This is an optimization exercise on Yosys and OpenROAD, whose aim is small area, not a production implementation. Where RTL was checked, it was by simulation tests only, not by an equivalence proof against the original. The series may have gaps, and a smaller design here may also do less where the tests do not look. No functional check of the RTL was part of runs 5 to 7. The flow treats the clock pin as an ideal source, which a real chip does not have. Power figures rest on the tool's default switching activity, not on a simulated workload.

### Wiring heat map, run 1

The die is cut into 21 by 21 equal tiles; white is low, dark blue is high, scaled to the fullest tile. Values are wire area over tile area, all layers added.
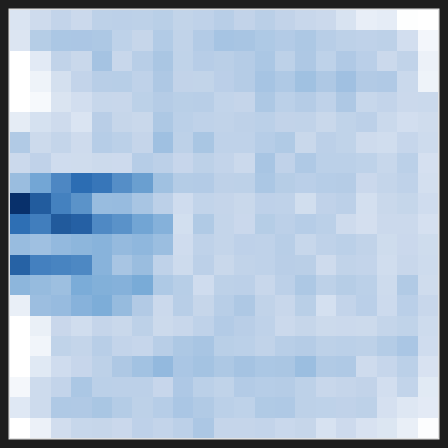
### Clock distribution, run 1

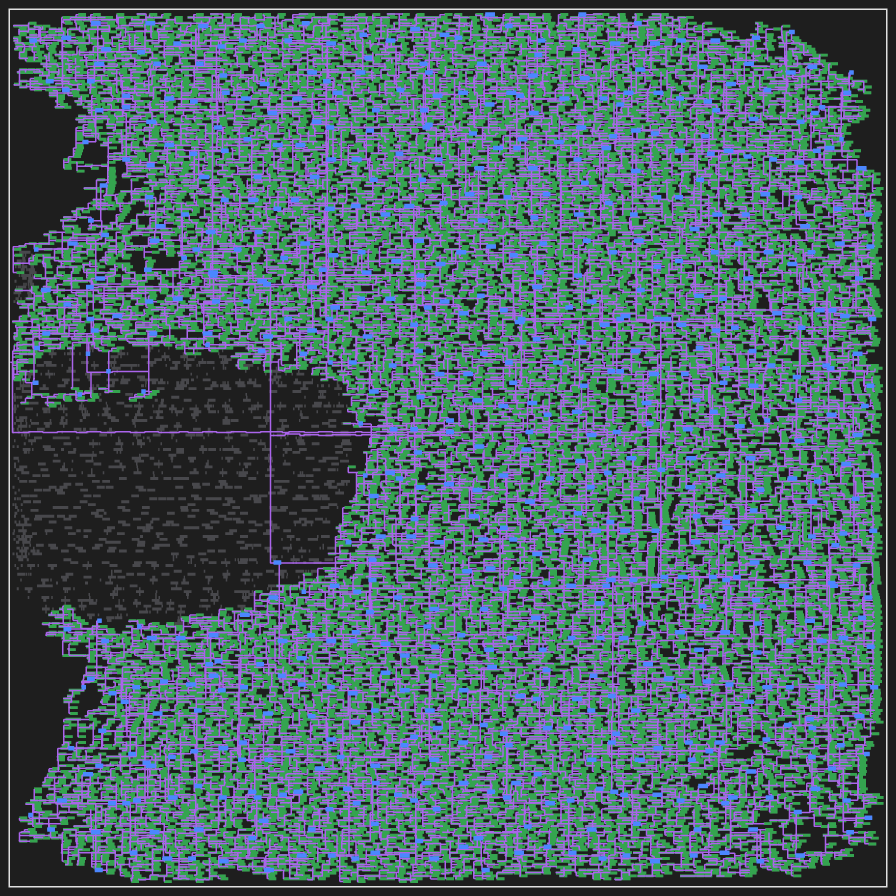
### Sequential cells grouped by signal name, run 1

Bar = 200 um. Other cells in grey.
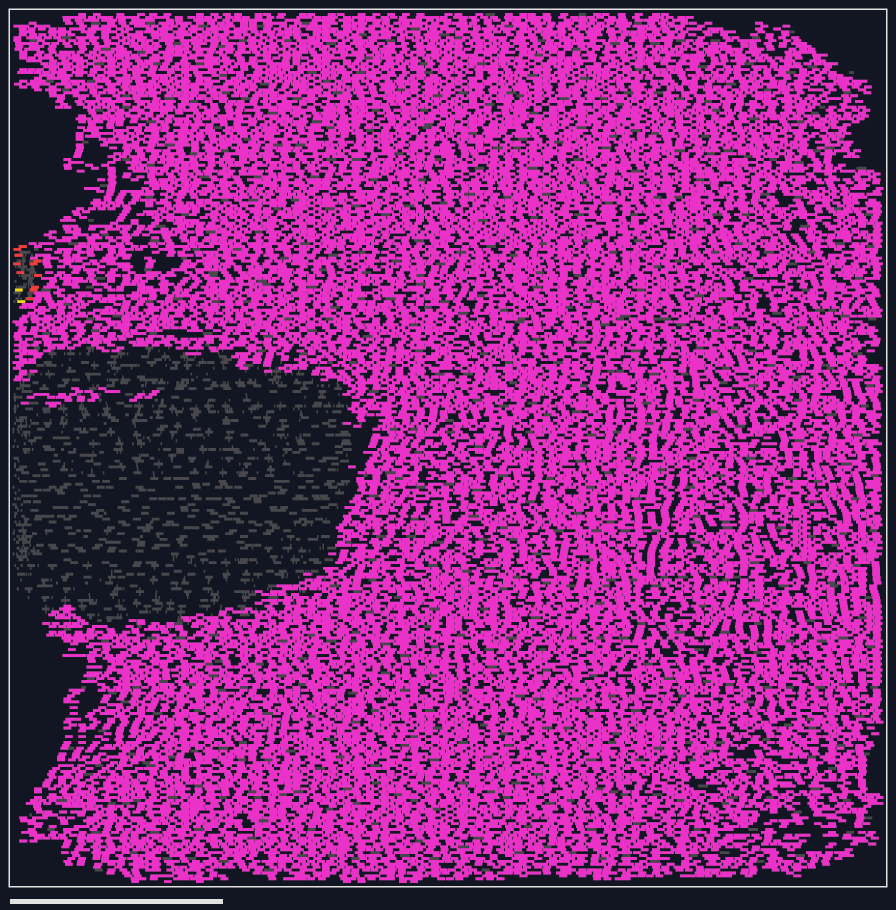
--- flow/design.v: outline only ---
// module fa_cell: 10 lines
// module conv_l1: 2905 lines
module conv_l1(
    	input clk,
    	input reset,
    	input [7:0] pxl_in,
		input [7:0] kernel_00, input [7:0] kernel_01, input [7:0] kernel_02,
		input [7:0] kernel_10, input [7:0] kernel_11, input [7:0] kernel_12,
		input [7:0] kernel_20, input [7:0] kernel_21, input [7:0] kernel_22,
    	output [15:0] pxl_out,
		output valid
    );
  // ...
==> flow/flow/run.sh <==
#!/bin/bash
# The standard layout (standard.sh) with a leaner clock tree: clock tree
# synthesis builds sink clusters of buf_12 without dummy loads, then
# post_cts.tcl resizes each leaf buffer to the smallest that keeps the
# flip-flop clock-pin slew under LEAF_SLEW_PS.
set -euo pipefail
here=$(cd "$(dirname "$0")" && pwd)
export CTS_ARGS="-sink_clustering_enable -repair_clock_nets -dont_use_dummy_load -sink_clustering_size 35 -sink_clustering_max_diameter 70 -buf_list sky130_fd_sc_hd__buf_12"
export POST_CTS_TCL="$here/post_cts.tcl"
export LEAF_SLEW_PS=120
export IO_CONSTRAINTS="$here/io.tcl"
export BUFFER_PORTS_ARGS="-buffer_cell sky130_fd_sc_hd__buf_2"
bash standard.sh > standard.log 2>&1
==> flow/flow/io.tcl <==
# All ports on one stretch of the left edge, next to each other, so the
# adder tree and the pixel taps gather there instead of spreading over the die.
set die [[ord::get_db_block] getDieArea]
set h [expr {[$die dy] / 1000.0}]
set lo [expr {int($h / 2 - 85)}]
set hi [expr {int($h / 2 + 85)}]
set_io_pin_constraint -pin_names [get_ports *] -region left:$lo-$hi
==> flow/flow/leafsize.tcl <==
# Resize each clock-tree leaf buffer (one that drives only flip-flop clock
# pins) to the smallest of the candidate buffers (listed by rising area) that
# keeps the slew at its flip-flops' clock pins at most target_ps; if none
# does, to the candidate with the lowest slew.
proc leaf_worst_slew {sinks} {
  set w 0
  foreach pin $sinks {
    foreach q {slew_max_rise slew_max_fall} {
      set s [get_property $pin $q]
      if {$s > $w} { set w $s }
    }
  }
  return $w
}

proc leaf_resize {target_ps cands} {
  set target [expr {$target_ps / 1000.0}]
  set block [ord::get_db_block]
  set n 0
  set before 0.0
  set after 0.0
  foreach inst [$block getInsts] {
    if {![string match "clkbuf_*" [$inst getName]]} continue
    set out ""
    foreach it [$inst getITerms] { if {[$it isOutputSignal]} { set out [$it getNet] } }
    if {$out eq "" || $out eq "NULL"} continue
    set leaf 1
    foreach it [$out getITerms] {
      if {[$it isOutputSignal]} continue
      if {![string match "*__df*" [[[$it getInst] getMaster] getName]]} { set leaf 0; break }
    }
    if {!$leaf} continue
    set sinks [get_pins -of_objects [get_nets [$out getName]] -filter "direction==input"]
    if {[llength $sinks] == 0} continue
    set m [$inst getMaster]
    set before [expr {$before + [$m getWidth] * [$m getHeight] / 1e6}]
    set iname [$inst getName]
    set chosen ""
    set best ""
    set bestw 1e9
    foreach c $cands {
      replace_cell [get_cells $iname] $c
      set w [leaf_worst_slew $sinks]
      if {$w <= $target} { set chosen $c; break }
      if {$w < $bestw} { set bestw $w; set best $c }
    }
    if {$chosen eq ""} { set chosen $best; replace_cell [get_cells $iname] $chosen }
    set m [$inst getMaster]
    set after [expr {$after + [$m getWidth] * [$m getHeight] / 1e6}]
    incr n
  }
  puts [format "leaf_resize: %d leaf buffers, area %.1f -> %.1f um2" $n $before $after]
}
==> flow/flow/post_cts.tcl <==
# Runs at the end of ORFS's CTS step (POST_CTS_TCL): resize the clock-tree
# leaf buffers to the smallest that keeps the flip-flop clock-pin slew low.
source [file join [file dirname [info script]] leafsize.tcl]
set_propagated_clock [all_clocks]
estimate_parasitics -placement
leaf_resize $::env(LEAF_SLEW_PS) {sky130_fd_sc_hd__buf_2 sky130_fd_sc_hd__buf_4 sky130_fd_sc_hd__buf_6 sky130_fd_sc_hd__buf_8 sky130_fd_sc_hd__buf_12 sky130_fd_sc_hd__clkbuf_16 sky130_fd_sc_hd__buf_16}
detailed_placement
check_placement -verbose
==> flow/standard.sh <==
#!/bin/bash
# synth_recipe.tcl (not shown) runs the flow's synth.tcl, then flattens the netlist and writes it again
# the make line also repeats each setting of config.mk as NAME=value (left out here)
make -C /OpenROAD-flow-scripts/flow DESIGN_CONFIG=/design/flow/config.mk WORK_HOME=/design/flow/orfs CLKGATE_MAP_FILE= SYNTH_SCRIPT=/design/flow/synth_recipe.tcl "${@:-finish}"
==> flow/config.mk <==
export PLATFORM = sky130hd
export DESIGN_NAME = conv_l1
export DESIGN_NICKNAME = conv_l1
export VERILOG_FILES = /design/flow/design.v
export SDC_FILE = /design/flow/constraint.sdc
export NUM_CORES = 8
export LEC_CHECK = 0
export CAP_MARGIN = 20
export CORE_MARGIN = 2
export CORE_UTILIZATION = 60
export GPL_TIMING_DRIVEN = 0
export PLACE_DENSITY = 0.75
export SLEW_MARGIN = 20
export SYNTH_HIERARCHICAL = 1
==> flow/constraint.sdc <==
create_clock -name core_clock -period 12.0 [get_ports {clk}]
set_input_delay 2.4000 -clock core_clock [delete_from_list [all_inputs] [get_ports {clk}]]
set_output_delay 2.4000 -clock core_clock [all_outputs]
set_load 0.01 [all_outputs]
==> flow_summary_export.csv, run 1 <==
group,metric,value,unit
run_status,status,"no timing/DRC/antenna violations",
setup_path,critPathTopFamily,"adder cells",
die,pin_count,99,
global_route,gr-usage-met2,16.9,%
synthesis,synth_compound_area_share,0.0278,%
global_route,grt_start_max_net_pins,36,
setup_path,critPathKind,"in -> out",
finish,syn_to_final_growth,6.38,%
power_and_ir_drop,power.share.clock,26.7,%
finish,final-nonclk-buf-share,0.207,%
synthesis,ys_seq_area_share,96.4,%
clock_network,path_clk_slew,0.12,ns
synthesis,synthCells,20700,
finish,dominant_cells,"sequential cells",
die,die_x,822,um
power_and_ir_drop,pwr-share-seq,67.3,%
setup_path,cp_common_cell,"fa_1",
synthesis,synthFlopType,"dfxtp_1",
global_route,grtUsageMet1,20.8,%
timing,fin_hold_ws,0.234,ns
synthesis,yosys.area.top_type,"dfxtp_1",
finish,clkbuf_count,643,
global_route,grt_pass1_wl,691000,um
power_and_ir_drop,power_clock,25.4,mW
power_and_ir_drop,p_sw,20.1,mW
timing,rsz0062_at_grt,"no",
setup_path,r2r_cells,4,
finish,nNonClkBuffers,167,
timing,setup_ws,0.146,ns
detailed_routing,dr_wl_met2,159000,um
setup_path,arrival,9.45,ns
setup_path,reg2reg_setup_slack,10.37,ns
synthesis,yosys.area_share.xor_xnor,0.0218,%
setup_path,critPathRequiredTime,9.60,ns
detailed_routing,drc,0,
power_and_ir_drop,p_comb_share,6.1,%
global_route,antenna_found_initial,37,
synthesis,synth_top_family_by_area,"adder cells",
global_route,grt_pass1_vias,126000,
timing,max_freq,84.4,MHz
synthesis,syn-cell-area,0.401,mm2
synthesis,synthAdderAreaFrac,2.80,%
synthesis,synth-simple-area-share,0.592,%
finish,final_nets,22000,
global_route,grt_overflow,0,
detailed_routing,drt-met1-wl,242000,um
finish,largest_reg_flops,19300,
timing,maxSlewViolCount,0,
setup_path,critical_path.slowest_cell,"clkbuf_1",
timing,timing.final.hold_violations,0,
placed_design,numPlacedInstances,29600,
timing,finalSetupTns,0,ns
synthesis,netlist_top_cells_count,"dfxtp_1 (19300), nand2_1 (581), fa_1 (555)",
clock_network,cts.sinks,19300,
setup_path,cp_cell_sequence,"clkbuf_1, nand2_1, fa_1, fa_1, fa_1, fa_1, fa_1, fa_1, fa_1, fa_1, fa_1, fa_1, inv_1, ha_1, o21a_1, o31ai_1, a211o_1, nand3_1, buf_2",
finish,multi_input_area,0.0139,mm2
timing,fin_skew,0.113,ns
power_and_ir_drop,swShare,21.1,%
worst_hold_path,hold_path.class,"reg -> reg",
worst_hold_path,whs_path_depth,0,
synthesis,avgSynthCellArea,19.4,um2
Back to the opening pictures, 'Wiring heat map':
densest ninth of the die = middle left
tiles over half the peak = 4.8%
nearly empty tiles = 2.3%
GRT Util Overall: 12.5%
drt total wl: 428000 um
WL/cell: 14.1 um
DR vias: 124000

Back to the opening pictures, 'Clock distribution':
clock wires -> purple  # length 146 mm
clock drivers -> blue  # count 643
flip-flops -> green  # count 19309
routed clock nets = 644
flops lie = all over the die

Back to the opening pictures, 'Sequential cells grouped by signal name':
`counter1` -> red  # sequential cells 11
`line` -> magenta  # sequential cells 19296, where all over the die
`counter2` -> yellow  # sequential cells 2
register share of the cell area: 90.6%
Util after Layout: 64.0%
FF/Latch Area: 0.387 mm2
seq pwr: 64.1 mW

==> run 2, diff against run 1 <==
==> flow/flow/run.sh (replaced) <==
#!/bin/bash
# The standard layout (standard.sh) with a leaner clock tree: clock tree
# synthesis builds sink clusters of buf_12 without dummy loads, then
# post_cts.tcl resizes each leaf buffer to the smallest that keeps the
# flip-flop clock-pin slew under LEAF_SLEW_PS.
set -euo pipefail
here=$(cd "$(dirname "$0")" && pwd)
export CTS_ARGS="-sink_clustering_enable -repair_clock_nets -dont_use_dummy_load -sink_clustering_size 35 -sink_clustering_max_diameter 70 -buf_list sky130_fd_sc_hd__buf_12 -tree_buf sky130_fd_sc_hd__buf_4"
export POST_CTS_TCL="$here/post_cts.tcl"
export LEAF_SLEW_PS=118
export IO_CONSTRAINTS="$here/io.tcl"
export BUFFER_PORTS_ARGS="-buffer_cell sky130_fd_sc_hd__buf_2"
bash standard.sh > standard.log 2>&1
### Ports around the boundary, run 2

Pins as bars across the die edge, other pins in grey.
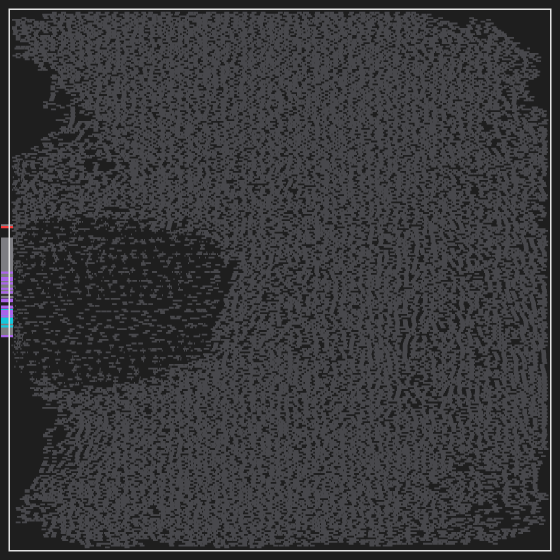
`kernel_10` -> cyan  # pins 8, direction input, edge left
`clk` -> red  # pins 1, direction input, edge left
`pxl_out` -> purple  # pins 16, direction output, edge left
all pins by edge = left
Die Wd: 822 um
DIE HEIGHT: 822 um

==> run 2 against run 1 <==
  * Via count is essentially flat
  * First-iteration DRC count shrank 1.4%
  * Non-clock buffer count shrank 7
  * Still clean
  * Total power shrank 0.55%
  * Critical endpoint unchanged
  * Highest routed layer unchanged
  * Largest power group unchanged
  * Worst setup slack gained 0.073 ns
  * Utilization is essentially flat
  * Synthesized cell count is the same
  * Cell area is essentially flat
  * Register-to-register slack is essentially flat
==> flow_summary_export.csv, run 2 <==
group,metric,value,unit
global_route,grtUsageMet1,20.8,%
setup_path,cp-end-kind,"output port",
placed_design,numPlacedInstances,29600,
synthesis,synthCells,20700,
finish,diodes,33,
timing,setup_ws,0.219,ns
power_and_ir_drop,p_comb,5.79,mW
clock_network,cts.sinks,19300,
power_and_ir_drop,p_comb_share,6.1,%
synthesis,synth-simple-area-share,0.592,%
power_and_ir_drop,pwr-share-seq,67.7,%
finish,largest_reg_flops,19300,
setup_path,cp_common_cell,"fa_1",
clock_network,clk_latency,1.43,ns
timing,max_freq,84.9,MHz
detailed_routing,dr_wl_met2,158000,um
setup_path,crit_fanout,8,
die,nWellTaps,8909,
synthesis,yosysWarningCount,7,
synthesis,synthMuxAreaShare,0.00499,%
timing,fin_crit,11.78,ns
synthesis,synth.distinct_cells,37,
synthesis,synthAdderAreaFrac,2.80,%
synthesis,ys_seq_area_share,96.4,%
global_route,gr-usage-met2,16.9,%
die,start_util,60.2,%
finish,multi_input_area,0.0139,mm2
global_route,grt_pass1_wl,691000,um
synthesis,synthFlopType,"dfxtp_1",
detailed_routing,topRoutingLayerUsed,"met5",
detailed_routing,ant_nets,0,
finish,final_cell_mix,"dfxtp_1 (19300), nand2_1 (581), fa_1 (533), clkbuf_16 (474), buf_4 (84)",
timing,fin_hold_ws,0.141,ns
global_route,grt_pass1_vias,126000,
detailed_routing,via_per_inst,4.10,
timing,finalSetupTns,0,ns
power_and_ir_drop,p_leak,166,nW
setup_path,cp.depth,19,
setup_path,cp_cell_sequence,"clkbuf_1, nand2_1, fa_1, fa_1, fa_1, fa_1, fa_1, fa_1, fa_1, fa_1, fa_1, fa_1, inv_1, ha_1, o21a_1, o31ai_1, a211o_1, nand3_1, buf_2",
setup_path,critPathTopFamily,"adder cells",
synthesis,yosys.area_share.xor_xnor,0.0218,%
finish,fin_area,0.427,mm2
global_route,grt_overflow,0,
synthesis,synth.top_cell.area_share,96.4,%
global_route,top_usage_layer,"met1",
finish,final_nets,22000,
power_and_ir_drop,power_clock,24.9,mW
finish,clkbuf_count,643,
die,pin_count,99,
detailed_routing,drc,0,
global_route,gr-usage-met3,2.43,%
timing,timing.final.hold_violations,0,
die,die_area,0.675,mm2
run_status,status,"no timing/DRC/antenna violations",
timing,maxSlewViolCount,0,
finish,finish.utilization,64.0,%
power_and_ir_drop,swShare,21.0,%
worst_hold_path,whs_path_depth,0,
setup_path,reg2reg_setup_slack,10.37,ns
setup_path,cp_num_buf_inv,3,
worst_hold_path,hold_path.class,"reg -> reg",
synthesis,synth_seq_cells,19300,
placed_design,port_buffers,25,
power_and_ir_drop,ir_drop,1.34,mV
timing,maxSlewHeadroom,21.7,%
timing,finalCritPeriodShare,98.2,%
die,row_count,300,
synthesis,syn-cell-area,0.401,mm2
power_and_ir_drop,power_density,222,mW/mm2
power_and_ir_drop,p_int,74.9,mW
timing,setup_viol,0,
setup_path,critical_path.slowest_cell,"clkbuf_1",
synthesis,async_flop_share,0,%
placed_design,dpl_cell_area,0.412,mm2
synthesis,synth_area_leaders,"dfxtp_1 (96%), fa_1 (2.8%), nand2_1 (0.54%), clkbuf_1 (0.13%), inv_1 (0.029%)",
clock_network,path_clk_slew,0.12,ns
finish,regArea,0.387,mm2
global_route,antenna_found_initial,41,
finish,syn_to_final_growth,6.43,%
run,cap_viol_max_count,0,
global_route,grt_start_max_net_pins,36,
finish,dominant_cells,"sequential cells",
detailed_routing,dr_wl_met3,17600,um
finish,seq_cells,19300,
synthesis,yosys.area.top_type,"dfxtp_1",
detailed_routing,drt-met1-wl,242000,um
placed_design,hpwl,235000,um
finish,drive_gt1_share,3.58,%
power_and_ir_drop,p_total,94.8,mW
finish,fillers,45200,
timing,fin_skew,0.194,ns
clock_network,cts_tree,"done",
finish,multi_input_area_share,3.26,%
power_and_ir_drop,p_sw,19.9,mW
finish,final-nonclk-buf-share,0.200,%
finish,nMultiInputCombCells,1213,
finish,clock_area_share,3.32,%
placed_design,pre_cts_ws,-0.763,ns
power_and_ir_drop,power.share.clock,26.2,%
global_route,grt_use_total,12.5,%
synthesis,synth_most_common_cell,"dfxtp_1",
die,design.core.area,0.667,mm2
finish,seq_area_share,90.6,%
synthesis,synth_top_family_by_area,"adder cells",
detailed_routing,firstDrtPassIters,5,
setup_path,arrival,9.38,ns
finish,nNonClkBuffers,160,
placed_design,gp_congestion,0.791,
setup_path,cpPeakStageDelay,0.74,ns
setup_path,critPathKind,"in -> out",
timing,tightest_slew,1.17,ns
finish,final_common_cell,"dfxtp_1",
synthesis,avgSynthCellArea,19.4,um2
power_and_ir_drop,top_power_group,"sequential cells",
power_and_ir_drop,seq-power,64.2,mW
timing,rsz0062_at_grt,"no",
setup_path,r2r_cells,4,
synthesis,synth_compound_area_share,0.0278,%
finish,nNonClkInverters,31,
setup_path,cp-start-kind,"input port",
setup_path,critPathRequiredTime,9.60,ns
detailed_routing,drt_iter0_drc,6394,
synthesis,synth-edff-count,0,
finish,fin_cells,30300,
synthesis,netlist_top_cells_count,"dfxtp_1 (19300), nand2_1 (581), fa_1 (555)",
### Wiring heat map, run 2

The die is cut into 21 by 21 equal tiles; white is low, dark blue is high, scaled to the fullest tile. Values are wire area over tile area, all layers added.
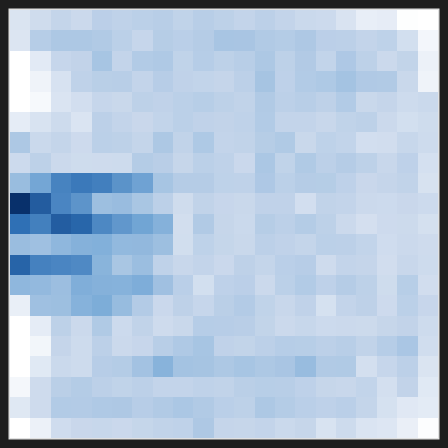
mean over tiles = 0.099
tiles over half the peak = 4.8%
densest ninth of the die = middle left
fullest tile = 0.35
nearly empty tiles = 2.3%
WL/cell: 14.1 um
DR vias: 124000
drt total wl: 427000 um

==> run 3, diff against run 2 <==
==> flow/flow/run.sh (replaced) <==
#!/bin/bash
# The standard layout (standard.sh) with a leaner clock tree: clock tree
# synthesis builds sink clusters of buf_12 without dummy loads, then
# post_cts.tcl resizes each leaf buffer to the smallest that keeps the
# flip-flop clock-pin slew under LEAF_SLEW_PS.
set -euo pipefail
here=$(cd "$(dirname "$0")" && pwd)
export CTS_ARGS="-sink_clustering_enable -repair_clock_nets -dont_use_dummy_load -sink_clustering_size 35 -sink_clustering_max_diameter 70 -buf_list sky130_fd_sc_hd__buf_12 -tree_buf sky130_fd_sc_hd__buf_8"
export POST_CTS_TCL="$here/post_cts.tcl"
export LEAF_SLEW_PS=120
export IO_CONSTRAINTS="$here/io.tcl"
export BUFFER_PORTS_ARGS="-buffer_cell sky130_fd_sc_hd__buf_2"
bash standard.sh > standard.log 2>&1
### Ports around the boundary, run 3

Pins as bars across the die edge, other pins in grey.
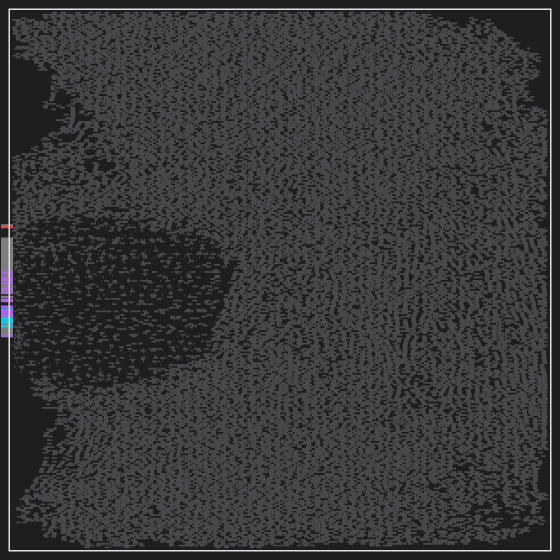
`kernel_10` -> cyan  # pins 8, direction input, edge left
`clk` -> red  # pins 1, direction input, edge left
`pxl_out` -> purple  # pins 16, direction output, edge left
I/O Buffers: 25

==> run 3 against run 2 <==
  * Still clean
  * Final cell count hardly changed
  * Cell area about the same
  * Sequential share of layout area grew 0.085 points
  * Largest power group unchanged
==> flow_summary_export.csv, run 3 <==
group,metric,value,unit
run_status,status,"no timing/DRC/antenna violations",
setup_path,cp_cell_sequence,"clkbuf_1, nand2_1, fa_1, fa_1, fa_1, fa_1, fa_1, fa_1, fa_1, fa_1, inv_1, ha_1, inv_1, fa_2, nor2b_4, buf_4, o31ai_1, a21oi_1, xnor2_1, buf_2",
worst_hold_path,hold_path.class,"reg -> reg",
global_route,grt_overflow,0,
synthesis,synth-simple-area-share,0.592,%
synthesis,synth.distinct_cells,37,
power_and_ir_drop,pwr-share-seq,67.5,%
finish,nNonClkBuffers,167,
detailed_routing,routed_wl,428000,um
clock_network,clk_latency,1.17,ns
power_and_ir_drop,top_power_group,"sequential cells",
timing,setup_viol,0,
synthesis,synthFlopType,"dfxtp_1",
run,cap_viol_max_count,0,
global_route,grt_pass1_wl,691000,um
placed_design,dpl_cell_area,0.412,mm2
timing,maxSlewHeadroom,22.5,%
global_route,antenna_found_initial,37,
die,nWellTaps,8909,
setup_path,critPathRequiredTime,9.60,ns
detailed_routing,ant_nets,0,
global_route,grt_use_total,12.5,%
power_and_ir_drop,power_clock,25.1,mW
power_and_ir_drop,p_comb_share,6.1,%
die,start_util,60.2,%
synthesis,synth.top_cell.area_share,96.4,%
finish,dominant_cells,"sequential cells",
worst_hold_path,whs_path_depth,0,
setup_path,cp_common_cell,"fa_1",
detailed_routing,drt-met1-wl,241000,um
setup_path,cp_num_buf_inv,5,
die,die_area,0.675,mm2
power_and_ir_drop,p_leak,165,nW
timing,fin_crit,11.82,ns
synthesis,synth_top_family_by_area,"adder cells",
power_and_ir_drop,swShare,21.1,%
setup_path,reg2reg_setup_slack,10.37,ns
synthesis,yosys.area_share.xor_xnor,0.0218,%
finish,multi_input_area_share,3.26,%
finish,final_cell_mix,"dfxtp_1 (19300), nand2_1 (581), fa_1 (533), clkbuf_16 (296), buf_12 (252)",
timing,max_freq,84.6,MHz
finish,clock_area_share,3.23,%
synthesis,avgSynthCellArea,19.4,um2
global_route,grtUsageMet1,20.8,%
clock_network,cts_tree,"done",
setup_path,cp.depth,20,
setup_path,cpPeakStageDelay,0.76,ns
detailed_routing,topRoutingLayerUsed,"met5",
finish,nMultiInputCombCells,1213,
timing,tightest_slew,1.16,ns
power_and_ir_drop,ir_drop,1.34,mV
timing,timing.final.hold_violations,0,
die,row_count,300,
synthesis,async_flop_share,0,%
detailed_routing,drt_iter0_drc,6364,
synthesis,yosysWarningCount,7,
finish,seq_area_share,90.6,%
timing,finalCritPeriodShare,98.5,%
synthesis,synth_compound_area_share,0.0278,%
power_and_ir_drop,power.share.clock,26.4,%
power_and_ir_drop,seq-power,64.1,mW
finish,diodes,18,
die,die_x,822,um
placed_design,hpwl,235000,um
timing,fin_hold_ws,0.206,ns
synthesis,netlist_top_cells_count,"dfxtp_1 (19300), nand2_1 (581), fa_1 (555)",
synthesis,synth_most_common_cell,"dfxtp_1",
global_route,gr-usage-met3,2.50,%
setup_path,cp-end-kind,"output port",
finish,final_nets,22000,
detailed_routing,dr_total_vias,124000,
placed_design,pre_cts_ws,-0.763,ns
detailed_routing,via_per_inst,4.10,
finish,nNonClkInverters,31,
clock_network,cts.sinks,19300,
detailed_routing,firstDrtPassIters,6,
die,design.core.area,0.667,mm2
power_and_ir_drop,p_int,74.9,mW
timing,finalSetupTns,0,ns
synthesis,ys_seq_area_share,96.4,%
finish,largest_reg_flops,19300,
synthesis,synth_area_leaders,"dfxtp_1 (96%), fa_1 (2.8%), nand2_1 (0.54%), clkbuf_1 (0.13%), inv_1 (0.029%)",
synthesis,yosys.area.top_type,"dfxtp_1",
synthesis,synth_seq_cells,19300,
detailed_routing,dr_wl_met2,158000,um
synthesis,synthCells,20700,
detailed_routing,drc,0,
power_and_ir_drop,p_sw,20.0,mW
finish,regArea,0.387,mm2
power_and_ir_drop,p_comb,5.77,mW
finish,syn_to_final_growth,6.33,%
finish,final-nonclk-buf-share,0.207,%
synthesis,synth-edff-count,0,
setup_path,arrival,9.42,ns
finish,drive_gt1_share,3.57,%
clock_network,path_clk_slew,0.12,ns
finish,multi_input_area,0.0139,mm2
finish,final_common_cell,"dfxtp_1",
global_route,top_usage_layer,"met1",
timing,setup_ws,0.181,ns
setup_path,r2r_cells,4,
finish,fin_area,0.426,mm2
finish,seq_cells,19300,
power_and_ir_drop,power_density,223,mW/mm2
detailed_routing,routedWlPerCell,14.1,um
power_and_ir_drop,p_total,95.0,mW
setup_path,critPathKind,"in -> out",
global_route,grt_start_max_net_pins,36,
global_route,gr-usage-met2,16.9,%
setup_path,critPathTopFamily,"adder cells",
synthesis,syn-cell-area,0.401,mm2
die,die_h,822,um
synthesis,synthAdderAreaFrac,2.80,%
global_route,grt_pass1_vias,126000,
finish,finish.utilization,64.0,%
timing,fin_skew,0.139,ns
synthesis,synthMuxAreaShare,0.00499,%
placed_design,numPlacedInstances,29600,
finish,fillers,45200,
timing,rsz0062_at_grt,"no",
finish,clkbuf_count,643,
setup_path,critical_path.slowest_cell,"clkbuf_1",
setup_path,crit_fanout,8,
timing,maxSlewViolCount,0,
setup_path,cp-start-kind,"input port",
placed_design,gp_congestion,0.791,
finish,fin_cells,30300,
detailed_routing,dr_wl_met3,17800,um
die,pin_count,99,
### Wiring heat map, run 3

The die is cut into 21 by 21 equal tiles; white is low, dark blue is high, scaled to the fullest tile. Values are wire area over tile area, all layers added.
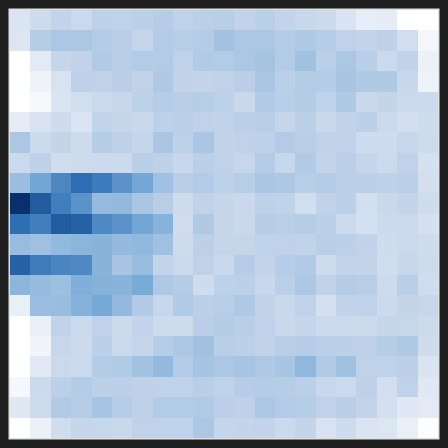
fullest tile = 0.34
mean over tiles = 0.099
densest ninth of the die = middle left
nearly empty tiles = 2.3%
tiles over half the peak = 5.0%

==> run 4, diff against run 3 <==
--- a/flow/flow/run.sh
+++ b/flow/flow/run.sh
@@ -9,5 +9,6 @@
 export POST_CTS_TCL="$here/post_cts.tcl"
 export LEAF_SLEW_PS=120
 export IO_CONSTRAINTS="$here/io.tcl"
+export POST_GLOBAL_ROUTE_TCL="$here/post_grt.tcl"
 export BUFFER_PORTS_ARGS="-buffer_cell sky130_fd_sc_hd__buf_2"
 bash standard.sh > standard.log 2>&1
--- a/flow/flow/post_cts.tcl
+++ b/flow/flow/post_cts.tcl
@@ -6,3 +6,5 @@
 leaf_resize $::env(LEAF_SLEW_PS) {sky130_fd_sc_hd__buf_2 sky130_fd_sc_hd__buf_4 sky130_fd_sc_hd__buf_6 sky130_fd_sc_hd__buf_8 sky130_fd_sc_hd__buf_12 sky130_fd_sc_hd__clkbuf_16 sky130_fd_sc_hd__buf_16}
 detailed_placement
 check_placement -verbose
+source [file join [file dirname [info script]] report_leaf.tcl]
+report_leaf_slews [file join $::env(LOG_DIR) leaf_cts.txt]
==> flow/flow/post_grt.tcl (new file) <==
source [file join [file dirname [info script]] report_leaf.tcl]
report_leaf_slews [file join $::env(LOG_DIR) leaf_grt.txt]
==> flow/flow/report_leaf.tcl (new file) <==
# Report, per clock-tree leaf net, the worst flip-flop clock-pin slew (ps)
# with the parasitics estimated at this point of the flow.
proc report_leaf_slews {file} {
  set f [open $file w]
  foreach inst [[ord::get_db_block] getInsts] {
    if {![string match "clkbuf_*" [$inst getName]]} continue
    set out ""
    foreach it [$inst getITerms] { if {[$it isOutputSignal]} { set out [$it getNet] } }
    if {$out eq "" || $out eq "NULL"} continue
    set sinks [get_pins -of_objects [get_nets [$out getName]] -filter "direction==input"]
    set w 0
    foreach pin $sinks {
      foreach q {slew_max_rise slew_max_fall} { set s [get_property $pin $q]; if {$s > $w} { set w $s } }
    }
    puts $f "[$out getName] [[$inst getMaster] getName] [llength $sinks] [format %.2f [expr {$w*1000}]]"
  }
  close $f
}
### Sequential cells grouped by signal name, run 4

Bar = 200 um. Other cells in grey.
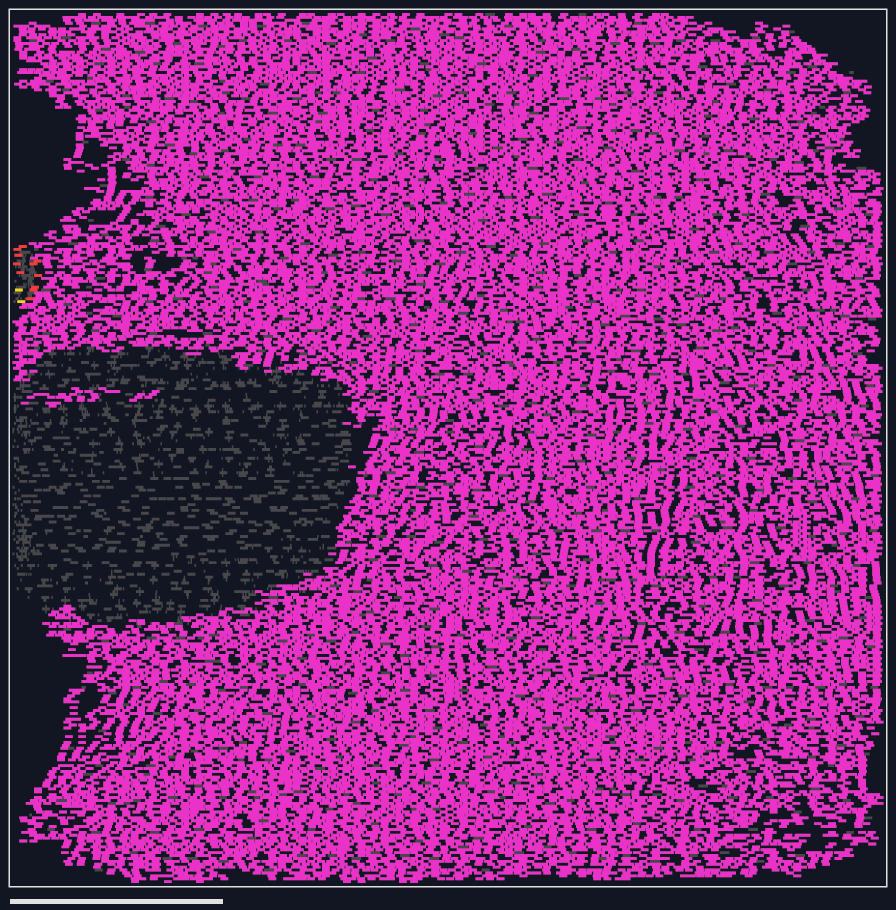
`line` -> magenta  # sequential cells 19296, where all over the die
`counter1` -> red  # sequential cells 11
`counter2` -> yellow  # sequential cells 2

==> run 4 against run 3 <==
  * First-iteration DRC count is the same
  * Die area is the same
  * Still clean on timing, DRC and antenna
  * Clock skew is the same
  * Register-to-register slack is essentially flat
  * Final cell count is the same
  * Critical endpoint unchanged
  * Global-route usage is the same
  * Flip-flop and latch count is the same
  * Routed wire length is the same
  * Largest power group unchanged
  * Critical path type unchanged
==> flow_summary_export.csv, run 4 <==
group,metric,value,unit
synthesis,yosys.area.top_type,"dfxtp_1",
finish,fin_area,0.426,mm2
finish,seq_cells,19300,
worst_hold_path,hold_path.class,"reg -> reg",
finish,largest_reg_flops,19300,
timing,finalCritPeriodShare,98.5,%
power_and_ir_drop,p_total,95.0,mW
power_and_ir_drop,p_comb,5.77,mW
clock_network,path_clk_slew,0.12,ns
finish,final-nonclk-buf-share,0.207,%
setup_path,critical_path.slowest_cell,"clkbuf_1",
setup_path,r2r_cells,4,
synthesis,yosys.area_share.xor_xnor,0.0218,%
setup_path,crit_fanout,8,
detailed_routing,via_per_inst,4.10,
placed_design,dpl_cell_area,0.412,mm2
die,row_count,300,
synthesis,synth_compound_area_share,0.0278,%
power_and_ir_drop,p_leak,165,nW
die,pin_count,99,
power_and_ir_drop,swShare,21.1,%
finish,multi_input_area,0.0139,mm2
synthesis,synth.distinct_cells,37,
synthesis,synth_area_leaders,"dfxtp_1 (96%), fa_1 (2.8%), nand2_1 (0.54%), clkbuf_1 (0.13%), inv_1 (0.029%)",
power_and_ir_drop,power_clock,25.1,mW
power_and_ir_drop,p_int,74.9,mW
power_and_ir_drop,ir_drop,1.34,mV
detailed_routing,routed_wl,428000,um
die,die_area,0.675,mm2
power_and_ir_drop,top_power_group,"sequential cells",
setup_path,reg2reg_setup_slack,10.37,ns
run,cap_viol_max_count,0,
setup_path,critPathTopFamily,"adder cells",
synthesis,synth_most_common_cell,"dfxtp_1",
die,start_util,60.2,%
detailed_routing,dr_wl_met2,158000,um
synthesis,avgSynthCellArea,19.4,um2
detailed_routing,topRoutingLayerUsed,"met5",
global_route,antenna_found_initial,37,
global_route,grt_start_max_net_pins,36,
finish,final_common_cell,"dfxtp_1",
setup_path,cp-start-kind,"input port",
power_and_ir_drop,p_comb_share,6.1,%
finish,seq_area_share,90.6,%
setup_path,cp_cell_sequence,"clkbuf_1, nand2_1, fa_1, fa_1, fa_1, fa_1, fa_1, fa_1, fa_1, fa_1, inv_1, ha_1, inv_1, fa_2, nor2b_4, buf_4, o31ai_1, a21oi_1, xnor2_1, buf_2",
setup_path,arrival,9.42,ns
clock_network,cts.sinks,19300,
global_route,grt_pass1_vias,126000,
die,design.core.area,0.667,mm2
synthesis,netlist_top_cells_count,"dfxtp_1 (19300), nand2_1 (581), fa_1 (555)",
synthesis,synth_top_family_by_area,"adder cells",
detailed_routing,dr_total_vias,124000,
detailed_routing,drt_iter0_drc,6364,
timing,setup_ws,0.181,ns
placed_design,port_buffers,25,
finish,fillers,45200,
finish,regArea,0.387,mm2
finish,fin_cells,30300,
synthesis,async_flop_share,0,%
detailed_routing,firstDrtPassIters,6,
global_route,gr-usage-met2,16.9,%
finish,multi_input_area_share,3.26,%
placed_design,gp_congestion,0.791,
finish,final_cell_mix,"dfxtp_1 (19300), nand2_1 (581), fa_1 (533), clkbuf_16 (296), buf_12 (252)",
synthesis,synth.top_cell.area_share,96.4,%
timing,maxSlewHeadroom,22.5,%
synthesis,ys_seq_area_share,96.4,%
die,die_h,822,um
setup_path,cp_num_buf_inv,5,
clock_network,cts_tree,"done",
finish,clock_area_share,3.23,%
synthesis,yosysWarningCount,7,
finish,syn_to_final_growth,6.33,%
run_status,status,"no timing/DRC/antenna violations",
setup_path,cpPeakStageDelay,0.76,ns
power_and_ir_drop,seq-power,64.1,mW
worst_hold_path,whs_path_depth,0,
synthesis,syn-cell-area,0.401,mm2
timing,finalSetupTns,0,ns
finish,clkbuf_count,643,
detailed_routing,ant_nets,0,
global_route,grtUsageMet1,20.8,%
finish,dominant_cells,"sequential cells",
global_route,top_usage_layer,"met1",
global_route,grt_use_total,12.5,%
detailed_routing,dr_wl_met3,17800,um
setup_path,cp.depth,20,
placed_design,numPlacedInstances,29600,
setup_path,cp_common_cell,"fa_1",
timing,tightest_slew,1.16,ns
die,nWellTaps,8909,
synthesis,synthCells,20700,
setup_path,critPathRequiredTime,9.60,ns
timing,max_freq,84.6,MHz
setup_path,critPathKind,"in -> out",
finish,final_nets,22000,
timing,timing.final.hold_violations,0,
timing,fin_hold_ws,0.206,ns
finish,nNonClkBuffers,167,
power_and_ir_drop,pwr-share-seq,67.5,%
placed_design,pre_cts_ws,-0.763,ns
finish,diodes,18,
detailed_routing,routedWlPerCell,14.1,um
timing,setup_viol,0,
timing,maxSlewViolCount,0,
global_route,grt_overflow,0,
detailed_routing,drt-met1-wl,241000,um
synthesis,synth-simple-area-share,0.592,%
setup_path,cp-end-kind,"output port",
detailed_routing,drc,0,
power_and_ir_drop,power_density,223,mW/mm2
power_and_ir_drop,p_sw,20.0,mW
synthesis,synthAdderAreaFrac,2.80,%
finish,nNonClkInverters,31,
synthesis,synthFlopType,"dfxtp_1",
synthesis,synth-edff-count,0,
timing,fin_crit,11.82,ns
global_route,gr-usage-met3,2.50,%
finish,nMultiInputCombCells,1213,
finish,drive_gt1_share,3.57,%
global_route,grt_pass1_wl,691000,um
die,die_x,822,um
finish,finish.utilization,64.0,%
placed_design,hpwl,235000,um
synthesis,synth_seq_cells,19300,
synthesis,synthMuxAreaShare,0.00499,%
### Clock distribution, run 4

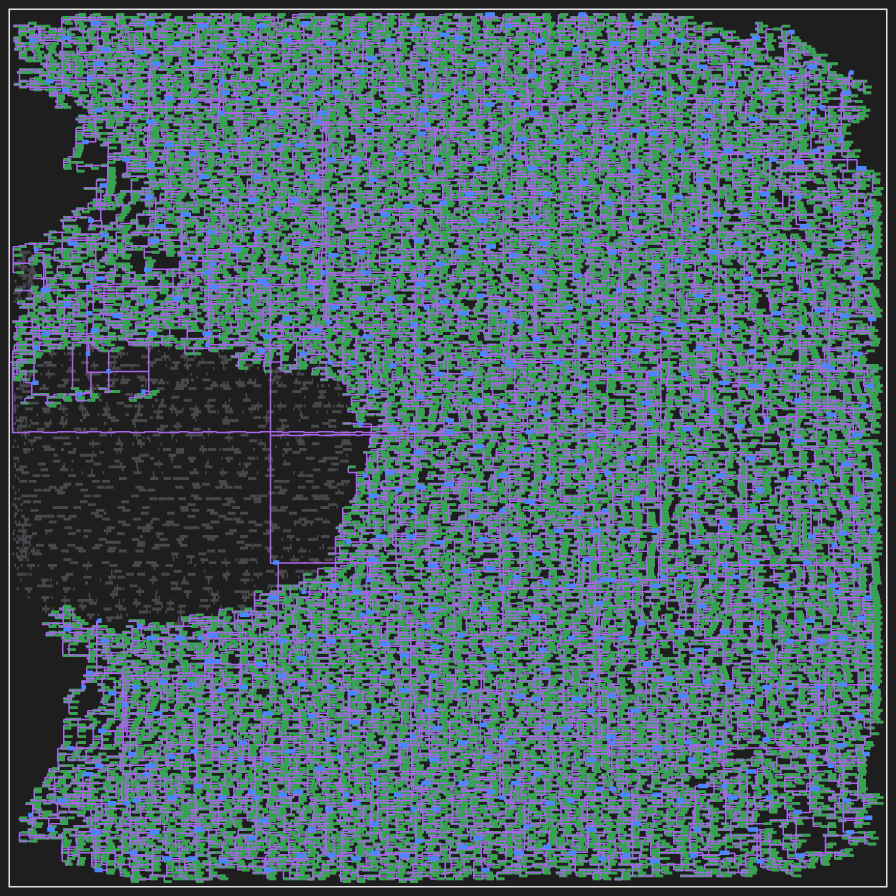
clock wires -> purple  # length 146 mm
flip-flops -> green  # count 19309
clock drivers -> blue  # count 643
flops lie = all over the die
routed clock nets = 644
Post-Route Skew: 0.139 ns
power share of the clock group: 26.4%
clock latency (worst-skew pair): 1.17 ns

--- run 5: outline of the changes from run 4 ---
flow/design.v: 2919 -> 2262 lines; modules unchanged: 1
  sel_cell: new, 11 lines
  conv_l1: edited, 2905 -> 2237 lines
==> module sel_cell as of run 5 <==
module sel_cell(
    input a,
    input x,
    input b,
    input y,
    input c,
    input z,
    output y_n
    );
assign y_n = ~((a & x) | (b & y) | (c & z));
endmodule
--- a/flow/flow/run.sh
+++ b/flow/flow/run.sh
@@ -8,7 +8,6 @@
 export CTS_ARGS="-sink_clustering_enable -repair_clock_nets -dont_use_dummy_load -sink_clustering_size 35 -sink_clustering_max_diameter 70 -buf_list sky130_fd_sc_hd__buf_12 -tree_buf sky130_fd_sc_hd__buf_8"
 export POST_CTS_TCL="$here/post_cts.tcl"
-export LEAF_SLEW_PS=120
+export LEAF_SLEW_PS=119
 export IO_CONSTRAINTS="$here/io.tcl"
-export POST_GLOBAL_ROUTE_TCL="$here/post_grt.tcl"
 export BUFFER_PORTS_ARGS="-buffer_cell sky130_fd_sc_hd__buf_2"
 bash standard.sh > standard.log 2>&1
--- a/flow/flow/post_cts.tcl
+++ b/flow/flow/post_cts.tcl
@@ -7,4 +7,2 @@
 detailed_placement
 check_placement -verbose
-source [file join [file dirname [info script]] report_leaf.tcl]
-report_leaf_slews [file join $::env(LOG_DIR) leaf_cts.txt]
--- a/flow/config.mk
+++ b/flow/config.mk
@@ -11,4 +11,5 @@
 export GPL_TIMING_DRIVEN = 0
 export PLACE_DENSITY = 0.75
+export SETUP_SLACK_MARGIN = 0.2
 export SLEW_MARGIN = 20
 export SYNTH_HIERARCHICAL = 1
removed: flow/flow/post_grt.tcl
removed: flow/flow/report_leaf.tcl
### Clock distribution, run 5

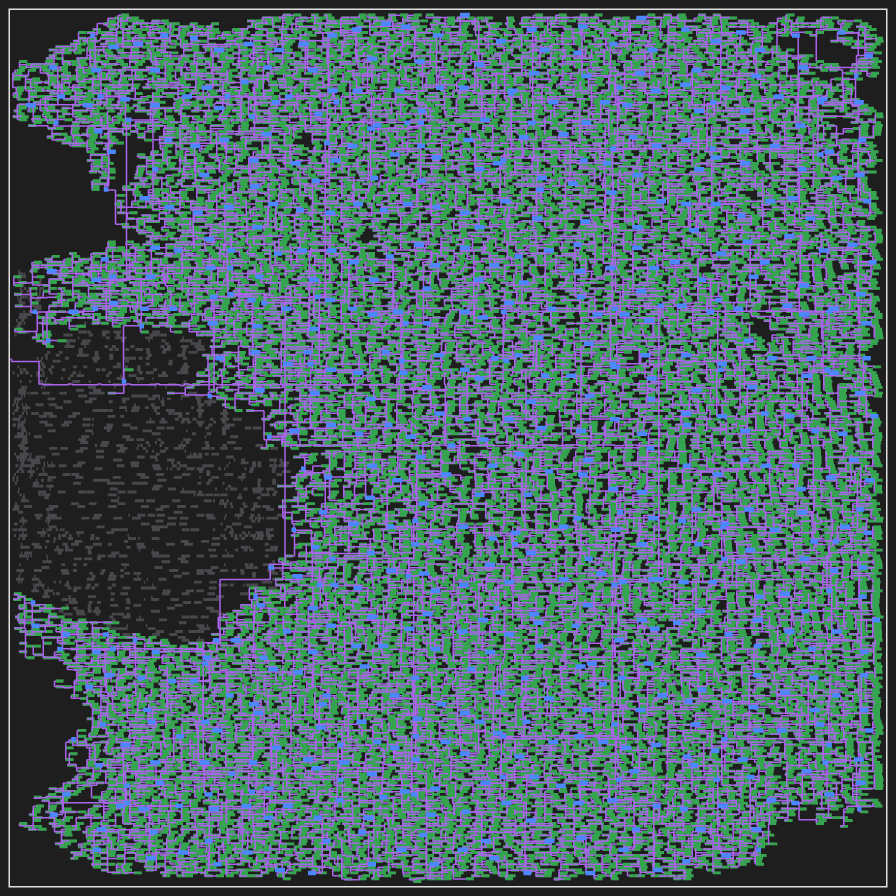
flip-flops -> green  # count 19309
clock wires -> purple  # length 147 mm
clock drivers -> blue  # count 642
flops lie = all over the die
routed clock nets = 643
clk pwr: 25.2 mW
power share of the clock group: 26.8%
Post-Route Skew: 0.151 ns

==> run 5 against run 4 <==
  * Sequential power about the same
  * Clock power hardly changed
  * Utilization grew 0.25 points
  * Total power shrank 0.81%
  * Combinational power shrank 16%
  * Routed wire length up 0.72%
  * Worst setup slack improved by 0.16 ns
  * Largest cell class unchanged
  * Hold slack got worse by 0.020 ns
==> flow_summary_export.csv, run 5 <==
group,metric,value,unit
synthesis,yosys.area.top_type,"dfxtp_1",
synthesis,synth_compound_area_share,0.678,%
synthesis,async_flop_share,0,%
finish,seq_cells,19300,
setup_path,r2r_cells,5,
synthesis,netlist_top_cells_count,"dfxtp_1 (19300), fa_1 (384), a222oi_1 (256)",
synthesis,ys_seq_area_share,96.9,%
setup_path,arrival,9.26,ns
finish,multi_input_area,0.0125,mm2
timing,setup_viol,0,
setup_path,critPathKind,"in -> out",
placed_design,pre_cts_ws,-0.548,ns
power_and_ir_drop,p_sw,19.2,mW
placed_design,gp_congestion,0.817,
power_and_ir_drop,pwr-share-seq,68.1,%
detailed_routing,ant_nets,0,
finish,clkbuf_count,642,
global_route,antenna_found_initial,39,
synthesis,synthFlopType,"dfxtp_1",
setup_path,cp_num_buf_inv,3,
finish,nNonClkBuffers,152,
power_and_ir_drop,top_power_group,"sequential cells",
finish,final_nets,21600,
finish,regArea,0.387,mm2
timing,maxSlewViolCount,0,
detailed_routing,routed_wl,431000,um
global_route,gr-usage-met3,2.45,%
detailed_routing,firstDrtPassIters,12,
detailed_routing,routedWlPerCell,14.4,um
synthesis,synth_seq_cells,19300,
global_route,grt_pass1_vias,125000,
finish,clock_area_share,3.32,%
synthesis,avgSynthCellArea,19.6,um2
detailed_routing,via_per_inst,4.18,
die,start_util,60.2,%
timing,fin_hold_ws,0.186,ns
detailed_routing,drc,0,
global_route,grt_start_max_net_pins,36,
finish,syn_to_final_growth,6.67,%
power_and_ir_drop,p_comb_share,5.1,%
clock_network,clk_latency,1.17,ns
setup_path,cp_common_cell,"fa_2",
detailed_routing,dr_total_vias,125000,
finish,largest_reg_flops,19300,
setup_path,critPathTopFamily,"adder cells",
detailed_routing,dr_wl_met2,158000,um
die,nWellTaps,8879,
synthesis,synth_top_family_by_area,"adder cells",
global_route,grt_overflow,0,
worst_hold_path,whs_path_depth,0,
placed_design,dpl_cell_area,0.410,mm2
synthesis,syn-cell-area,0.399,mm2
die,design.core.area,0.663,mm2
power_and_ir_drop,p_leak,166,nW
setup_path,cp_cell_sequence,"buf_2, nor2b_2, a222oi_1, fa_1, fa_2, fa_2, fa_2, fa_2, fa_2, fa_2, fa_1, inv_2, ha_4, nand2_2, o21ai_2, a41oi_2, fa_2, xnor2_2, buf_2",
placed_design,numPlacedInstances,29300,
timing,finalSetupTns,0,ns
run_status,status,"no timing/DRC/antenna violations",
finish,seq_area_share,90.9,%
finish,fin_cells,30000,
timing,max_freq,85.8,MHz
clock_network,path_clk_slew,0.11,ns
synthesis,synth.distinct_cells,36,
finish,drive_gt1_share,4.53,%
die,pin_count,99,
detailed_routing,drt-met1-wl,240000,um
synthesis,synthAdderAreaFrac,1.99,%
finish,final-nonclk-buf-share,0.207,%
finish,finish.utilization,64.2,%
timing,setup_ws,0.339,ns
setup_path,cp.depth,19,
setup_path,cp-end-kind,"output port",
setup_path,crit_fanout,8,
worst_hold_path,hold_path.class,"reg -> reg",
detailed_routing,drt_iter0_drc,8403,
synthesis,yosysWarningCount,7,
synthesis,yosys.area_share.xor_xnor,0.0351,%
timing,fin_crit,11.66,ns
die,die_area,0.671,mm2
power_and_ir_drop,power_density,221,mW/mm2
synthesis,synth-edff-count,0,
finish,fillers,44500,
finish,final_cell_mix,"dfxtp_1 (19300), clkbuf_16 (371), fa_1 (301), a222oi_1 (256), buf_12 (183)",
power_and_ir_drop,swShare,20.3,%
finish,nNonClkInverters,35,
power_and_ir_drop,seq-power,64.2,mW
timing,timing.final.hold_violations,0,
timing,tightest_slew,1.10,ns
power_and_ir_drop,p_total,94.2,mW
setup_path,critical_path.slowest_cell,"a222oi_1",
synthesis,synth_most_common_cell,"dfxtp_1",
power_and_ir_drop,p_int,75.1,mW
synthesis,synthCells,20300,
timing,finalCritPeriodShare,97.2,%
clock_network,cts_tree,"done",
synthesis,synth_area_leaders,"dfxtp_1 (97%), fa_1 (1.9%), a222oi_1 (0.64%), nand2_1 (0.13%), nor2b_1 (0.10%)",
finish,diodes,22,
global_route,grt_use_total,12.6,%
finish,final_common_cell,"dfxtp_1",
finish,dominant_cells,"sequential cells",
setup_path,critPathRequiredTime,9.60,ns
setup_path,cp-start-kind,"input port",
run,cap_viol_max_count,0,
detailed_routing,topRoutingLayerUsed,"met5",
setup_path,reg2reg_setup_slack,10.40,ns
power_and_ir_drop,ir_drop,1.86,mV
global_route,gr-usage-met2,16.9,%
detailed_routing,dr_wl_met3,20100,um
global_route,grt_pass1_wl,694000,um
synthesis,synth.top_cell.area_share,96.9,%
finish,fin_area,0.425,mm2
die,row_count,299,
finish,nMultiInputCombCells,967,
timing,maxSlewHeadroom,26.5,%
global_route,grtUsageMet1,21.0,%
### Ports around the boundary, run 5

Pins as bars across the die edge, other pins in grey.
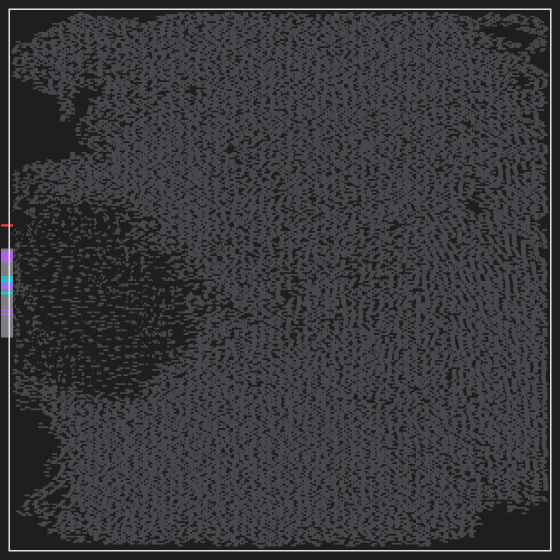
`clk` -> red  # pins 1, direction input, edge left
`kernel_10` -> cyan  # pins 8, direction input, edge left
`pxl_out` -> purple  # pins 16, direction output, edge left
I/O Buffers: 90
DIE HEIGHT: 819 um
Die Wd: 819 um

==> run 6, diff against run 5 <==
--- a/flow/config.mk
+++ b/flow/config.mk
@@ -10,6 +10,6 @@
 export CORE_UTILIZATION = 60
 export GPL_TIMING_DRIVEN = 0
 export PLACE_DENSITY = 0.75
-export SETUP_SLACK_MARGIN = 0.2
+export SETUP_SLACK_MARGIN = 0.1
 export SLEW_MARGIN = 20
 export SYNTH_HIERARCHICAL = 1
### Wiring heat map, run 6

The die is cut into 20 by 20 equal tiles; white is low, dark blue is high, scaled to the fullest tile. Values are wire area over tile area, all layers added.
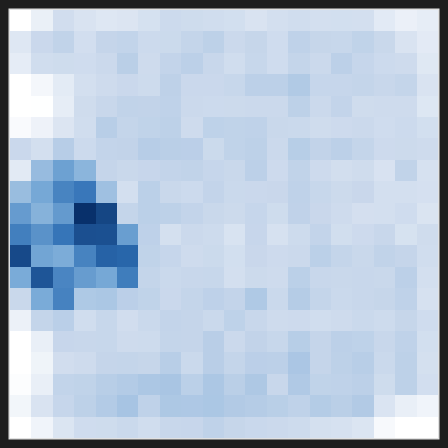
tiles over half the peak = 6.2%
densest ninth of the die = middle left
fullest tile = 0.38
emptiest ninth of the die = upper left
WL/cell: 14.4 um
drt total wl: 431000 um
GRT Util Overall: 12.6%

==> run 6 against run 5 <==
  * Via count barely moved
  * Global-route usage did not move
  * Worst setup slack lost 0.083 ns
  * Total power decreased by 0.23%
  * Die area did not move
  * Maximum frequency is 0.71% lower
  * Highest routed layer unchanged
  * First-iteration DRC count is 1.5% lower
  * Critical endpoint is now pxl_out[12]
  * Final cell count hardly changed
  * Clock power barely moved
  * Critical path depth increased by 1
==> flow_summary_export.csv, run 6 <==
group,metric,value,unit
finish,final_common_cell,"dfxtp_1",
finish,diodes,22,
global_route,antenna_found_initial,39,
timing,fin_skew,0.145,ns
power_and_ir_drop,p_int,74.9,mW
clock_network,cts_tree,"done",
finish,clkbuf_count,642,
setup_path,cp_num_buf_inv,4,
detailed_routing,drt-met1-wl,240000,um
timing,tightest_slew,1.11,ns
finish,fin_area,0.425,mm2
power_and_ir_drop,p_comb_share,4.9,%
finish,regArea,0.387,mm2
power_and_ir_drop,power.share.clock,26.9,%
setup_path,critPathKind,"in -> out",
timing,maxSlewViolCount,0,
power_and_ir_drop,pwr-share-seq,68.2,%
timing,maxSlewHeadroom,26.2,%
detailed_routing,dr_wl_met3,20200,um
power_and_ir_drop,p_total,94.0,mW
synthesis,yosys.area.top_type,"dfxtp_1",
setup_path,r2r_cells,5,
power_and_ir_drop,seq-power,64.2,mW
setup_path,arrival,9.34,ns
die,die_x,819,um
setup_path,reg2reg_setup_slack,10.41,ns
setup_path,cp-start-kind,"input port",
setup_path,critical_path.slowest_cell,"nor2b_1",
global_route,grt_overflow,0,
finish,dominant_cells,"sequential cells",
finish,final_nets,21600,
setup_path,crit_fanout,8,
die,nWellTaps,8879,
synthesis,netlist_top_cells_count,"dfxtp_1 (19300), fa_1 (384), a222oi_1 (256)",
synthesis,synthFlopType,"dfxtp_1",
global_route,grt_pass1_vias,125000,
finish,seq_cells,19300,
synthesis,synth.top_cell.area_share,96.9,%
run,cap_viol_max_count,0,
finish,multi_input_area,0.0125,mm2
finish,final_cell_mix,"dfxtp_1 (19300), clkbuf_16 (371), fa_1 (312), a222oi_1 (256), buf_12 (183)",
clock_network,clk_latency,1.17,ns
synthesis,synth_compound_area_share,0.678,%
timing,setup_viol,0,
synthesis,synth-edff-count,0,
synthesis,synth_top_family_by_area,"adder cells",
die,die_area,0.671,mm2
synthesis,syn-cell-area,0.399,mm2
finish,seq_area_share,90.9,%
power_and_ir_drop,ir_drop,1.86,mV
detailed_routing,via_per_inst,4.18,
timing,fin_hold_ws,0.193,ns
power_and_ir_drop,top_power_group,"sequential cells",
synthesis,yosys.area_share.xor_xnor,0.0351,%
die,row_count,299,
finish,drive_gt1_share,4.33,%
synthesis,synth.distinct_cells,36,
setup_path,cp.depth,20,
synthesis,avgSynthCellArea,19.6,um2
global_route,grt_pass1_wl,694000,um
die,design.core.area,0.663,mm2
synthesis,synthCells,20300,
synthesis,synthAdderAreaFrac,1.99,%
finish,fin_cells,30000,
setup_path,cp-end-kind,"output port",
detailed_routing,topRoutingLayerUsed,"met5",
finish,finish.utilization,64.2,%
timing,setup_ws,0.256,ns
global_route,gr-usage-met3,2.45,%
finish,nMultiInputCombCells,967,
synthesis,synth_area_leaders,"dfxtp_1 (97%), fa_1 (1.9%), a222oi_1 (0.64%), nand2_1 (0.13%), nor2b_1 (0.10%)",
finish,nNonClkInverters,35,
global_route,gr-usage-met2,16.9,%
finish,syn_to_final_growth,6.62,%
run_status,status,"no timing/DRC/antenna violations",
synthesis,synth_most_common_cell,"dfxtp_1",
setup_path,cp_cell_sequence,"buf_2, nor2b_1, a222oi_1, fa_2, fa_1, fa_1, fa_1, fa_2, fa_2, fa_1, fa_2, fa_1, inv_2, ha_4, a21oi_4, o21ai_2, a41oi_2, fa_2, inv_1, buf_2",
worst_hold_path,hold_path.class,"reg -> reg",
finish,fillers,44500,
placed_design,gp_congestion,0.817,
power_and_ir_drop,power_clock,25.2,mW
power_and_ir_drop,p_leak,166,nW
global_route,grtUsageMet1,21.0,%
finish,nNonClkBuffers,145,
### Sequential cells grouped by signal name, run 6

Bar = 200 um. Other cells in grey.
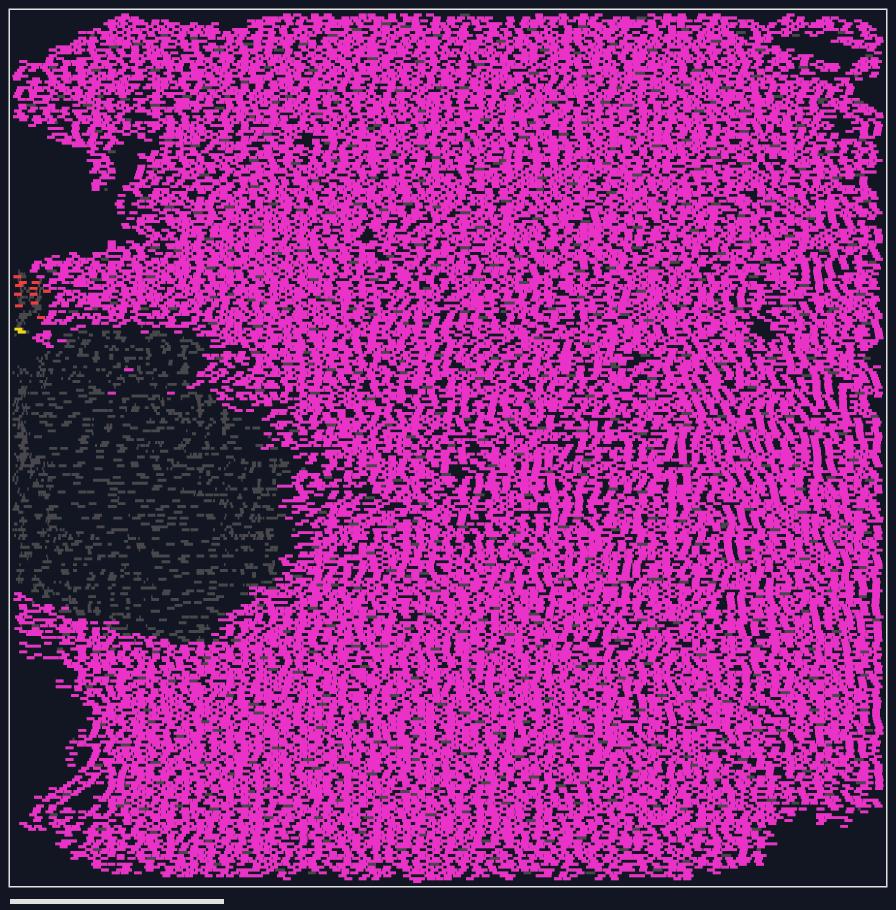
`counter1` -> red  # sequential cells 11
`counter2` -> yellow  # sequential cells 2
`line` -> magenta  # sequential cells 19296, where all over the die

==> run 7, diff against run 6 <==
--- a/flow/flow/run.sh
+++ b/flow/flow/run.sh
@@ -5,7 +5,7 @@
 # flip-flop clock-pin slew under LEAF_SLEW_PS.
 set -euo pipefail
 here=$(cd "$(dirname "$0")" && pwd)
-export CTS_ARGS="-sink_clustering_enable -repair_clock_nets -dont_use_dummy_load -sink_clustering_size 35 -sink_clustering_max_diameter 70 -buf_list sky130_fd_sc_hd__buf_12 -tree_buf sky130_fd_sc_hd__buf_8"
+export CTS_ARGS="-sink_clustering_enable -repair_clock_nets -dont_use_dummy_load -sink_clustering_size 33 -sink_clustering_max_diameter 80 -buf_list sky130_fd_sc_hd__buf_12 -tree_buf sky130_fd_sc_hd__buf_4"
 export POST_CTS_TCL="$here/post_cts.tcl"
 export LEAF_SLEW_PS=119
 export IO_CONSTRAINTS="$here/io.tcl"
### Ports around the boundary, run 7

Pins as bars across the die edge, other pins in grey.
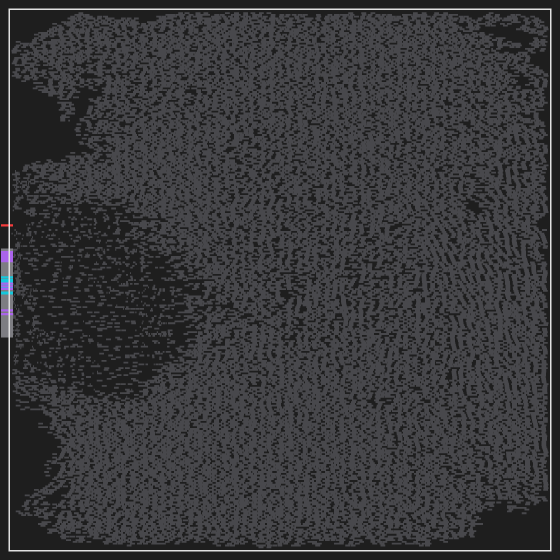
`kernel_10` -> cyan  # pins 8, direction input, edge left
`clk` -> red  # pins 1, direction input, edge left
`pxl_out` -> purple  # pins 16, direction output, edge left

==> run 7 against run 6 <==
  * The layout now fails its checks (negative setup slack)
  * Utilization fell by 0.28 points
  * Final cell count about the same
  * Area after synthesis unchanged
  * First-iteration DRC count down 3.6%
  * Maximum frequency fell by 3.0%
  * Total power down 0.31%
==> flow_summary_export.csv, run 7 <==
group,metric,value,unit
detailed_routing,topRoutingLayerUsed,"met5",
global_route,grt_pass1_wl,693000,um
run_status,status,"failed layout checks",
clock_network,cts_tree,"done",
power_and_ir_drop,p_comb_share,5.3,%
placed_design,gp_congestion,0.817,
setup_path,cp_cell_sequence,"ha_4, fa_2, fa_2, fa_2, buf_6, a222oi_1, fa_2, fa_2, fa_2, fa_2, fa_2, fa_2, fa_2, fa_1, inv_2, ha_4, nand2_2, o21ai_2, a41oi_2, fa_2, xnor2_2, buf_2",
die,nWellTaps,8879,
global_route,grtUsageMet1,20.9,%
finish,finish.utilization,63.9,%
finish,fin_cells,30000,
finish,syn_to_final_growth,6.16,%
power_and_ir_drop,power.share.clock,26.3,%
die,row_count,299,
global_route,antenna_found_initial,45,
synthesis,synthAdderAreaFrac,1.99,%
synthesis,yosys.area_share.xor_xnor,0.0351,%
clock_network,clk_latency,1.54,ns
setup_path,critPathKind,"reg -> out",
timing,setup_viol,4,
power_and_ir_drop,ir_drop,1.67,mV
power_and_ir_drop,p_int,74.3,mW
power_and_ir_drop,pwr-share-seq,68.4,%
synthesis,synth_area_leaders,"dfxtp_1 (97%), fa_1 (1.9%), a222oi_1 (0.64%), nand2_1 (0.13%), nor2b_1 (0.10%)",
synthesis,synthFlopType,"dfxtp_1",
die,die_x,819,um
power_and_ir_drop,p_total,93.7,mW
global_route,grt_use_total,12.6,%
finish,diodes,29,
finish,seq_area_share,91.3,%
synthesis,synth_most_common_cell,"dfxtp_1",
detailed_routing,routedWlPerCell,14.3,um
finish,fillers,44600,
setup_path,arrival,9.71,ns
run_status,violatedChecks,"negative setup slack",
finish,nMultiInputCombCells,967,
worst_hold_path,hold_path.class,"reg -> reg",
finish,final_common_cell,"dfxtp_1",
synthesis,synth-edff-count,0,
synthesis,synth_top_family_by_area,"adder cells",
finish,nNonClkInverters,35,
power_and_ir_drop,p_leak,165,nW
finish,multi_input_area,0.0123,mm2
setup_path,crit_fanout,4,
setup_path,cp-end-kind,"output port",
setup_path,r2r_cells,5,
synthesis,yosys.area.top_type,"dfxtp_1",
timing,maxSlewViolCount,0,
setup_path,cp.depth,22,
synthesis,netlist_top_cells_count,"dfxtp_1 (19300), fa_1 (384), a222oi_1 (256)",
global_route,grt_overflow,0,
die,die_area,0.671,mm2
die,design.core.area,0.663,mm2
global_route,grt_pass1_vias,126000,
detailed_routing,dr_wl_met3,20300,um
setup_path,critical_path.slowest_cell,"a222oi_1",
power_and_ir_drop,seq-power,64.1,mW
setup_path,cp_num_buf_inv,3,
timing,setup_ws,-0.109,ns
detailed_routing,routed_wl,430000,um
finish,dominant_cells,"sequential cells",
synthesis,synth_compound_area_share,0.678,%
### Clock distribution, run 7

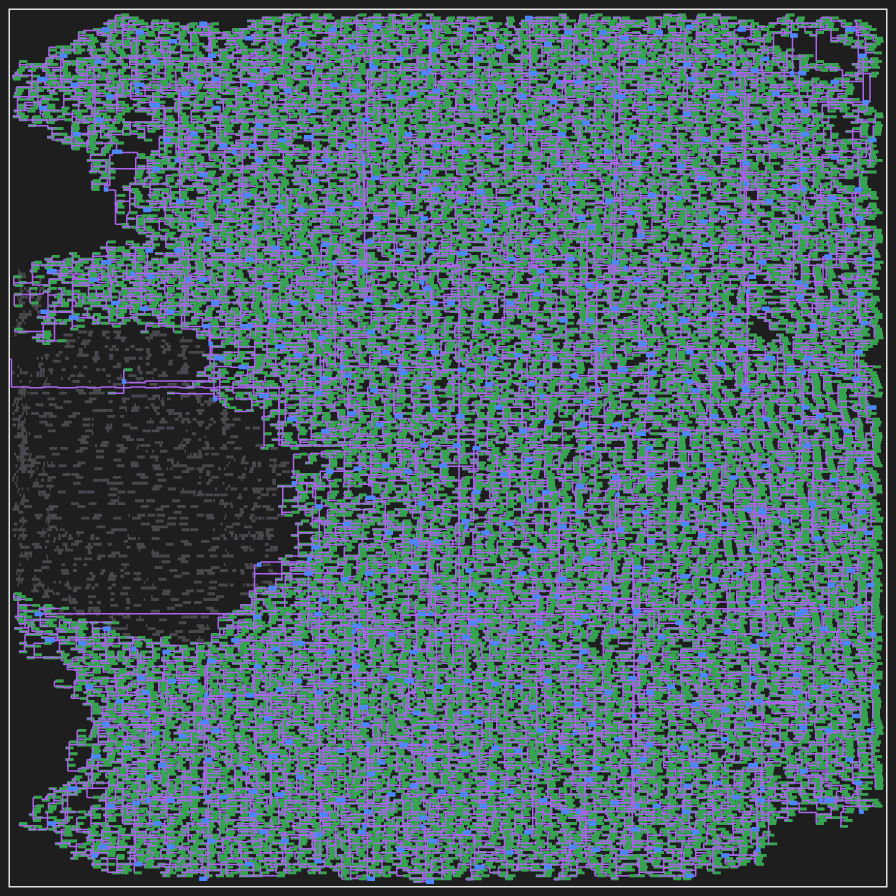
flip-flops -> green  # count 19309
clock wires -> purple  # length 147 mm
clock drivers -> blue  # count 661
flops lie = all over the die

## Run 8: large edit since run 7, in outline
flow/design.v: 2262 -> 2262 lines; modules unchanged: 2
  conv_l1: edited, 2237 -> 2237 lines
--- a/flow/flow/run.sh
+++ b/flow/flow/run.sh
@@ -6,5 +6,5 @@
 set -euo pipefail
 here=$(cd "$(dirname "$0")" && pwd)
-export CTS_ARGS="-sink_clustering_enable -repair_clock_nets -dont_use_dummy_load -sink_clustering_size 33 -sink_clustering_max_diameter 80 -buf_list sky130_fd_sc_hd__buf_12 -tree_buf sky130_fd_sc_hd__buf_4"
+export CTS_ARGS="-sink_clustering_enable -repair_clock_nets -dont_use_dummy_load -sink_clustering_size 33 -sink_clustering_max_diameter 80 -buf_list sky130_fd_sc_hd__buf_12 -tree_buf sky130_fd_sc_hd__buf_8"
 export POST_CTS_TCL="$here/post_cts.tcl"
 export LEAF_SLEW_PS=119
### Clock distribution, run 8

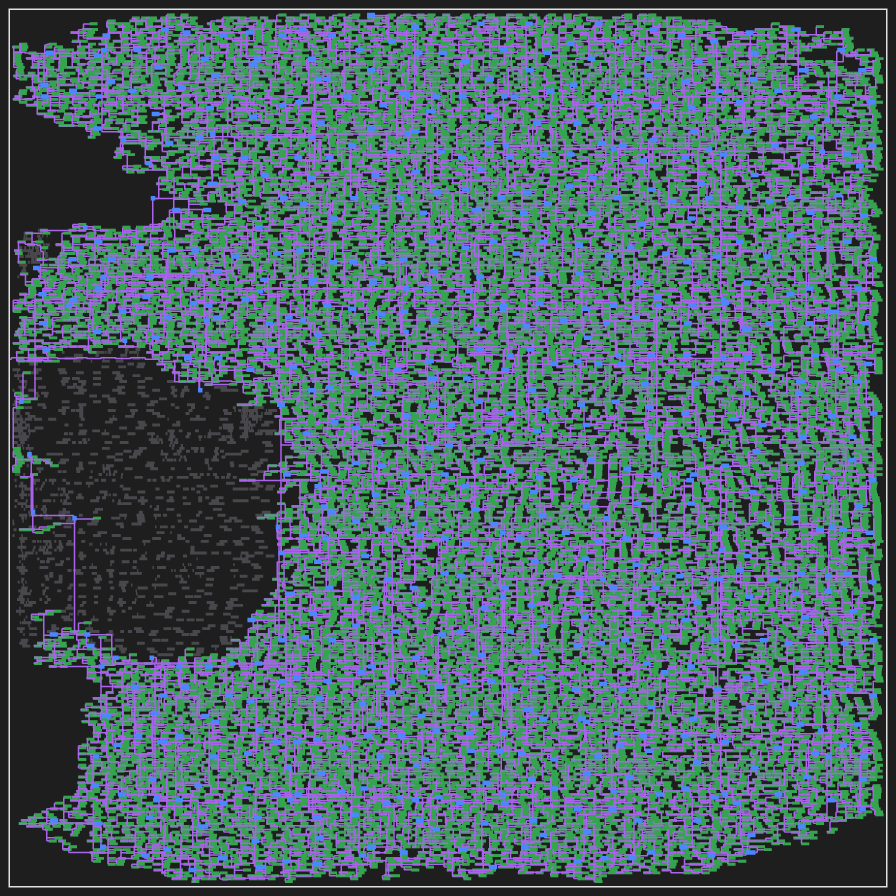
flip-flops -> green  # count 19309
clock wires -> purple  # length 147 mm
clock drivers -> blue  # count 666
routed clock nets = 667
Post-Route Skew: 0.132 ns
power share of the clock group: 25.9%

==> run 8 against run 7 <==
  * The run now finishes clean
  * Utilization grew 0.13 points
  * Sequential power about the same
  * Hold slack improved by 0.15 ns
  * Area after synthesis stayed put
  * Total power rose by 3.2%
  * Maximum frequency grew 2.1%
  * Cell area rose by 0.20%
==> flow_summary_export.csv, run 8 <==
group,metric,value,unit
run_status,status,"no timing/DRC/antenna violations",
die,nWellTaps,8879,
power_and_ir_drop,p_leak,165,nW
finish,multi_input_area_share,2.97,%
synthesis,synth_compound_area_share,0.678,%
run,cap_viol_max_count,0,
synthesis,synth_most_common_cell,"dfxtp_1",
worst_hold_path,hold_path.class,"reg -> reg",
setup_path,cp-start-kind,"input port",
global_route,grt_start_max_net_pins,34,
detailed_routing,topRoutingLayerUsed,"met5",
global_route,grt_use_total,13.0,%
power_and_ir_drop,p_comb_share,7.8,%
die,die_area,0.671,mm2
synthesis,synth_seq_cells,19300,
global_route,grt_pass1_wl,706000,um
power_and_ir_drop,pwr-share-seq,66.3,%
clock_network,cts_tree,"done",
power_and_ir_drop,p_int,75.4,mW
setup_path,critPathTopFamily,"adder cells",
setup_path,crit_fanout,10,
placed_design,port_buffers,90,
finish,regArea,0.387,mm2
finish,nNonClkBuffers,127,
detailed_routing,routedWlPerCell,14.7,um
detailed_routing,ant_nets,0,
setup_path,cp_num_buf_inv,4,
finish,dominant_cells,"sequential cells",
timing,setup_viol,0,
die,start_util,60.2,%
global_route,top_usage_layer,"met1",
die,row_count,299,
finish,fillers,44600,
placed_design,numPlacedInstances,29300,
clock_network,clk_latency,1.17,ns
synthesis,synth_top_family_by_area,"adder cells",
synthesis,synthAdderAreaFrac,1.99,%
finish,nMultiInputCombCells,967,
detailed_routing,dr_wl_met3,18500,um
power_and_ir_drop,p_total,96.7,mW
synthesis,synth-edff-count,0,
setup_path,reg2reg_setup_slack,10.45,ns
finish,final_cell_mix,"dfxtp_1 (19300), buf_12 (565), fa_1 (297), a222oi_1 (256), nand2_1 (131)",
global_route,gr-usage-met3,2.34,%
timing,maxSlewViolCount,0,
finish,fin_area,0.424,mm2
power_and_ir_drop,seq-power,64.1,mW
setup_path,cp-end-kind,"output port",
die,pin_count,99,
synthesis,avgSynthCellArea,19.6,um2
timing,setup_ws,0.135,ns
finish,multi_input_area,0.0126,mm2
global_route,grt_overflow,0,
setup_path,cp.depth,20,
synthesis,yosys.area_share.xor_xnor,0.0351,%
global_route,grtUsageMet1,21.2,%
global_route,antenna_found_initial,38,
clock_network,cts.sinks,19300,
timing,maxSlewHeadroom,25.0,%
setup_path,critPathKind,"in -> out",
placed_design,pre_cts_ws,-1.31,ns
placed_design,gp_congestion,0.852,
die,die_h,819,um
finish,nNonClkInverters,35,
power_and_ir_drop,p_sw,21.3,mW
finish,finish.utilization,64.0,%
timing,max_freq,84.3,MHz
timing,timing.final.hold_violations,0,
finish,diodes,21,
global_route,gr-usage-met2,17.7,%
placed_design,hpwl,238000,um
finish,final_common_cell,"dfxtp_1",
timing,fin_hold_ws,0.222,ns
synthesis,syn-cell-area,0.399,mm2
die,die_x,819,um
synthesis,synth-simple-area-share,0.324,%
synthesis,synth_area_leaders,"dfxtp_1 (97%), fa_1 (1.9%), a222oi_1 (0.64%), nand2_1 (0.13%), nor2b_1 (0.10%)",
setup_path,critical_path.slowest_cell,"a222oi_1",
setup_path,cp_common_cell,"fa_1",
finish,syn_to_final_growth,6.37,%
setup_path,arrival,9.47,ns
finish,fin_cells,30000,
synthesis,async_flop_share,0,%
timing,rsz0062_at_grt,"yes",
global_route,grt_pass1_vias,127000,
synthesis,yosys.area.top_type,"dfxtp_1",
timing,finalCritPeriodShare,98.9,%
power_and_ir_drop,ir_drop,1.73,mV
synthesis,synth.top_cell.area_share,96.9,%
detailed_routing,drc,0,
power_and_ir_drop,top_power_group,"sequential cells",
synthesis,synthFlopType,"dfxtp_1",
setup_path,r2r_cells,4,
synthesis,synth.distinct_cells,36,
power_and_ir_drop,swShare,22.1,%
finish,drive_gt1_share,4.53,%
die,design.core.area,0.663,mm2
synthesis,netlist_top_cells_count,"dfxtp_1 (19300), fa_1 (384), a222oi_1 (256)",
detailed_routing,routed_wl,443000,um
power_and_ir_drop,p_comb,7.53,mW
detailed_routing,dr_total_vias,126000,
setup_path,cp_cell_sequence,"buf_2, and2_1, a222oi_1, fa_1, fa_1, fa_2, fa_1, fa_2, fa_2, fa_1, fa_1, fa_1, inv_2, ha_4, nand2_4, o21ai_2, a41oi_2, fa_2, inv_2, buf_6",
setup_path,critPathRequiredTime,9.60,ns
synthesis,synthCells,20300,
finish,seq_area_share,91.1,%
### Wiring heat map, run 8

The die is cut into 20 by 20 equal tiles; white is low, dark blue is high, scaled to the fullest tile. Values are wire area over tile area, all layers added.
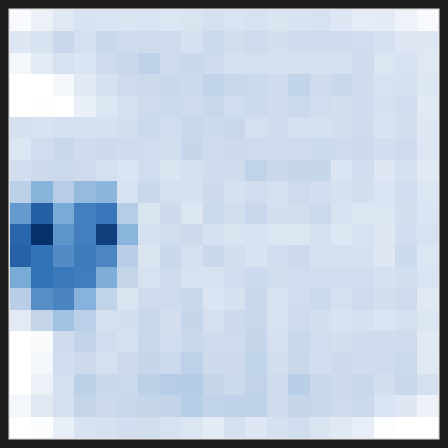
emptiest ninth of the die = upper left
densest ninth of the die = middle left
fullest tile = 0.46
mean over tiles = 0.10
nearly empty tiles = 3.3%
tiles over half the peak = 4.8%

==> run 9, diff against run 8 <==
--- a/flow/design.v
+++ b/flow/design.v
@@ -2245,18 +2245,14 @@
 	assign sum[13] = p13 ^ G3_12;
 	assign sum[14] = p14 ^ G3_13;
 	assign sum[15] = p15 ^ G3_14;
-	reg [10:0] counter1;	 
-	reg [1:0] counter2;	 
+	reg [11:0] count;
 	always @(posedge clk) begin
-		if (reset) begin
-			counter1 <= 0;
-			counter2 <= 0; end
-		else if (counter1 == 11'd1199) begin
-			counter1 <= 0;
-			if (counter2 != 2'd2)
-				counter2 <= counter2 + 1; end
+		if (reset)
+			count <= 0;
+		else if (count == 12'd3599)
+			count <= 12'd2400;
 		else
-			counter1 <= counter1 + 1;
+			count <= count + 1;
 	end
-	assign valid = (counter2 == 2'd2) && (counter1 >= 11'd12);
+	assign valid = (count >= 12'd2412);
 endmodule
### Clock distribution, run 9

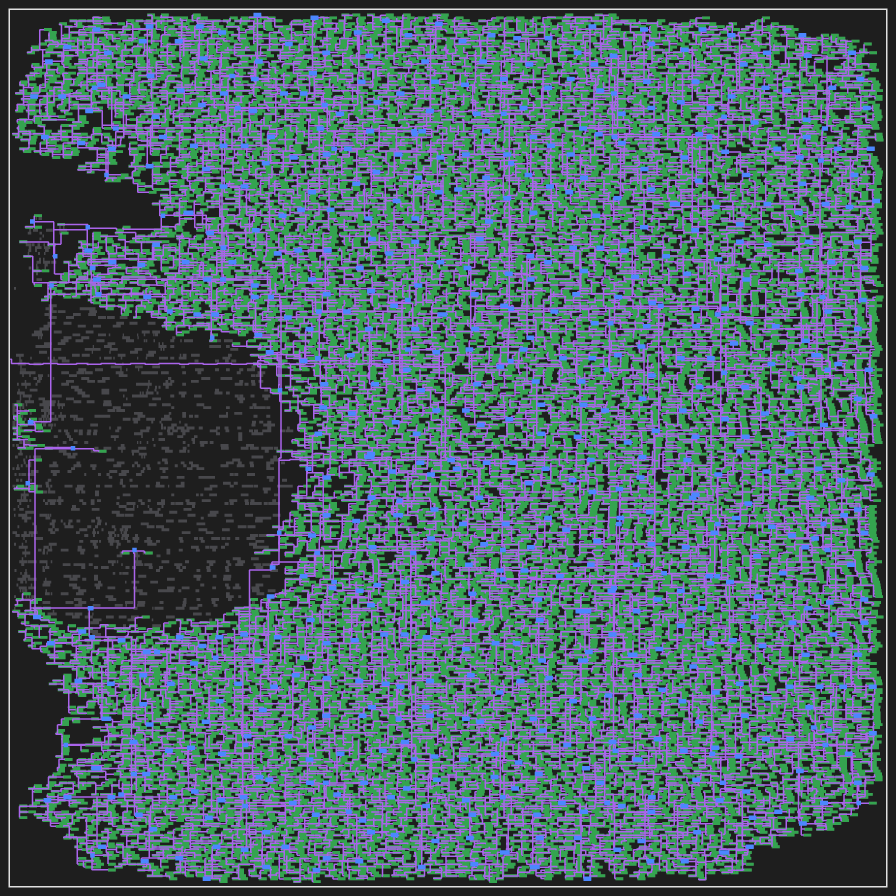
clock wires -> purple  # length 147 mm
clock drivers -> blue  # count 669
flip-flops -> green  # count 19308
flops lie = all over the die
routed clock nets = 670
power share of the clock group: 26.7%
Post-Route Skew: 0.107 ns

==> run 9 against run 8 <==
  * Critical path depth unchanged
  * Non-clock buffer count up 17
  * Final cell count about the same
  * Synthesized cell count about the same
==> flow_summary_export.csv, run 9 <==
group,metric,value,unit
finish,diodes,20,
setup_path,cp_common_cell,"fa_1",
synthesis,synth-edff-count,0,
setup_path,critPathKind,"in -> out",
synthesis,synth-simple-area-share,0.321,%
placed_design,pre_cts_ws,-0.741,ns
detailed_routing,drc,0,
finish,nNonClkInverters,32,
detailed_routing,dr_total_vias,126000,
clock_network,clk_latency,1.17,ns
power_and_ir_drop,p_sw,19.6,mW
global_route,gr-usage-met2,17.9,%
synthesis,synth_area_leaders,"dfxtp_1 (97%), fa_1 (1.9%), a222oi_1 (0.64%), nand2_1 (0.13%), nor2b_1 (0.10%)",
power_and_ir_drop,p_comb_share,5.2,%
setup_path,critical_path.slowest_cell,"fa_1",
finish,seq_area_share,91.1,%
timing,setup_viol,0,
power_and_ir_drop,p_total,94.1,mW
synthesis,netlist_top_cells_count,"dfxtp_1 (19300), fa_1 (384), a222oi_1 (256)",
setup_path,critPathTopFamily,"adder cells",
power_and_ir_drop,p_leak,165,nW
detailed_routing,ant_nets,0,
die,nWellTaps,8879,
timing,timing.final.hold_violations,0,
detailed_routing,dr_wl_met3,19200,um
synthesis,synthAdderAreaFrac,1.99,%
finish,fin_area,0.424,mm2
power_and_ir_drop,swShare,20.9,%
detailed_routing,routedWlPerCell,15.0,um
setup_path,r2r_cells,5,
detailed_routing,routed_wl,450000,um
global_route,grt_overflow,0,
placed_design,port_buffers,90,
die,row_count,299,
run_status,status,"no timing/DRC/antenna violations",
timing,maxSlewHeadroom,24.6,%
setup_path,cp-start-kind,"input port",
finish,final_cell_mix,"dfxtp_1 (19300), buf_12 (568), fa_1 (320), a222oi_1 (256), nand2_1 (137)",
synthesis,synth.top_cell.area_share,96.9,%
synthesis,async_flop_share,0,%
synthesis,synth_most_common_cell,"dfxtp_1",
finish,multi_input_area_share,2.95,%
power_and_ir_drop,seq-power,64.1,mW
placed_design,numPlacedInstances,29300,
setup_path,reg2reg_setup_slack,10.36,ns
clock_network,cts.sinks,19300,
timing,finalCritPeriodShare,98.8,%
synthesis,synthFlopType,"dfxtp_1",
finish,nMultiInputCombCells,971,
die,pin_count,99,
die,start_util,60.2,%
power_and_ir_drop,top_power_group,"sequential cells",
finish,fin_cells,30000,
finish,regArea,0.387,mm2
die,design.core.area,0.663,mm2
timing,rsz0062_at_grt,"yes",
synthesis,synth_seq_cells,19300,
global_route,grt_start_max_net_pins,34,
finish,dominant_cells,"sequential cells",
synthesis,yosys.area_share.xor_xnor,0.0351,%
finish,finish.utilization,64.0,%
worst_hold_path,hold_path.class,"reg -> reg",
global_route,top_usage_layer,"met1",
### Sequential cells grouped by signal name, run 9

Bar = 200 um. Other cells in grey.
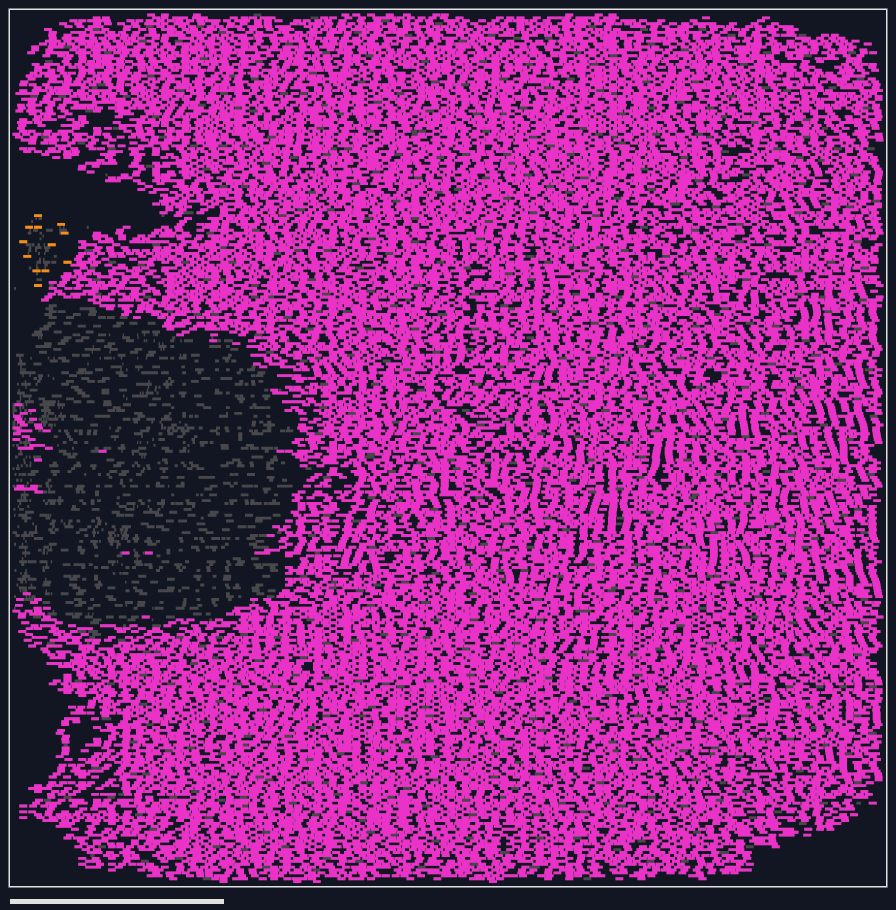
`count` -> orange  # sequential cells 12, where upper left
`line` -> magenta  # sequential cells 19296, where all over the die

==> run 10, diff against run 9 <==
--- a/flow/flow/run.sh
+++ b/flow/flow/run.sh
@@ -7,7 +7,8 @@
 here=$(cd "$(dirname "$0")" && pwd)
 export CTS_ARGS="-sink_clustering_enable -repair_clock_nets -dont_use_dummy_load -sink_clustering_size 33 -sink_clustering_max_diameter 80 -buf_list sky130_fd_sc_hd__buf_12 -tree_buf sky130_fd_sc_hd__buf_8"
 export POST_CTS_TCL="$here/post_cts.tcl"
-export LEAF_SLEW_PS=119
+export LEAF_SLEW_PS=118
 export IO_CONSTRAINTS="$here/io.tcl"
+export MIN_CLK_ROUTING_LAYER=met2
 export BUFFER_PORTS_ARGS="-buffer_cell sky130_fd_sc_hd__buf_2"
 bash standard.sh > standard.log 2>&1
### Clock distribution, run 10

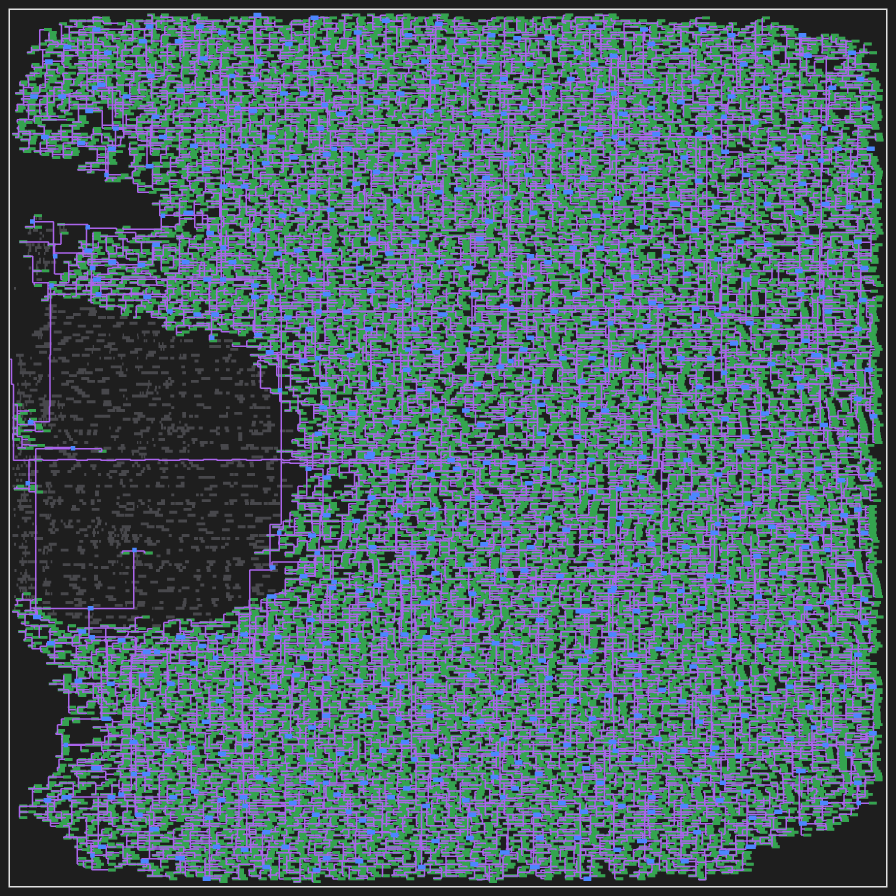
flip-flops -> green  # count 19308
clock drivers -> blue  # count 669
clock wires -> purple  # length 147 mm
routed clock nets = 670

==> run 10 against run 9 <==
  * Critical endpoint is now pxl_out[13]
  * Routed wire length barely moved
  * Critical path type unchanged
  * Global-route usage barely moved
  * First-iteration DRC count down 0.69%
  * Hold slack gained 0.0057 ns
==> flow_summary_export.csv, run 10 <==
group,metric,value,unit
run_status,status,"no timing/DRC/antenna violations",
synthesis,syn-cell-area,0.399,mm2
timing,setup_viol,0,
finish,finish.utilization,64.0,%
synthesis,synth_seq_cells,19300,
power_and_ir_drop,top_power_group,"sequential cells",
finish,nMultiInputCombCells,971,
synthesis,synthAdderAreaFrac,1.99,%
power_and_ir_drop,p_total,94.2,mW
finish,seq_area_share,91.1,%
setup_path,cp_common_cell,"fa_1",
die,nWellTaps,8879,
power_and_ir_drop,power_clock,25.0,mW
synthesis,synth_area_leaders,"dfxtp_1 (97%), fa_1 (1.9%), a222oi_1 (0.64%), nand2_1 (0.13%), nor2b_1 (0.10%)",
timing,fin_hold_ws,0.237,ns
clock_network,clk_latency,1.16,ns
detailed_routing,via_per_inst,4.18,
detailed_routing,drt-met1-wl,250000,um
power_and_ir_drop,p_leak,165,nW
finish,diodes,14,
detailed_routing,routed_wl,450000,um
synthesis,synth_compound_area_share,0.678,%
setup_path,crit_fanout,8,
finish,final_cell_mix,"dfxtp_1 (19300), buf_12 (551), fa_1 (327), a222oi_1 (256), nand2_1 (137)",
placed_design,numPlacedInstances,29300,
power_and_ir_drop,seq-power,64.1,mW
setup_path,critPathKind,"in -> out",
synthesis,synth-simple-area-share,0.321,%
global_route,gr-usage-met2,19.3,%
setup_path,critPathTopFamily,"adder cells",
detailed_routing,routedWlPerCell,15.0,um
global_route,grt_pass1_vias,124000,
finish,nNonClkInverters,32,
setup_path,cpPeakStageDelay,0.79,ns
timing,timing.final.hold_violations,0,
detailed_routing,dr_total_vias,125000,
synthesis,async_flop_share,0,%
timing,fin_skew,0.112,ns
finish,largest_reg_flops,19300,
power_and_ir_drop,swShare,20.8,%
clock_network,cts.sinks,19300,
finish,dominant_cells,"sequential cells",
power_and_ir_drop,p_comb_share,5.3,%
synthesis,synthMuxAreaShare,0,%
finish,multi_input_area_share,2.94,%
placed_design,port_buffers,90,
timing,rsz0062_at_grt,"yes",
die,die_h,819,um
finish,fin_cells,30000,
timing,maxSlewHeadroom,21.5,%
synthesis,avgSynthCellArea,19.6,um2
placed_design,pre_cts_ws,-0.741,ns
synthesis,synth_most_common_cell,"dfxtp_1",
finish,fillers,44700,
detailed_routing,topRoutingLayerUsed,"met5",
timing,setup_ws,0.0981,ns
setup_path,critical_path.slowest_cell,"fa_1",
setup_path,critPathRequiredTime,9.60,ns
setup_path,cp_cell_sequence,"buf_2, nor2b_2, a222oi_1, fa_1, fa_1, fa_1, fa_1, fa_2, fa_2, fa_1, fa_2, fa_1, inv_2, ha_4, nand2_1, o21ai_1, a41oi_2, fa_2, xnor2_2, buf_2",
power_and_ir_drop,power.share.clock,26.6,%
setup_path,cp-start-kind,"input port",
die,pin_count,99,
finish,regArea,0.387,mm2
finish,syn_to_final_growth,6.37,%
finish,fin_area,0.424,mm2
timing,finalCritPeriodShare,99.2,%
setup_path,arrival,9.50,ns
synthesis,synth.top_cell.area_share,96.9,%
setup_path,r2r_cells,5,
global_route,grt_start_max_net_pins,34,
synthesis,yosys.area.top_type,"dfxtp_1",
synthesis,synthFlopType,"dfxtp_1",
power_and_ir_drop,p_sw,19.6,mW
global_route,grt_overflow,0,
die,start_util,60.2,%
detailed_routing,dr_wl_met3,18100,um
power_and_ir_drop,p_int,74.6,mW
setup_path,reg2reg_setup_slack,10.36,ns
power_and_ir_drop,p_comb,4.99,mW
detailed_routing,ant_nets,0,
global_route,top_usage_layer,"met1",
die,row_count,299,
die,design.core.area,0.663,mm2
global_route,grt_pass1_wl,716000,um
finish,drive_gt1_share,4.54,%
worst_hold_path,whs_path_depth,0,
finish,clock_area_share,3.07,%
synthesis,yosys.area_share.xor_xnor,0.0351,%
synthesis,netlist_top_cells_count,"dfxtp_1 (19300), fa_1 (384), a222oi_1 (256)",
global_route,gr-usage-met3,2.34,%
worst_hold_path,hold_path.class,"reg -> reg",
detailed_routing,drc,0,
setup_path,cp_num_buf_inv,3,
synthesis,synth-edff-count,0,
placed_design,gp_congestion,0.838,
detailed_routing,dr_wl_met2,178000,um
### Sequential cells grouped by signal name, run 10

Bar = 200 um. Other cells in grey.
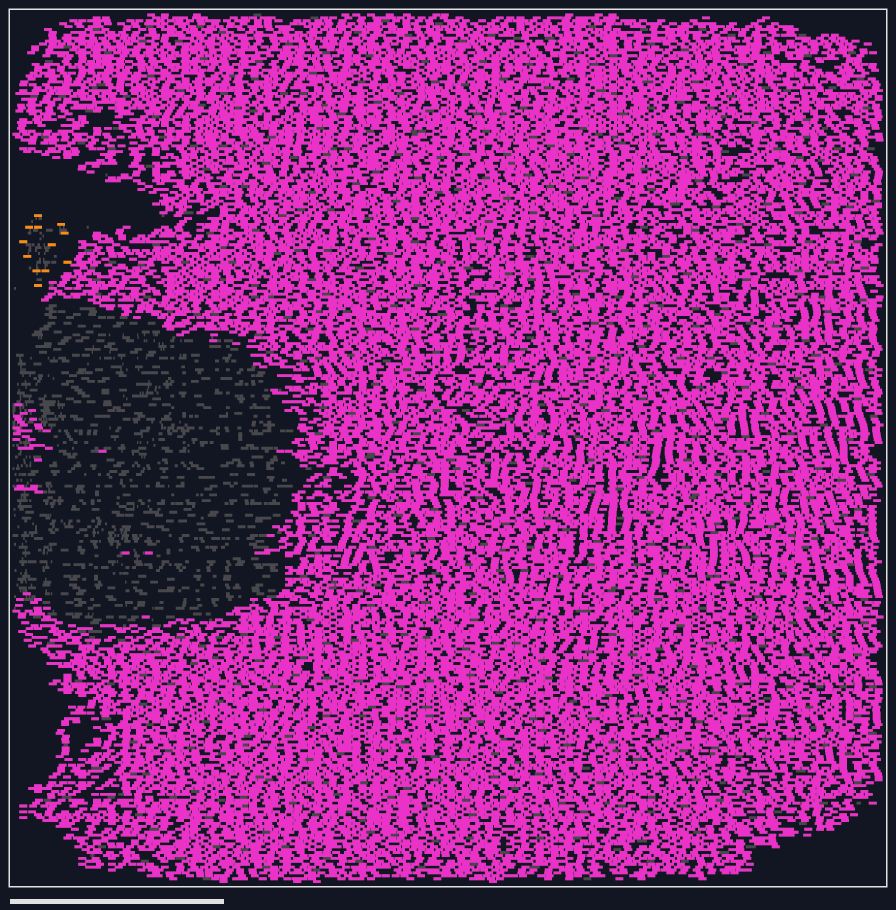
`line` -> magenta  # sequential cells 19296, where all over the die
`count` -> orange  # sequential cells 12, where upper left

==> run 11, diff against run 10 <==
--- a/flow/flow/run.sh
+++ b/flow/flow/run.sh
@@ -10,5 +10,5 @@
 export LEAF_SLEW_PS=118
 export IO_CONSTRAINTS="$here/io.tcl"
 export MIN_CLK_ROUTING_LAYER=met2
-export BUFFER_PORTS_ARGS="-buffer_cell sky130_fd_sc_hd__buf_2"
+export BUFFER_PORTS_ARGS="-buffer_cell sky130_fd_sc_hd__buf_1"
 bash standard.sh > standard.log 2>&1
### Wiring heat map, run 11

The die is cut into 20 by 20 equal tiles; white is low, dark blue is high, scaled to the fullest tile. Values are wire area over tile area, all layers added.
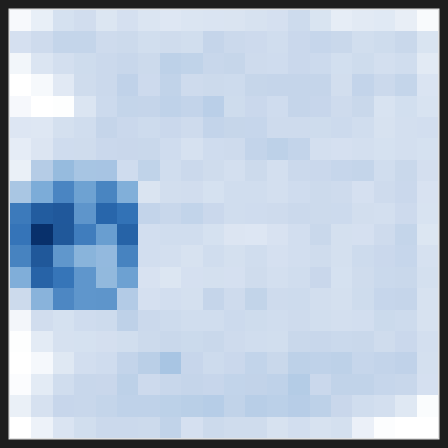
fullest tile = 0.41
densest ninth of the die = middle left
emptiest ninth of the die = upper left

==> run 11 against run 10 <==
  * Register-to-register slack improved by 0.11 ns
  * Non-clock buffer count rose by 16
  * Total power rose by 0.29%
  * Cell area barely moved
  * Hold slack got worse by 0.014 ns
  * Count of clock-buffer cells in the layout did not move
  * Sequential share of layout area barely moved
  * Critical path type unchanged
  * Largest cell class unchanged
  * Largest power group unchanged
==> flow_summary_export.csv, run 11 <==
group,metric,value,unit
run_status,status,"no timing/DRC/antenna violations",
global_route,grt_overflow,0,
finish,finish.utilization,64.0,%
synthesis,synth_seq_cells,19300,
worst_hold_path,whs_path_depth,0,
finish,diodes,23,
setup_path,critPathKind,"in -> out",
global_route,gr-usage-met3,2.45,%
synthesis,netlist_top_cells_count,"dfxtp_1 (19300), fa_1 (384), a222oi_1 (256)",
detailed_routing,dr_total_vias,125000,
finish,drive_gt1_share,4.27,%
timing,fin_skew,0.134,ns
power_and_ir_drop,p_comb,5.26,mW
finish,nMultiInputCombCells,971,
finish,syn_to_final_growth,6.40,%
clock_network,cts.sinks,19300,
setup_path,cpPeakStageDelay,0.88,ns
finish,dominant_cells,"sequential cells",
power_and_ir_drop,p_int,74.7,mW
synthesis,async_flop_share,0,%
setup_path,cp_cell_sequence,"clkbuf_2, and2_4, a222oi_1, fa_1, fa_1, fa_1, fa_1, fa_2, fa_2, fa_2, fa_2, fa_1, inv_2, ha_4, a21oi_4, o21ai_2, a41oi_2, fa_2, inv_2, buf_6",
power_and_ir_drop,top_power_group,"sequential cells",
synthesis,yosys.area_share.xor_xnor,0.0351,%
setup_path,crit_fanout,5,
finish,nNonClkInverters,32,
die,row_count,299,
detailed_routing,topRoutingLayerUsed,"met5",
finish,clock_area_share,3.07,%
timing,timing.final.hold_violations,0,
die,nWellTaps,8879,
timing,rsz0062_at_grt,"yes",
power_and_ir_drop,p_sw,19.7,mW
finish,fin_area,0.424,mm2
power_and_ir_drop,seq-power,64.1,mW
setup_path,critPathRequiredTime,9.60,ns
synthesis,synth_area_leaders,"dfxtp_1 (97%), fa_1 (1.9%), a222oi_1 (0.64%), nand2_1 (0.13%), nor2b_1 (0.10%)",
detailed_routing,drt-met1-wl,248000,um
finish,final_cell_mix,"dfxtp_1 (19300), buf_12 (545), fa_1 (317), a222oi_1 (256), nand2_1 (130)",
global_route,grt_use_total,13.2,%
timing,setup_ws,0.157,ns
power_and_ir_drop,p_leak,165,nW
synthesis,synthFlopType,"dfxtp_1",
synthesis,synth-edff-count,0,
placed_design,numPlacedInstances,29300,
die,pin_count,99,
detailed_routing,routedWlPerCell,15.0,um
power_and_ir_drop,p_comb_share,5.6,%
power_and_ir_drop,power.share.clock,26.5,%
timing,finalSetupTns,0,ns
setup_path,critical_path.slowest_cell,"a222oi_1",
synthesis,synth_most_common_cell,"dfxtp_1",
detailed_routing,dr_wl_met3,18300,um
detailed_routing,via_per_inst,4.17,
die,die_h,819,um
global_route,top_usage_layer,"met1",
timing,finalCritPeriodShare,98.7,%
finish,final-nonclk-buf-share,0.229,%
power_and_ir_drop,p_total,94.4,mW
placed_design,pre_cts_ws,-0.788,ns
detailed_routing,drc,0,
setup_path,arrival,9.44,ns
timing,fin_hold_ws,0.223,ns
setup_path,cp-start-kind,"input port",
die,design.core.area,0.663,mm2
die,start_util,60.2,%
power_and_ir_drop,swShare,20.9,%
synthesis,yosys.area.top_type,"dfxtp_1",
finish,final_common_cell,"dfxtp_1",
finish,multi_input_area_share,2.94,%
synthesis,avgSynthCellArea,19.6,um2
placed_design,port_buffers,90,
finish,regArea,0.387,mm2
setup_path,r2r_cells,5,
detailed_routing,routed_wl,450000,um
synthesis,synth-simple-area-share,0.321,%
synthesis,synthMuxAreaShare,0,%
clock_network,cts_tree,"done",
synthesis,synth_compound_area_share,0.678,%
global_route,gr-usage-met2,19.5,%
setup_path,cp_num_buf_inv,4,
timing,maxSlewHeadroom,11.4,%
synthesis,synth.top_cell.area_share,96.9,%
clock_network,clk_latency,1.14,ns
power_and_ir_drop,power_clock,25.0,mW
synthesis,synthAdderAreaFrac,1.99,%
finish,largest_reg_flops,19300,
finish,seq_area_share,91.1,%
placed_design,gp_congestion,0.840,
global_route,grt_pass1_wl,714000,um
synthesis,syn-cell-area,0.399,mm2
die,die_x,819,um
timing,setup_viol,0,
setup_path,reg2reg_setup_slack,10.47,ns
setup_path,critPathTopFamily,"adder cells",
global_route,grt_pass1_vias,125000,
detailed_routing,dr_wl_met2,181000,um
detailed_routing,ant_nets,0,
worst_hold_path,hold_path.class,"reg -> reg",
global_route,grt_start_max_net_pins,34,
### Ports around the boundary, run 11

Pins as bars across the die edge, other pins in grey.
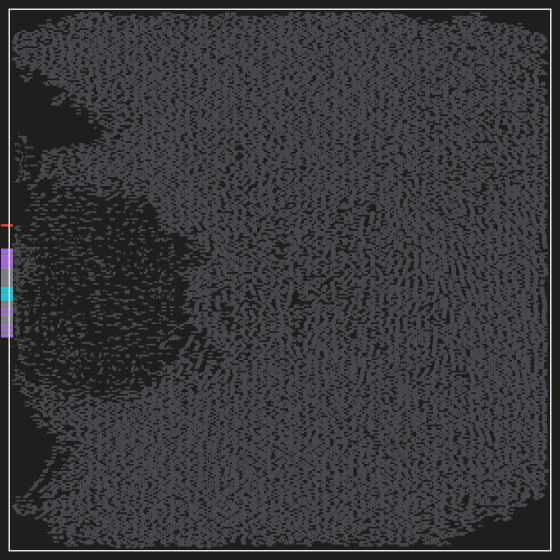
`kernel_10` -> cyan  # pins 8, direction input, edge left
`pxl_out` -> purple  # pins 16, direction output, edge left
`clk` -> red  # pins 1, direction input, edge left
all pins by edge = left

==> run 12, diff against run 11 <==
--- a/flow/flow/run.sh
+++ b/flow/flow/run.sh
@@ -10,5 +10,5 @@
 export LEAF_SLEW_PS=118
 export IO_CONSTRAINTS="$here/io.tcl"
 export MIN_CLK_ROUTING_LAYER=met2
-export BUFFER_PORTS_ARGS="-buffer_cell sky130_fd_sc_hd__buf_1"
+export BUFFER_PORTS_ARGS="-buffer_cell sky130_fd_sc_hd__buf_2"
 bash standard.sh > standard.log 2>&1
--- a/flow/flow/post_cts.tcl
+++ b/flow/flow/post_cts.tcl
@@ -6,3 +6,5 @@
 leaf_resize $::env(LEAF_SLEW_PS) {sky130_fd_sc_hd__buf_2 sky130_fd_sc_hd__buf_4 sky130_fd_sc_hd__buf_6 sky130_fd_sc_hd__buf_8 sky130_fd_sc_hd__buf_12 sky130_fd_sc_hd__clkbuf_16 sky130_fd_sc_hd__buf_16}
 detailed_placement
 check_placement -verbose
+source [file join [file dirname [info script]] report_leaf.tcl]
+report_leaf_slews [file join $::env(LOG_DIR) leaf_cts.txt]
==> flow/flow/report_leaf.tcl (new file) <==
# Report, per clock-tree leaf net, the worst flip-flop clock-pin slew (ps)
# with the parasitics estimated at this point of the flow.
proc report_leaf_slews {file} {
  set f [open $file w]
  foreach inst [[ord::get_db_block] getInsts] {
    if {![string match "clkbuf_*" [$inst getName]]} continue
    set out ""
    foreach it [$inst getITerms] { if {[$it isOutputSignal]} { set out [$it getNet] } }
    if {$out eq "" || $out eq "NULL"} continue
    set sinks [get_pins -of_objects [get_nets [$out getName]] -filter "direction==input"]
    set w 0
    foreach pin $sinks {
      foreach q {slew_max_rise slew_max_fall} { set s [get_property $pin $q]; if {$s > $w} { set w $s } }
    }
    puts $f "[$out getName] [[$inst getMaster] getName] [llength $sinks] [format %.2f [expr {$w*1000}]]"
  }
  close $f
}
### Wiring heat map, run 12

The die is cut into 20 by 20 equal tiles; white is low, dark blue is high, scaled to the fullest tile. Values are wire area over tile area, all layers added.
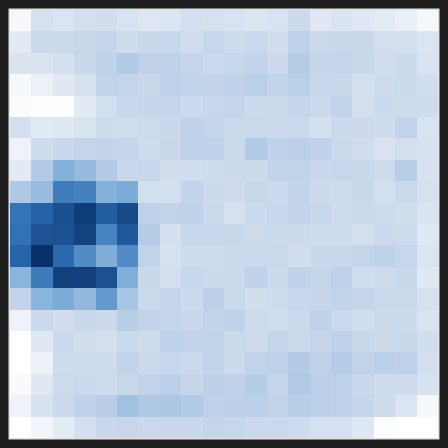
mean over tiles = 0.10
nearly empty tiles = 2.0%
tiles over half the peak = 6.0%

==> run 12 against run 11 <==
  * Hold slack improved by 0.014 ns
  * Clock power barely moved
  * Maximum frequency fell by 0.50%
  * Register-to-register slack got worse by 0.11 ns
  * Still clean
  * First-iteration DRC count rose by 4.3%
  * Cell area barely moved
==> flow_summary_export.csv, run 12 <==
group,metric,value,unit
global_route,top_usage_layer,"met1",
power_and_ir_drop,p_int,74.6,mW
die,row_count,299,
placed_design,pre_cts_ws,-0.741,ns
setup_path,cp_cell_sequence,"buf_2, nor2b_2, a222oi_1, fa_1, fa_1, fa_1, fa_1, fa_2, fa_2, fa_1, fa_2, fa_1, inv_2, ha_4, nand2_1, o21ai_1, a41oi_2, fa_2, xnor2_2, buf_2",
finish,dominant_cells,"sequential cells",
finish,nNonClkBuffers,148,
timing,timing.final.hold_violations,0,
detailed_routing,firstDrtPassIters,13,
placed_design,gp_congestion,0.838,
finish,nNonClkInverters,32,
power_and_ir_drop,seq-power,64.1,mW
finish,fin_area,0.424,mm2
finish,finish.utilization,64.0,%
synthesis,synth-edff-count,0,
finish,syn_to_final_growth,6.37,%
synthesis,synth-simple-area-share,0.321,%
finish,largest_reg_flops,19300,
timing,fin_skew,0.112,ns
die,die_area,0.671,mm2
setup_path,critPathKind,"in -> out",
finish,clock_area_share,3.07,%
power_and_ir_drop,power_clock,25.0,mW
setup_path,reg2reg_setup_slack,10.36,ns
setup_path,r2r_cells,5,
synthesis,synth_top_family_by_area,"adder cells",
synthesis,synthMuxAreaShare,0,%
setup_path,cp.depth,20,
finish,nMultiInputCombCells,971,
die,die_h,819,um
setup_path,cp-end-kind,"output port",
power_and_ir_drop,p_comb,4.99,mW
finish,final-nonclk-buf-share,0.209,%
synthesis,synthAdderAreaFrac,1.99,%
setup_path,cp-start-kind,"input port",
synthesis,synth_seq_cells,19300,
power_and_ir_drop,power_density,222,mW/mm2
power_and_ir_drop,p_sw,19.6,mW
setup_path,crit_fanout,8,
power_and_ir_drop,p_comb_share,5.3,%
synthesis,async_flop_share,0,%
setup_path,cpPeakStageDelay,0.79,ns
finish,final_cell_mix,"dfxtp_1 (19300), buf_12 (551), fa_1 (327), a222oi_1 (256), nand2_1 (137)",
placed_design,hpwl,244000,um
worst_hold_path,hold_path.class,"reg -> reg",
die,nWellTaps,8879,
clock_network,cts.sinks,19300,
global_route,gr-usage-met2,19.3,%
finish,regArea,0.387,mm2
power_and_ir_drop,swShare,20.8,%
timing,rsz0062_at_grt,"yes",
global_route,grt_use_total,13.2,%
synthesis,yosys.area_share.xor_xnor,0.0351,%
detailed_routing,dr_wl_met3,18100,um
synthesis,yosys.area.top_type,"dfxtp_1",
power_and_ir_drop,top_power_group,"sequential cells",
worst_hold_path,whs_path_depth,0,
synthesis,synth_compound_area_share,0.678,%
detailed_routing,via_per_inst,4.18,
synthesis,synthFlopType,"dfxtp_1",
global_route,antenna_found_initial,34,
detailed_routing,routed_wl,450000,um
synthesis,avgSynthCellArea,19.6,um2
finish,drive_gt1_share,4.54,%
timing,finalSetupTns,0,ns
run,cap_viol_max_count,0,
timing,setup_ws,0.0981,ns
placed_design,numPlacedInstances,29300,
power_and_ir_drop,p_total,94.2,mW
detailed_routing,drt-met1-wl,250000,um
timing,maxSlewHeadroom,21.5,%
detailed_routing,dr_wl_met2,178000,um
synthesis,netlist_top_cells_count,"dfxtp_1 (19300), fa_1 (384), a222oi_1 (256)",
synthesis,synth.top_cell.area_share,96.9,%
timing,setup_viol,0,
global_route,grt_pass1_wl,716000,um
die,design.core.area,0.663,mm2
timing,fin_hold_ws,0.237,ns
synthesis,synth_area_leaders,"dfxtp_1 (97%), fa_1 (1.9%), a222oi_1 (0.64%), nand2_1 (0.13%), nor2b_1 (0.10%)",
global_route,grt_pass1_vias,124000,
finish,final_common_cell,"dfxtp_1",
finish,final_nets,21600,
detailed_routing,topRoutingLayerUsed,"met5",
setup_path,cp_num_buf_inv,3,
die,pin_count,99,
setup_path,critPathTopFamily,"adder cells",
finish,diodes,14,
die,start_util,60.2,%
finish,fillers,44700,
placed_design,dpl_cell_area,0.411,mm2
setup_path,cp_common_cell,"fa_1",
synthesis,synth.distinct_cells,34,
global_route,gr-usage-met3,2.34,%
clock_network,path_clk_slew,0.11,ns
placed_design,port_buffers,90,
timing,maxSlewViolCount,0,
global_route,grt_start_max_net_pins,34,
power_and_ir_drop,power.share.clock,26.6,%
global_route,grt_overflow,0,
power_and_ir_drop,p_leak,165,nW
synthesis,synth_most_common_cell,"dfxtp_1",
detailed_routing,drt_iter0_drc,7915,
clock_network,cts_tree,"done",
setup_path,critPathRequiredTime,9.60,ns
detailed_routing,ant_nets,0,
setup_path,critical_path.slowest_cell,"fa_1",
finish,clkbuf_count,669,
run_status,status,"no timing/DRC/antenna violations",
clock_network,clk_latency,1.16,ns
synthesis,syn-cell-area,0.399,mm2
finish,multi_input_area_share,2.94,%
die,die_x,819,um
detailed_routing,drc,0,
setup_path,arrival,9.50,ns
detailed_routing,dr_total_vias,125000,
timing,tightest_slew,1.18,ns
detailed_routing,routedWlPerCell,15.0,um
finish,seq_area_share,91.1,%
timing,finalCritPeriodShare,99.2,%
### Ports around the boundary, run 12

Pins as bars across the die edge, other pins in grey.
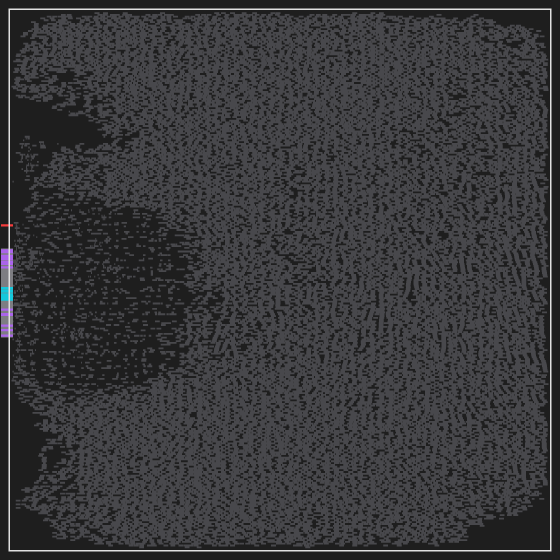
`pxl_out` -> purple  # pins 16, direction output, edge left
`kernel_10` -> cyan  # pins 8, direction input, edge left
`clk` -> red  # pins 1, direction input, edge left

==> run 13, diff against run 12 <==
==> flow/flow/run.sh (replaced) <==
#!/bin/bash
# The standard layout (standard.sh), run with these changes:
# - clock tree synthesis builds sink clusters of 33 flip-flops driven by
#   buf_12, with buf_8 above them and no dummy loads; post_cts.tcl then
#   resizes each leaf buffer to the smallest that keeps the flip-flop
#   clock-pin slew under LEAF_SLEW_PS (estimated after placement);
# - io.tcl puts all ports next to each other on the left edge;
# - every port gets a buf_2 as its port buffer (resized later as needed);
# - clock nets may be routed from met2 up.
# ORFS writes each step's full log under orfs/logs; make's own output goes
# to standard.log.
set -euo pipefail
here=$(cd "$(dirname "$0")" && pwd)
export CTS_ARGS="-sink_clustering_enable -repair_clock_nets -dont_use_dummy_load -sink_clustering_size 33 -sink_clustering_max_diameter 80 -buf_list sky130_fd_sc_hd__buf_12 -tree_buf sky130_fd_sc_hd__buf_8"
export POST_CTS_TCL="$here/post_cts.tcl"
export LEAF_SLEW_PS=118
export IO_CONSTRAINTS="$here/io.tcl"
export MIN_CLK_ROUTING_LAYER=met2
export BUFFER_PORTS_ARGS="-buffer_cell sky130_fd_sc_hd__buf_2"
bash standard.sh > standard.log 2>&1
--- a/flow/flow/post_cts.tcl
+++ b/flow/flow/post_cts.tcl
@@ -6,5 +6,3 @@
 leaf_resize $::env(LEAF_SLEW_PS) {sky130_fd_sc_hd__buf_2 sky130_fd_sc_hd__buf_4 sky130_fd_sc_hd__buf_6 sky130_fd_sc_hd__buf_8 sky130_fd_sc_hd__buf_12 sky130_fd_sc_hd__clkbuf_16 sky130_fd_sc_hd__buf_16}
 detailed_placement
 check_placement -verbose
-source [file join [file dirname [info script]] report_leaf.tcl]
-report_leaf_slews [file join $::env(LOG_DIR) leaf_cts.txt]
--- a/flow/config.mk
+++ b/flow/config.mk
@@ -7,9 +7,9 @@
 export LEC_CHECK = 0
 export CAP_MARGIN = 20
 export CORE_MARGIN = 2
-export CORE_UTILIZATION = 60
+export CORE_UTILIZATION = 55
 export GPL_TIMING_DRIVEN = 0
-export PLACE_DENSITY = 0.75
+export PLACE_DENSITY = 0.7
 export SETUP_SLACK_MARGIN = 0.1
 export SLEW_MARGIN = 20
 export SYNTH_HIERARCHICAL = 1
removed: flow/flow/report_leaf.tcl
### Wiring heat map, run 13

The die is cut into 21 by 21 equal tiles; white is low, dark blue is high, scaled to the fullest tile. Values are wire area over tile area, all layers added.
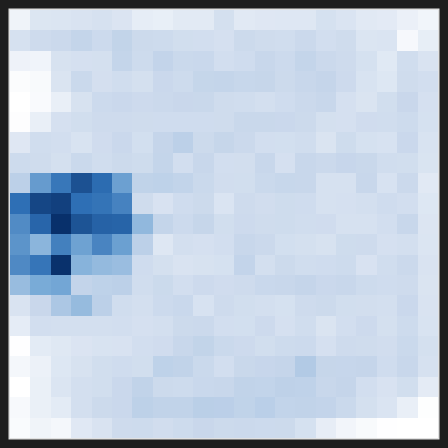
tiles over half the peak = 5.9%
nearly empty tiles = 2.0%
densest ninth of the die = middle left
mean over tiles = 0.091

==> run 13 against run 12 <==
  * Still clean on timing, DRC and antenna
  * Worst setup slack better by 0.033 ns
  * Global-route usage fell by 1.6 points
  * Maximum frequency increased by 0.28%
  * Final cell count up 2.3%
  * Flip-flop and latch count unchanged
  * Critical path depth unchanged
  * Largest power group unchanged
==> flow_summary_export.csv, run 13 <==
group,metric,value,unit
run_status,status,"no timing/DRC/antenna violations",
finish,nNonClkBuffers,131,
setup_path,cp_num_buf_inv,3,
setup_path,cp_cell_sequence,"buf_2, nor2b_1, a222oi_1, fa_1, fa_1, fa_2, fa_1, fa_2, fa_2, fa_1, fa_1, fa_1, inv_2, ha_4, nand2_4, o21ai_2, a41oi_2, fa_2, xnor2_4, buf_6",
placed_design,dpl_cell_area,0.411,mm2
placed_design,pre_cts_ws,-1.11,ns
die,nWellTaps,9577,
setup_path,critPathKind,"in -> out",
finish,clkbuf_count,667,
global_route,grt_overflow,0,
synthesis,synth_top_family_by_area,"adder cells",
global_route,antenna_found_initial,39,
setup_path,cp.depth,20,
synthesis,yosys.area.top_type,"dfxtp_1",
setup_path,arrival,9.47,ns
clock_network,clk_latency,1.19,ns
synthesis,synth_most_common_cell,"dfxtp_1",
die,row_count,312,
timing,fin_skew,0.166,ns
detailed_routing,drt_iter0_drc,7881,
power_and_ir_drop,p_comb_share,7.0,%
setup_path,critPathRequiredTime,9.60,ns
setup_path,reg2reg_setup_slack,10.52,ns
global_route,grt_pass1_wl,696000,um
finish,nMultiInputCombCells,972,
die,design.core.area,0.722,mm2
synthesis,netlist_top_cells_count,"dfxtp_1 (19300), fa_1 (384), a222oi_1 (256)",
timing,maxSlewHeadroom,11.8,%
finish,clock_area_share,3.08,%
timing,rsz0062_at_grt,"yes",
timing,fin_hold_ws,0.190,ns
detailed_routing,dr_wl_met3,19200,um
setup_path,cp-start-kind,"input port",
finish,drive_gt1_share,4.33,%
placed_design,gp_congestion,0.799,
placed_design,hpwl,236000,um
die,die_x,856,um
timing,maxSlewViolCount,0,
setup_path,r2r_cells,5,
finish,fin_area,0.425,mm2
finish,final_cell_mix,"dfxtp_1 (19300), buf_12 (529), fa_1 (335), a222oi_1 (256), nand2_1 (136)",
detailed_routing,drt-met1-wl,242000,um
power_and_ir_drop,power.share.clock,26.1,%
power_and_ir_drop,p_total,95.9,mW
global_route,grt_pass1_vias,124000,
finish,multi_input_area_share,2.93,%
power_and_ir_drop,p_comb,6.71,mW
synthesis,synthFlopType,"dfxtp_1",
die,die_h,856,um
setup_path,crit_fanout,8,
detailed_routing,dr_wl_met2,169000,um
synthesis,synth_area_leaders,"dfxtp_1 (97%), fa_1 (1.9%), a222oi_1 (0.64%), nand2_1 (0.13%), nor2b_1 (0.10%)",
finish,seq_area_share,90.9,%
global_route,top_usage_layer,"met1",
finish,finish.utilization,58.9,%
synthesis,yosys.area_share.xor_xnor,0.0351,%
global_route,gr-usage-met3,2.26,%
synthesis,avgSynthCellArea,19.6,um2
finish,regArea,0.387,mm2
run,cap_viol_max_count,0,
finish,fillers,52700,
timing,tightest_slew,1.32,ns
clock_network,cts_tree,"done",
detailed_routing,routed_wl,433000,um
synthesis,synth.top_cell.area_share,96.9,%
power_and_ir_drop,power_clock,25.0,mW
worst_hold_path,whs_path_depth,0,
global_route,grt_use_total,11.7,%
timing,setup_viol,0,
synthesis,synthMuxAreaShare,0,%
power_and_ir_drop,swShare,21.7,%
finish,syn_to_final_growth,6.57,%
clock_network,path_clk_slew,0.12,ns
synthesis,synth_compound_area_share,0.678,%
finish,nNonClkInverters,32,
placed_design,numPlacedInstances,30000,
finish,largest_reg_flops,19300,
global_route,gr-usage-met2,16.8,%
power_and_ir_drop,power_density,226,mW/mm2
die,pin_count,99,
synthesis,async_flop_share,0,%
placed_design,port_buffers,90,
detailed_routing,routedWlPerCell,14.1,um
timing,finalSetupTns,0,ns
finish,final-nonclk-buf-share,0.177,%
setup_path,critPathTopFamily,"adder cells",
detailed_routing,ant_nets,0,
timing,timing.final.hold_violations,0,
die,start_util,55.2,%
synthesis,synth_seq_cells,19300,
clock_network,cts.sinks,19300,
synthesis,synth-simple-area-share,0.321,%
power_and_ir_drop,seq-power,64.1,mW
timing,setup_ws,0.131,ns
setup_path,cp-end-kind,"output port",
detailed_routing,drc,0,
detailed_routing,topRoutingLayerUsed,"met5",
finish,final_nets,21600,
setup_path,critical_path.slowest_cell,"nor2b_1",
finish,diodes,24,
setup_path,cp_common_cell,"fa_1",
synthesis,syn-cell-area,0.399,mm2
detailed_routing,via_per_inst,4.09,
finish,dominant_cells,"sequential cells",
### Sequential cells grouped by signal name, run 13

Bar = 200 um. Other cells in grey.
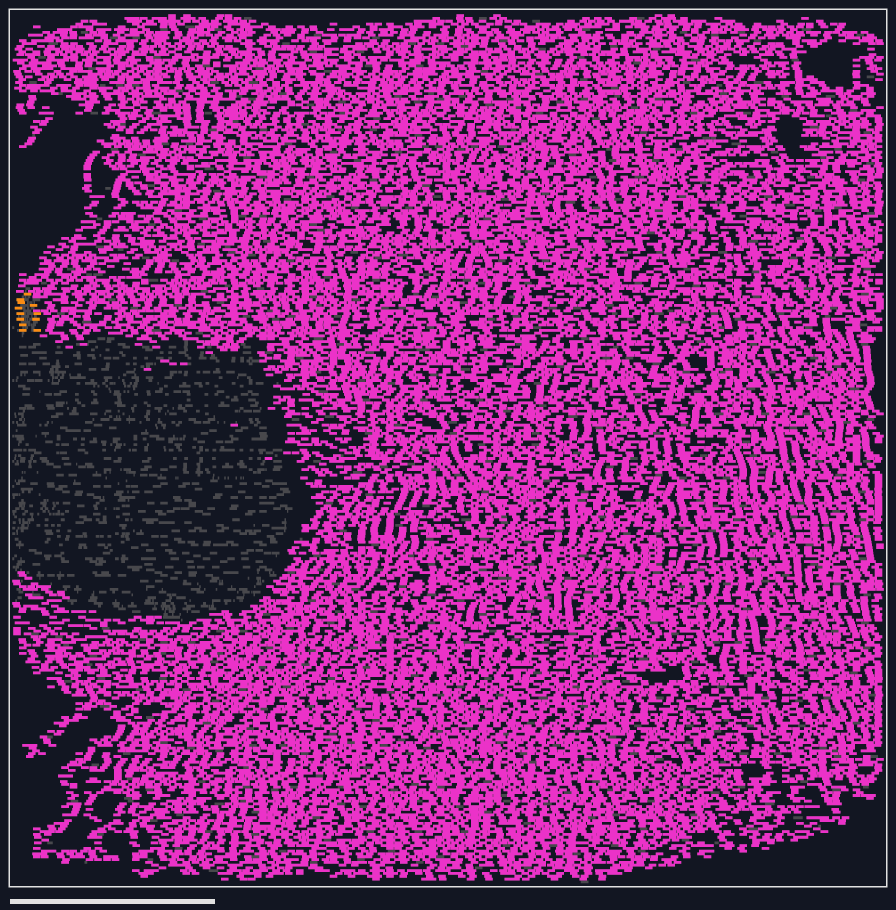
`line` -> magenta  # sequential cells 19296, where all over the die
`count` -> orange  # sequential cells 12


==> notes/layouts.md <==
Pictures saved along the way, in no particular order.

Clock distribution.
shot_01.png
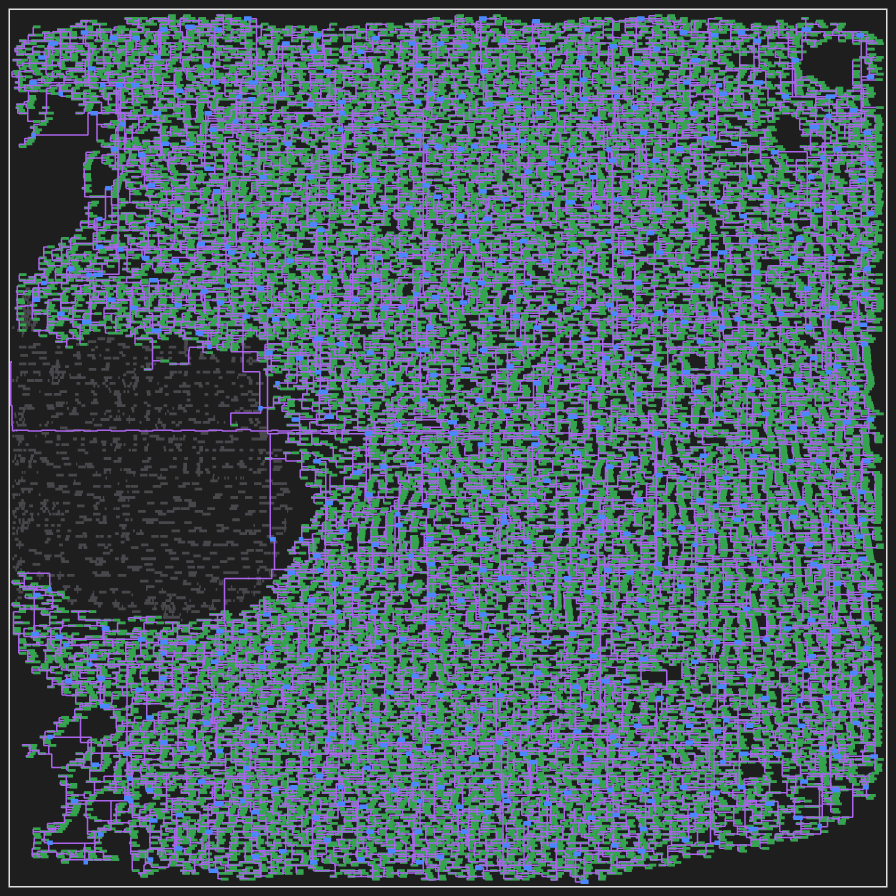
shot_02.png
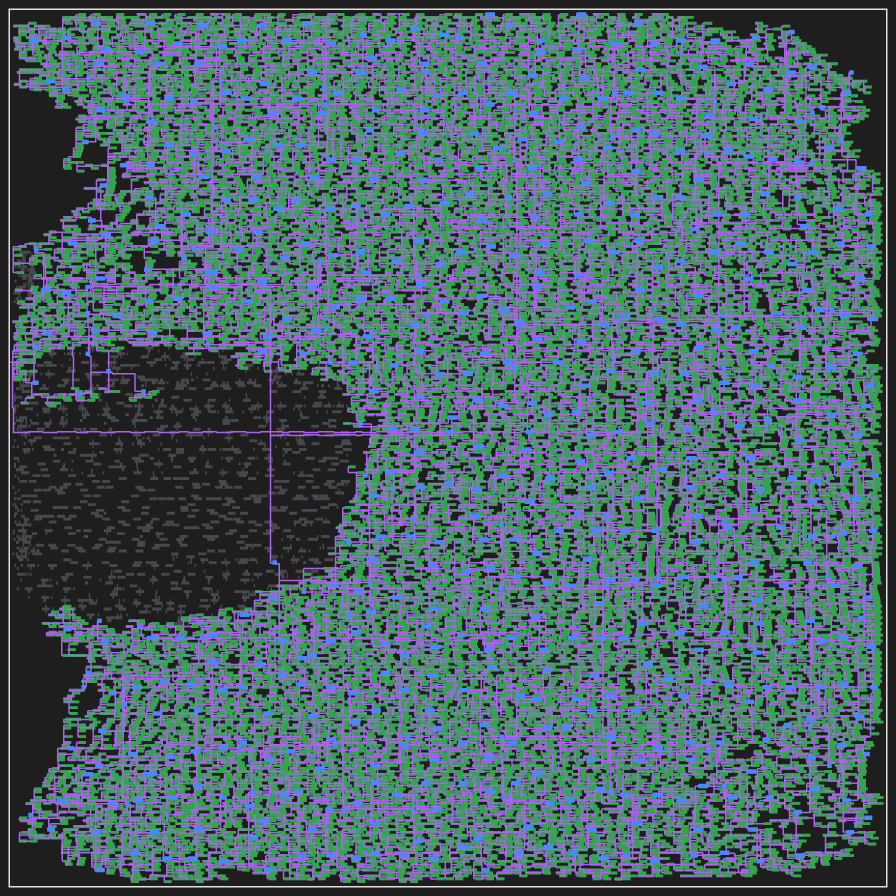
- run 13 = shot_01.png
- run 2 = shot_02.png

Key to shot_01.png:
clock drivers -> blue  # count 667
flip-flops -> green  # count 19308
clock wires -> purple  # length 148 mm
flops lie = all over the die

afterwards: timing with drivers on the ports:
How much do the figures lean on ideal ports? The routed layouts below were timed once more, with nothing changed but the port constraints. Step 1: set_driving_cell puts a clkbuf_16 on clk and a buf_2 on each other input, an assumption about the parent block. Step 2, shift: input delay + t, output delay - t, t = (earliest + latest rising clock arrival at the registers) / 2. This alone moves slack from input paths to output paths. Three values: ideal, step 1, step 2; two values: the first two.
run | t (ns) | setup WS [ns] | pins driven straight from the clock port
run 1 | 1.105 | 0.146 / 0.117 / 0.117 | 1
run 2 | 1.433 | 0.219 / 0.174 / 0.174 | 1
run 3 | 1.197 | 0.181 / 0.153 / 0.153 | 1
run 4 | 1.197 | 0.181 / 0.153 / 0.153 | 1
run 5 | 1.163 | 0.339 / 0.193 / 0.193 | 1
run 6 | 1.165 | 0.256 / 0.099 / 0.099 | 1
run 7 | 1.469 | -0.109 / -0.207 / -0.145 | 1
run 8 | 1.192 | 0.135 / 0.033 / 0.033 | 1
run 9 | 1.174 | 0.140 / 0.028 / 0.028 | 1
run 10 | 1.161 | 0.098 / 0.037 / 0.037 | 1
run 11 | 1.136 | 0.157 / 0.005 / 0.005 | 1
run 12 | 1.161 | 0.098 / 0.037 / 0.037 | 1
run 13 | 1.169 | 0.131 / 0.037 / 0.037 | 1
The setup slack of run 6, which loses most, moves by -0.157 ns with the drivers and by -0.157 ns with both steps.
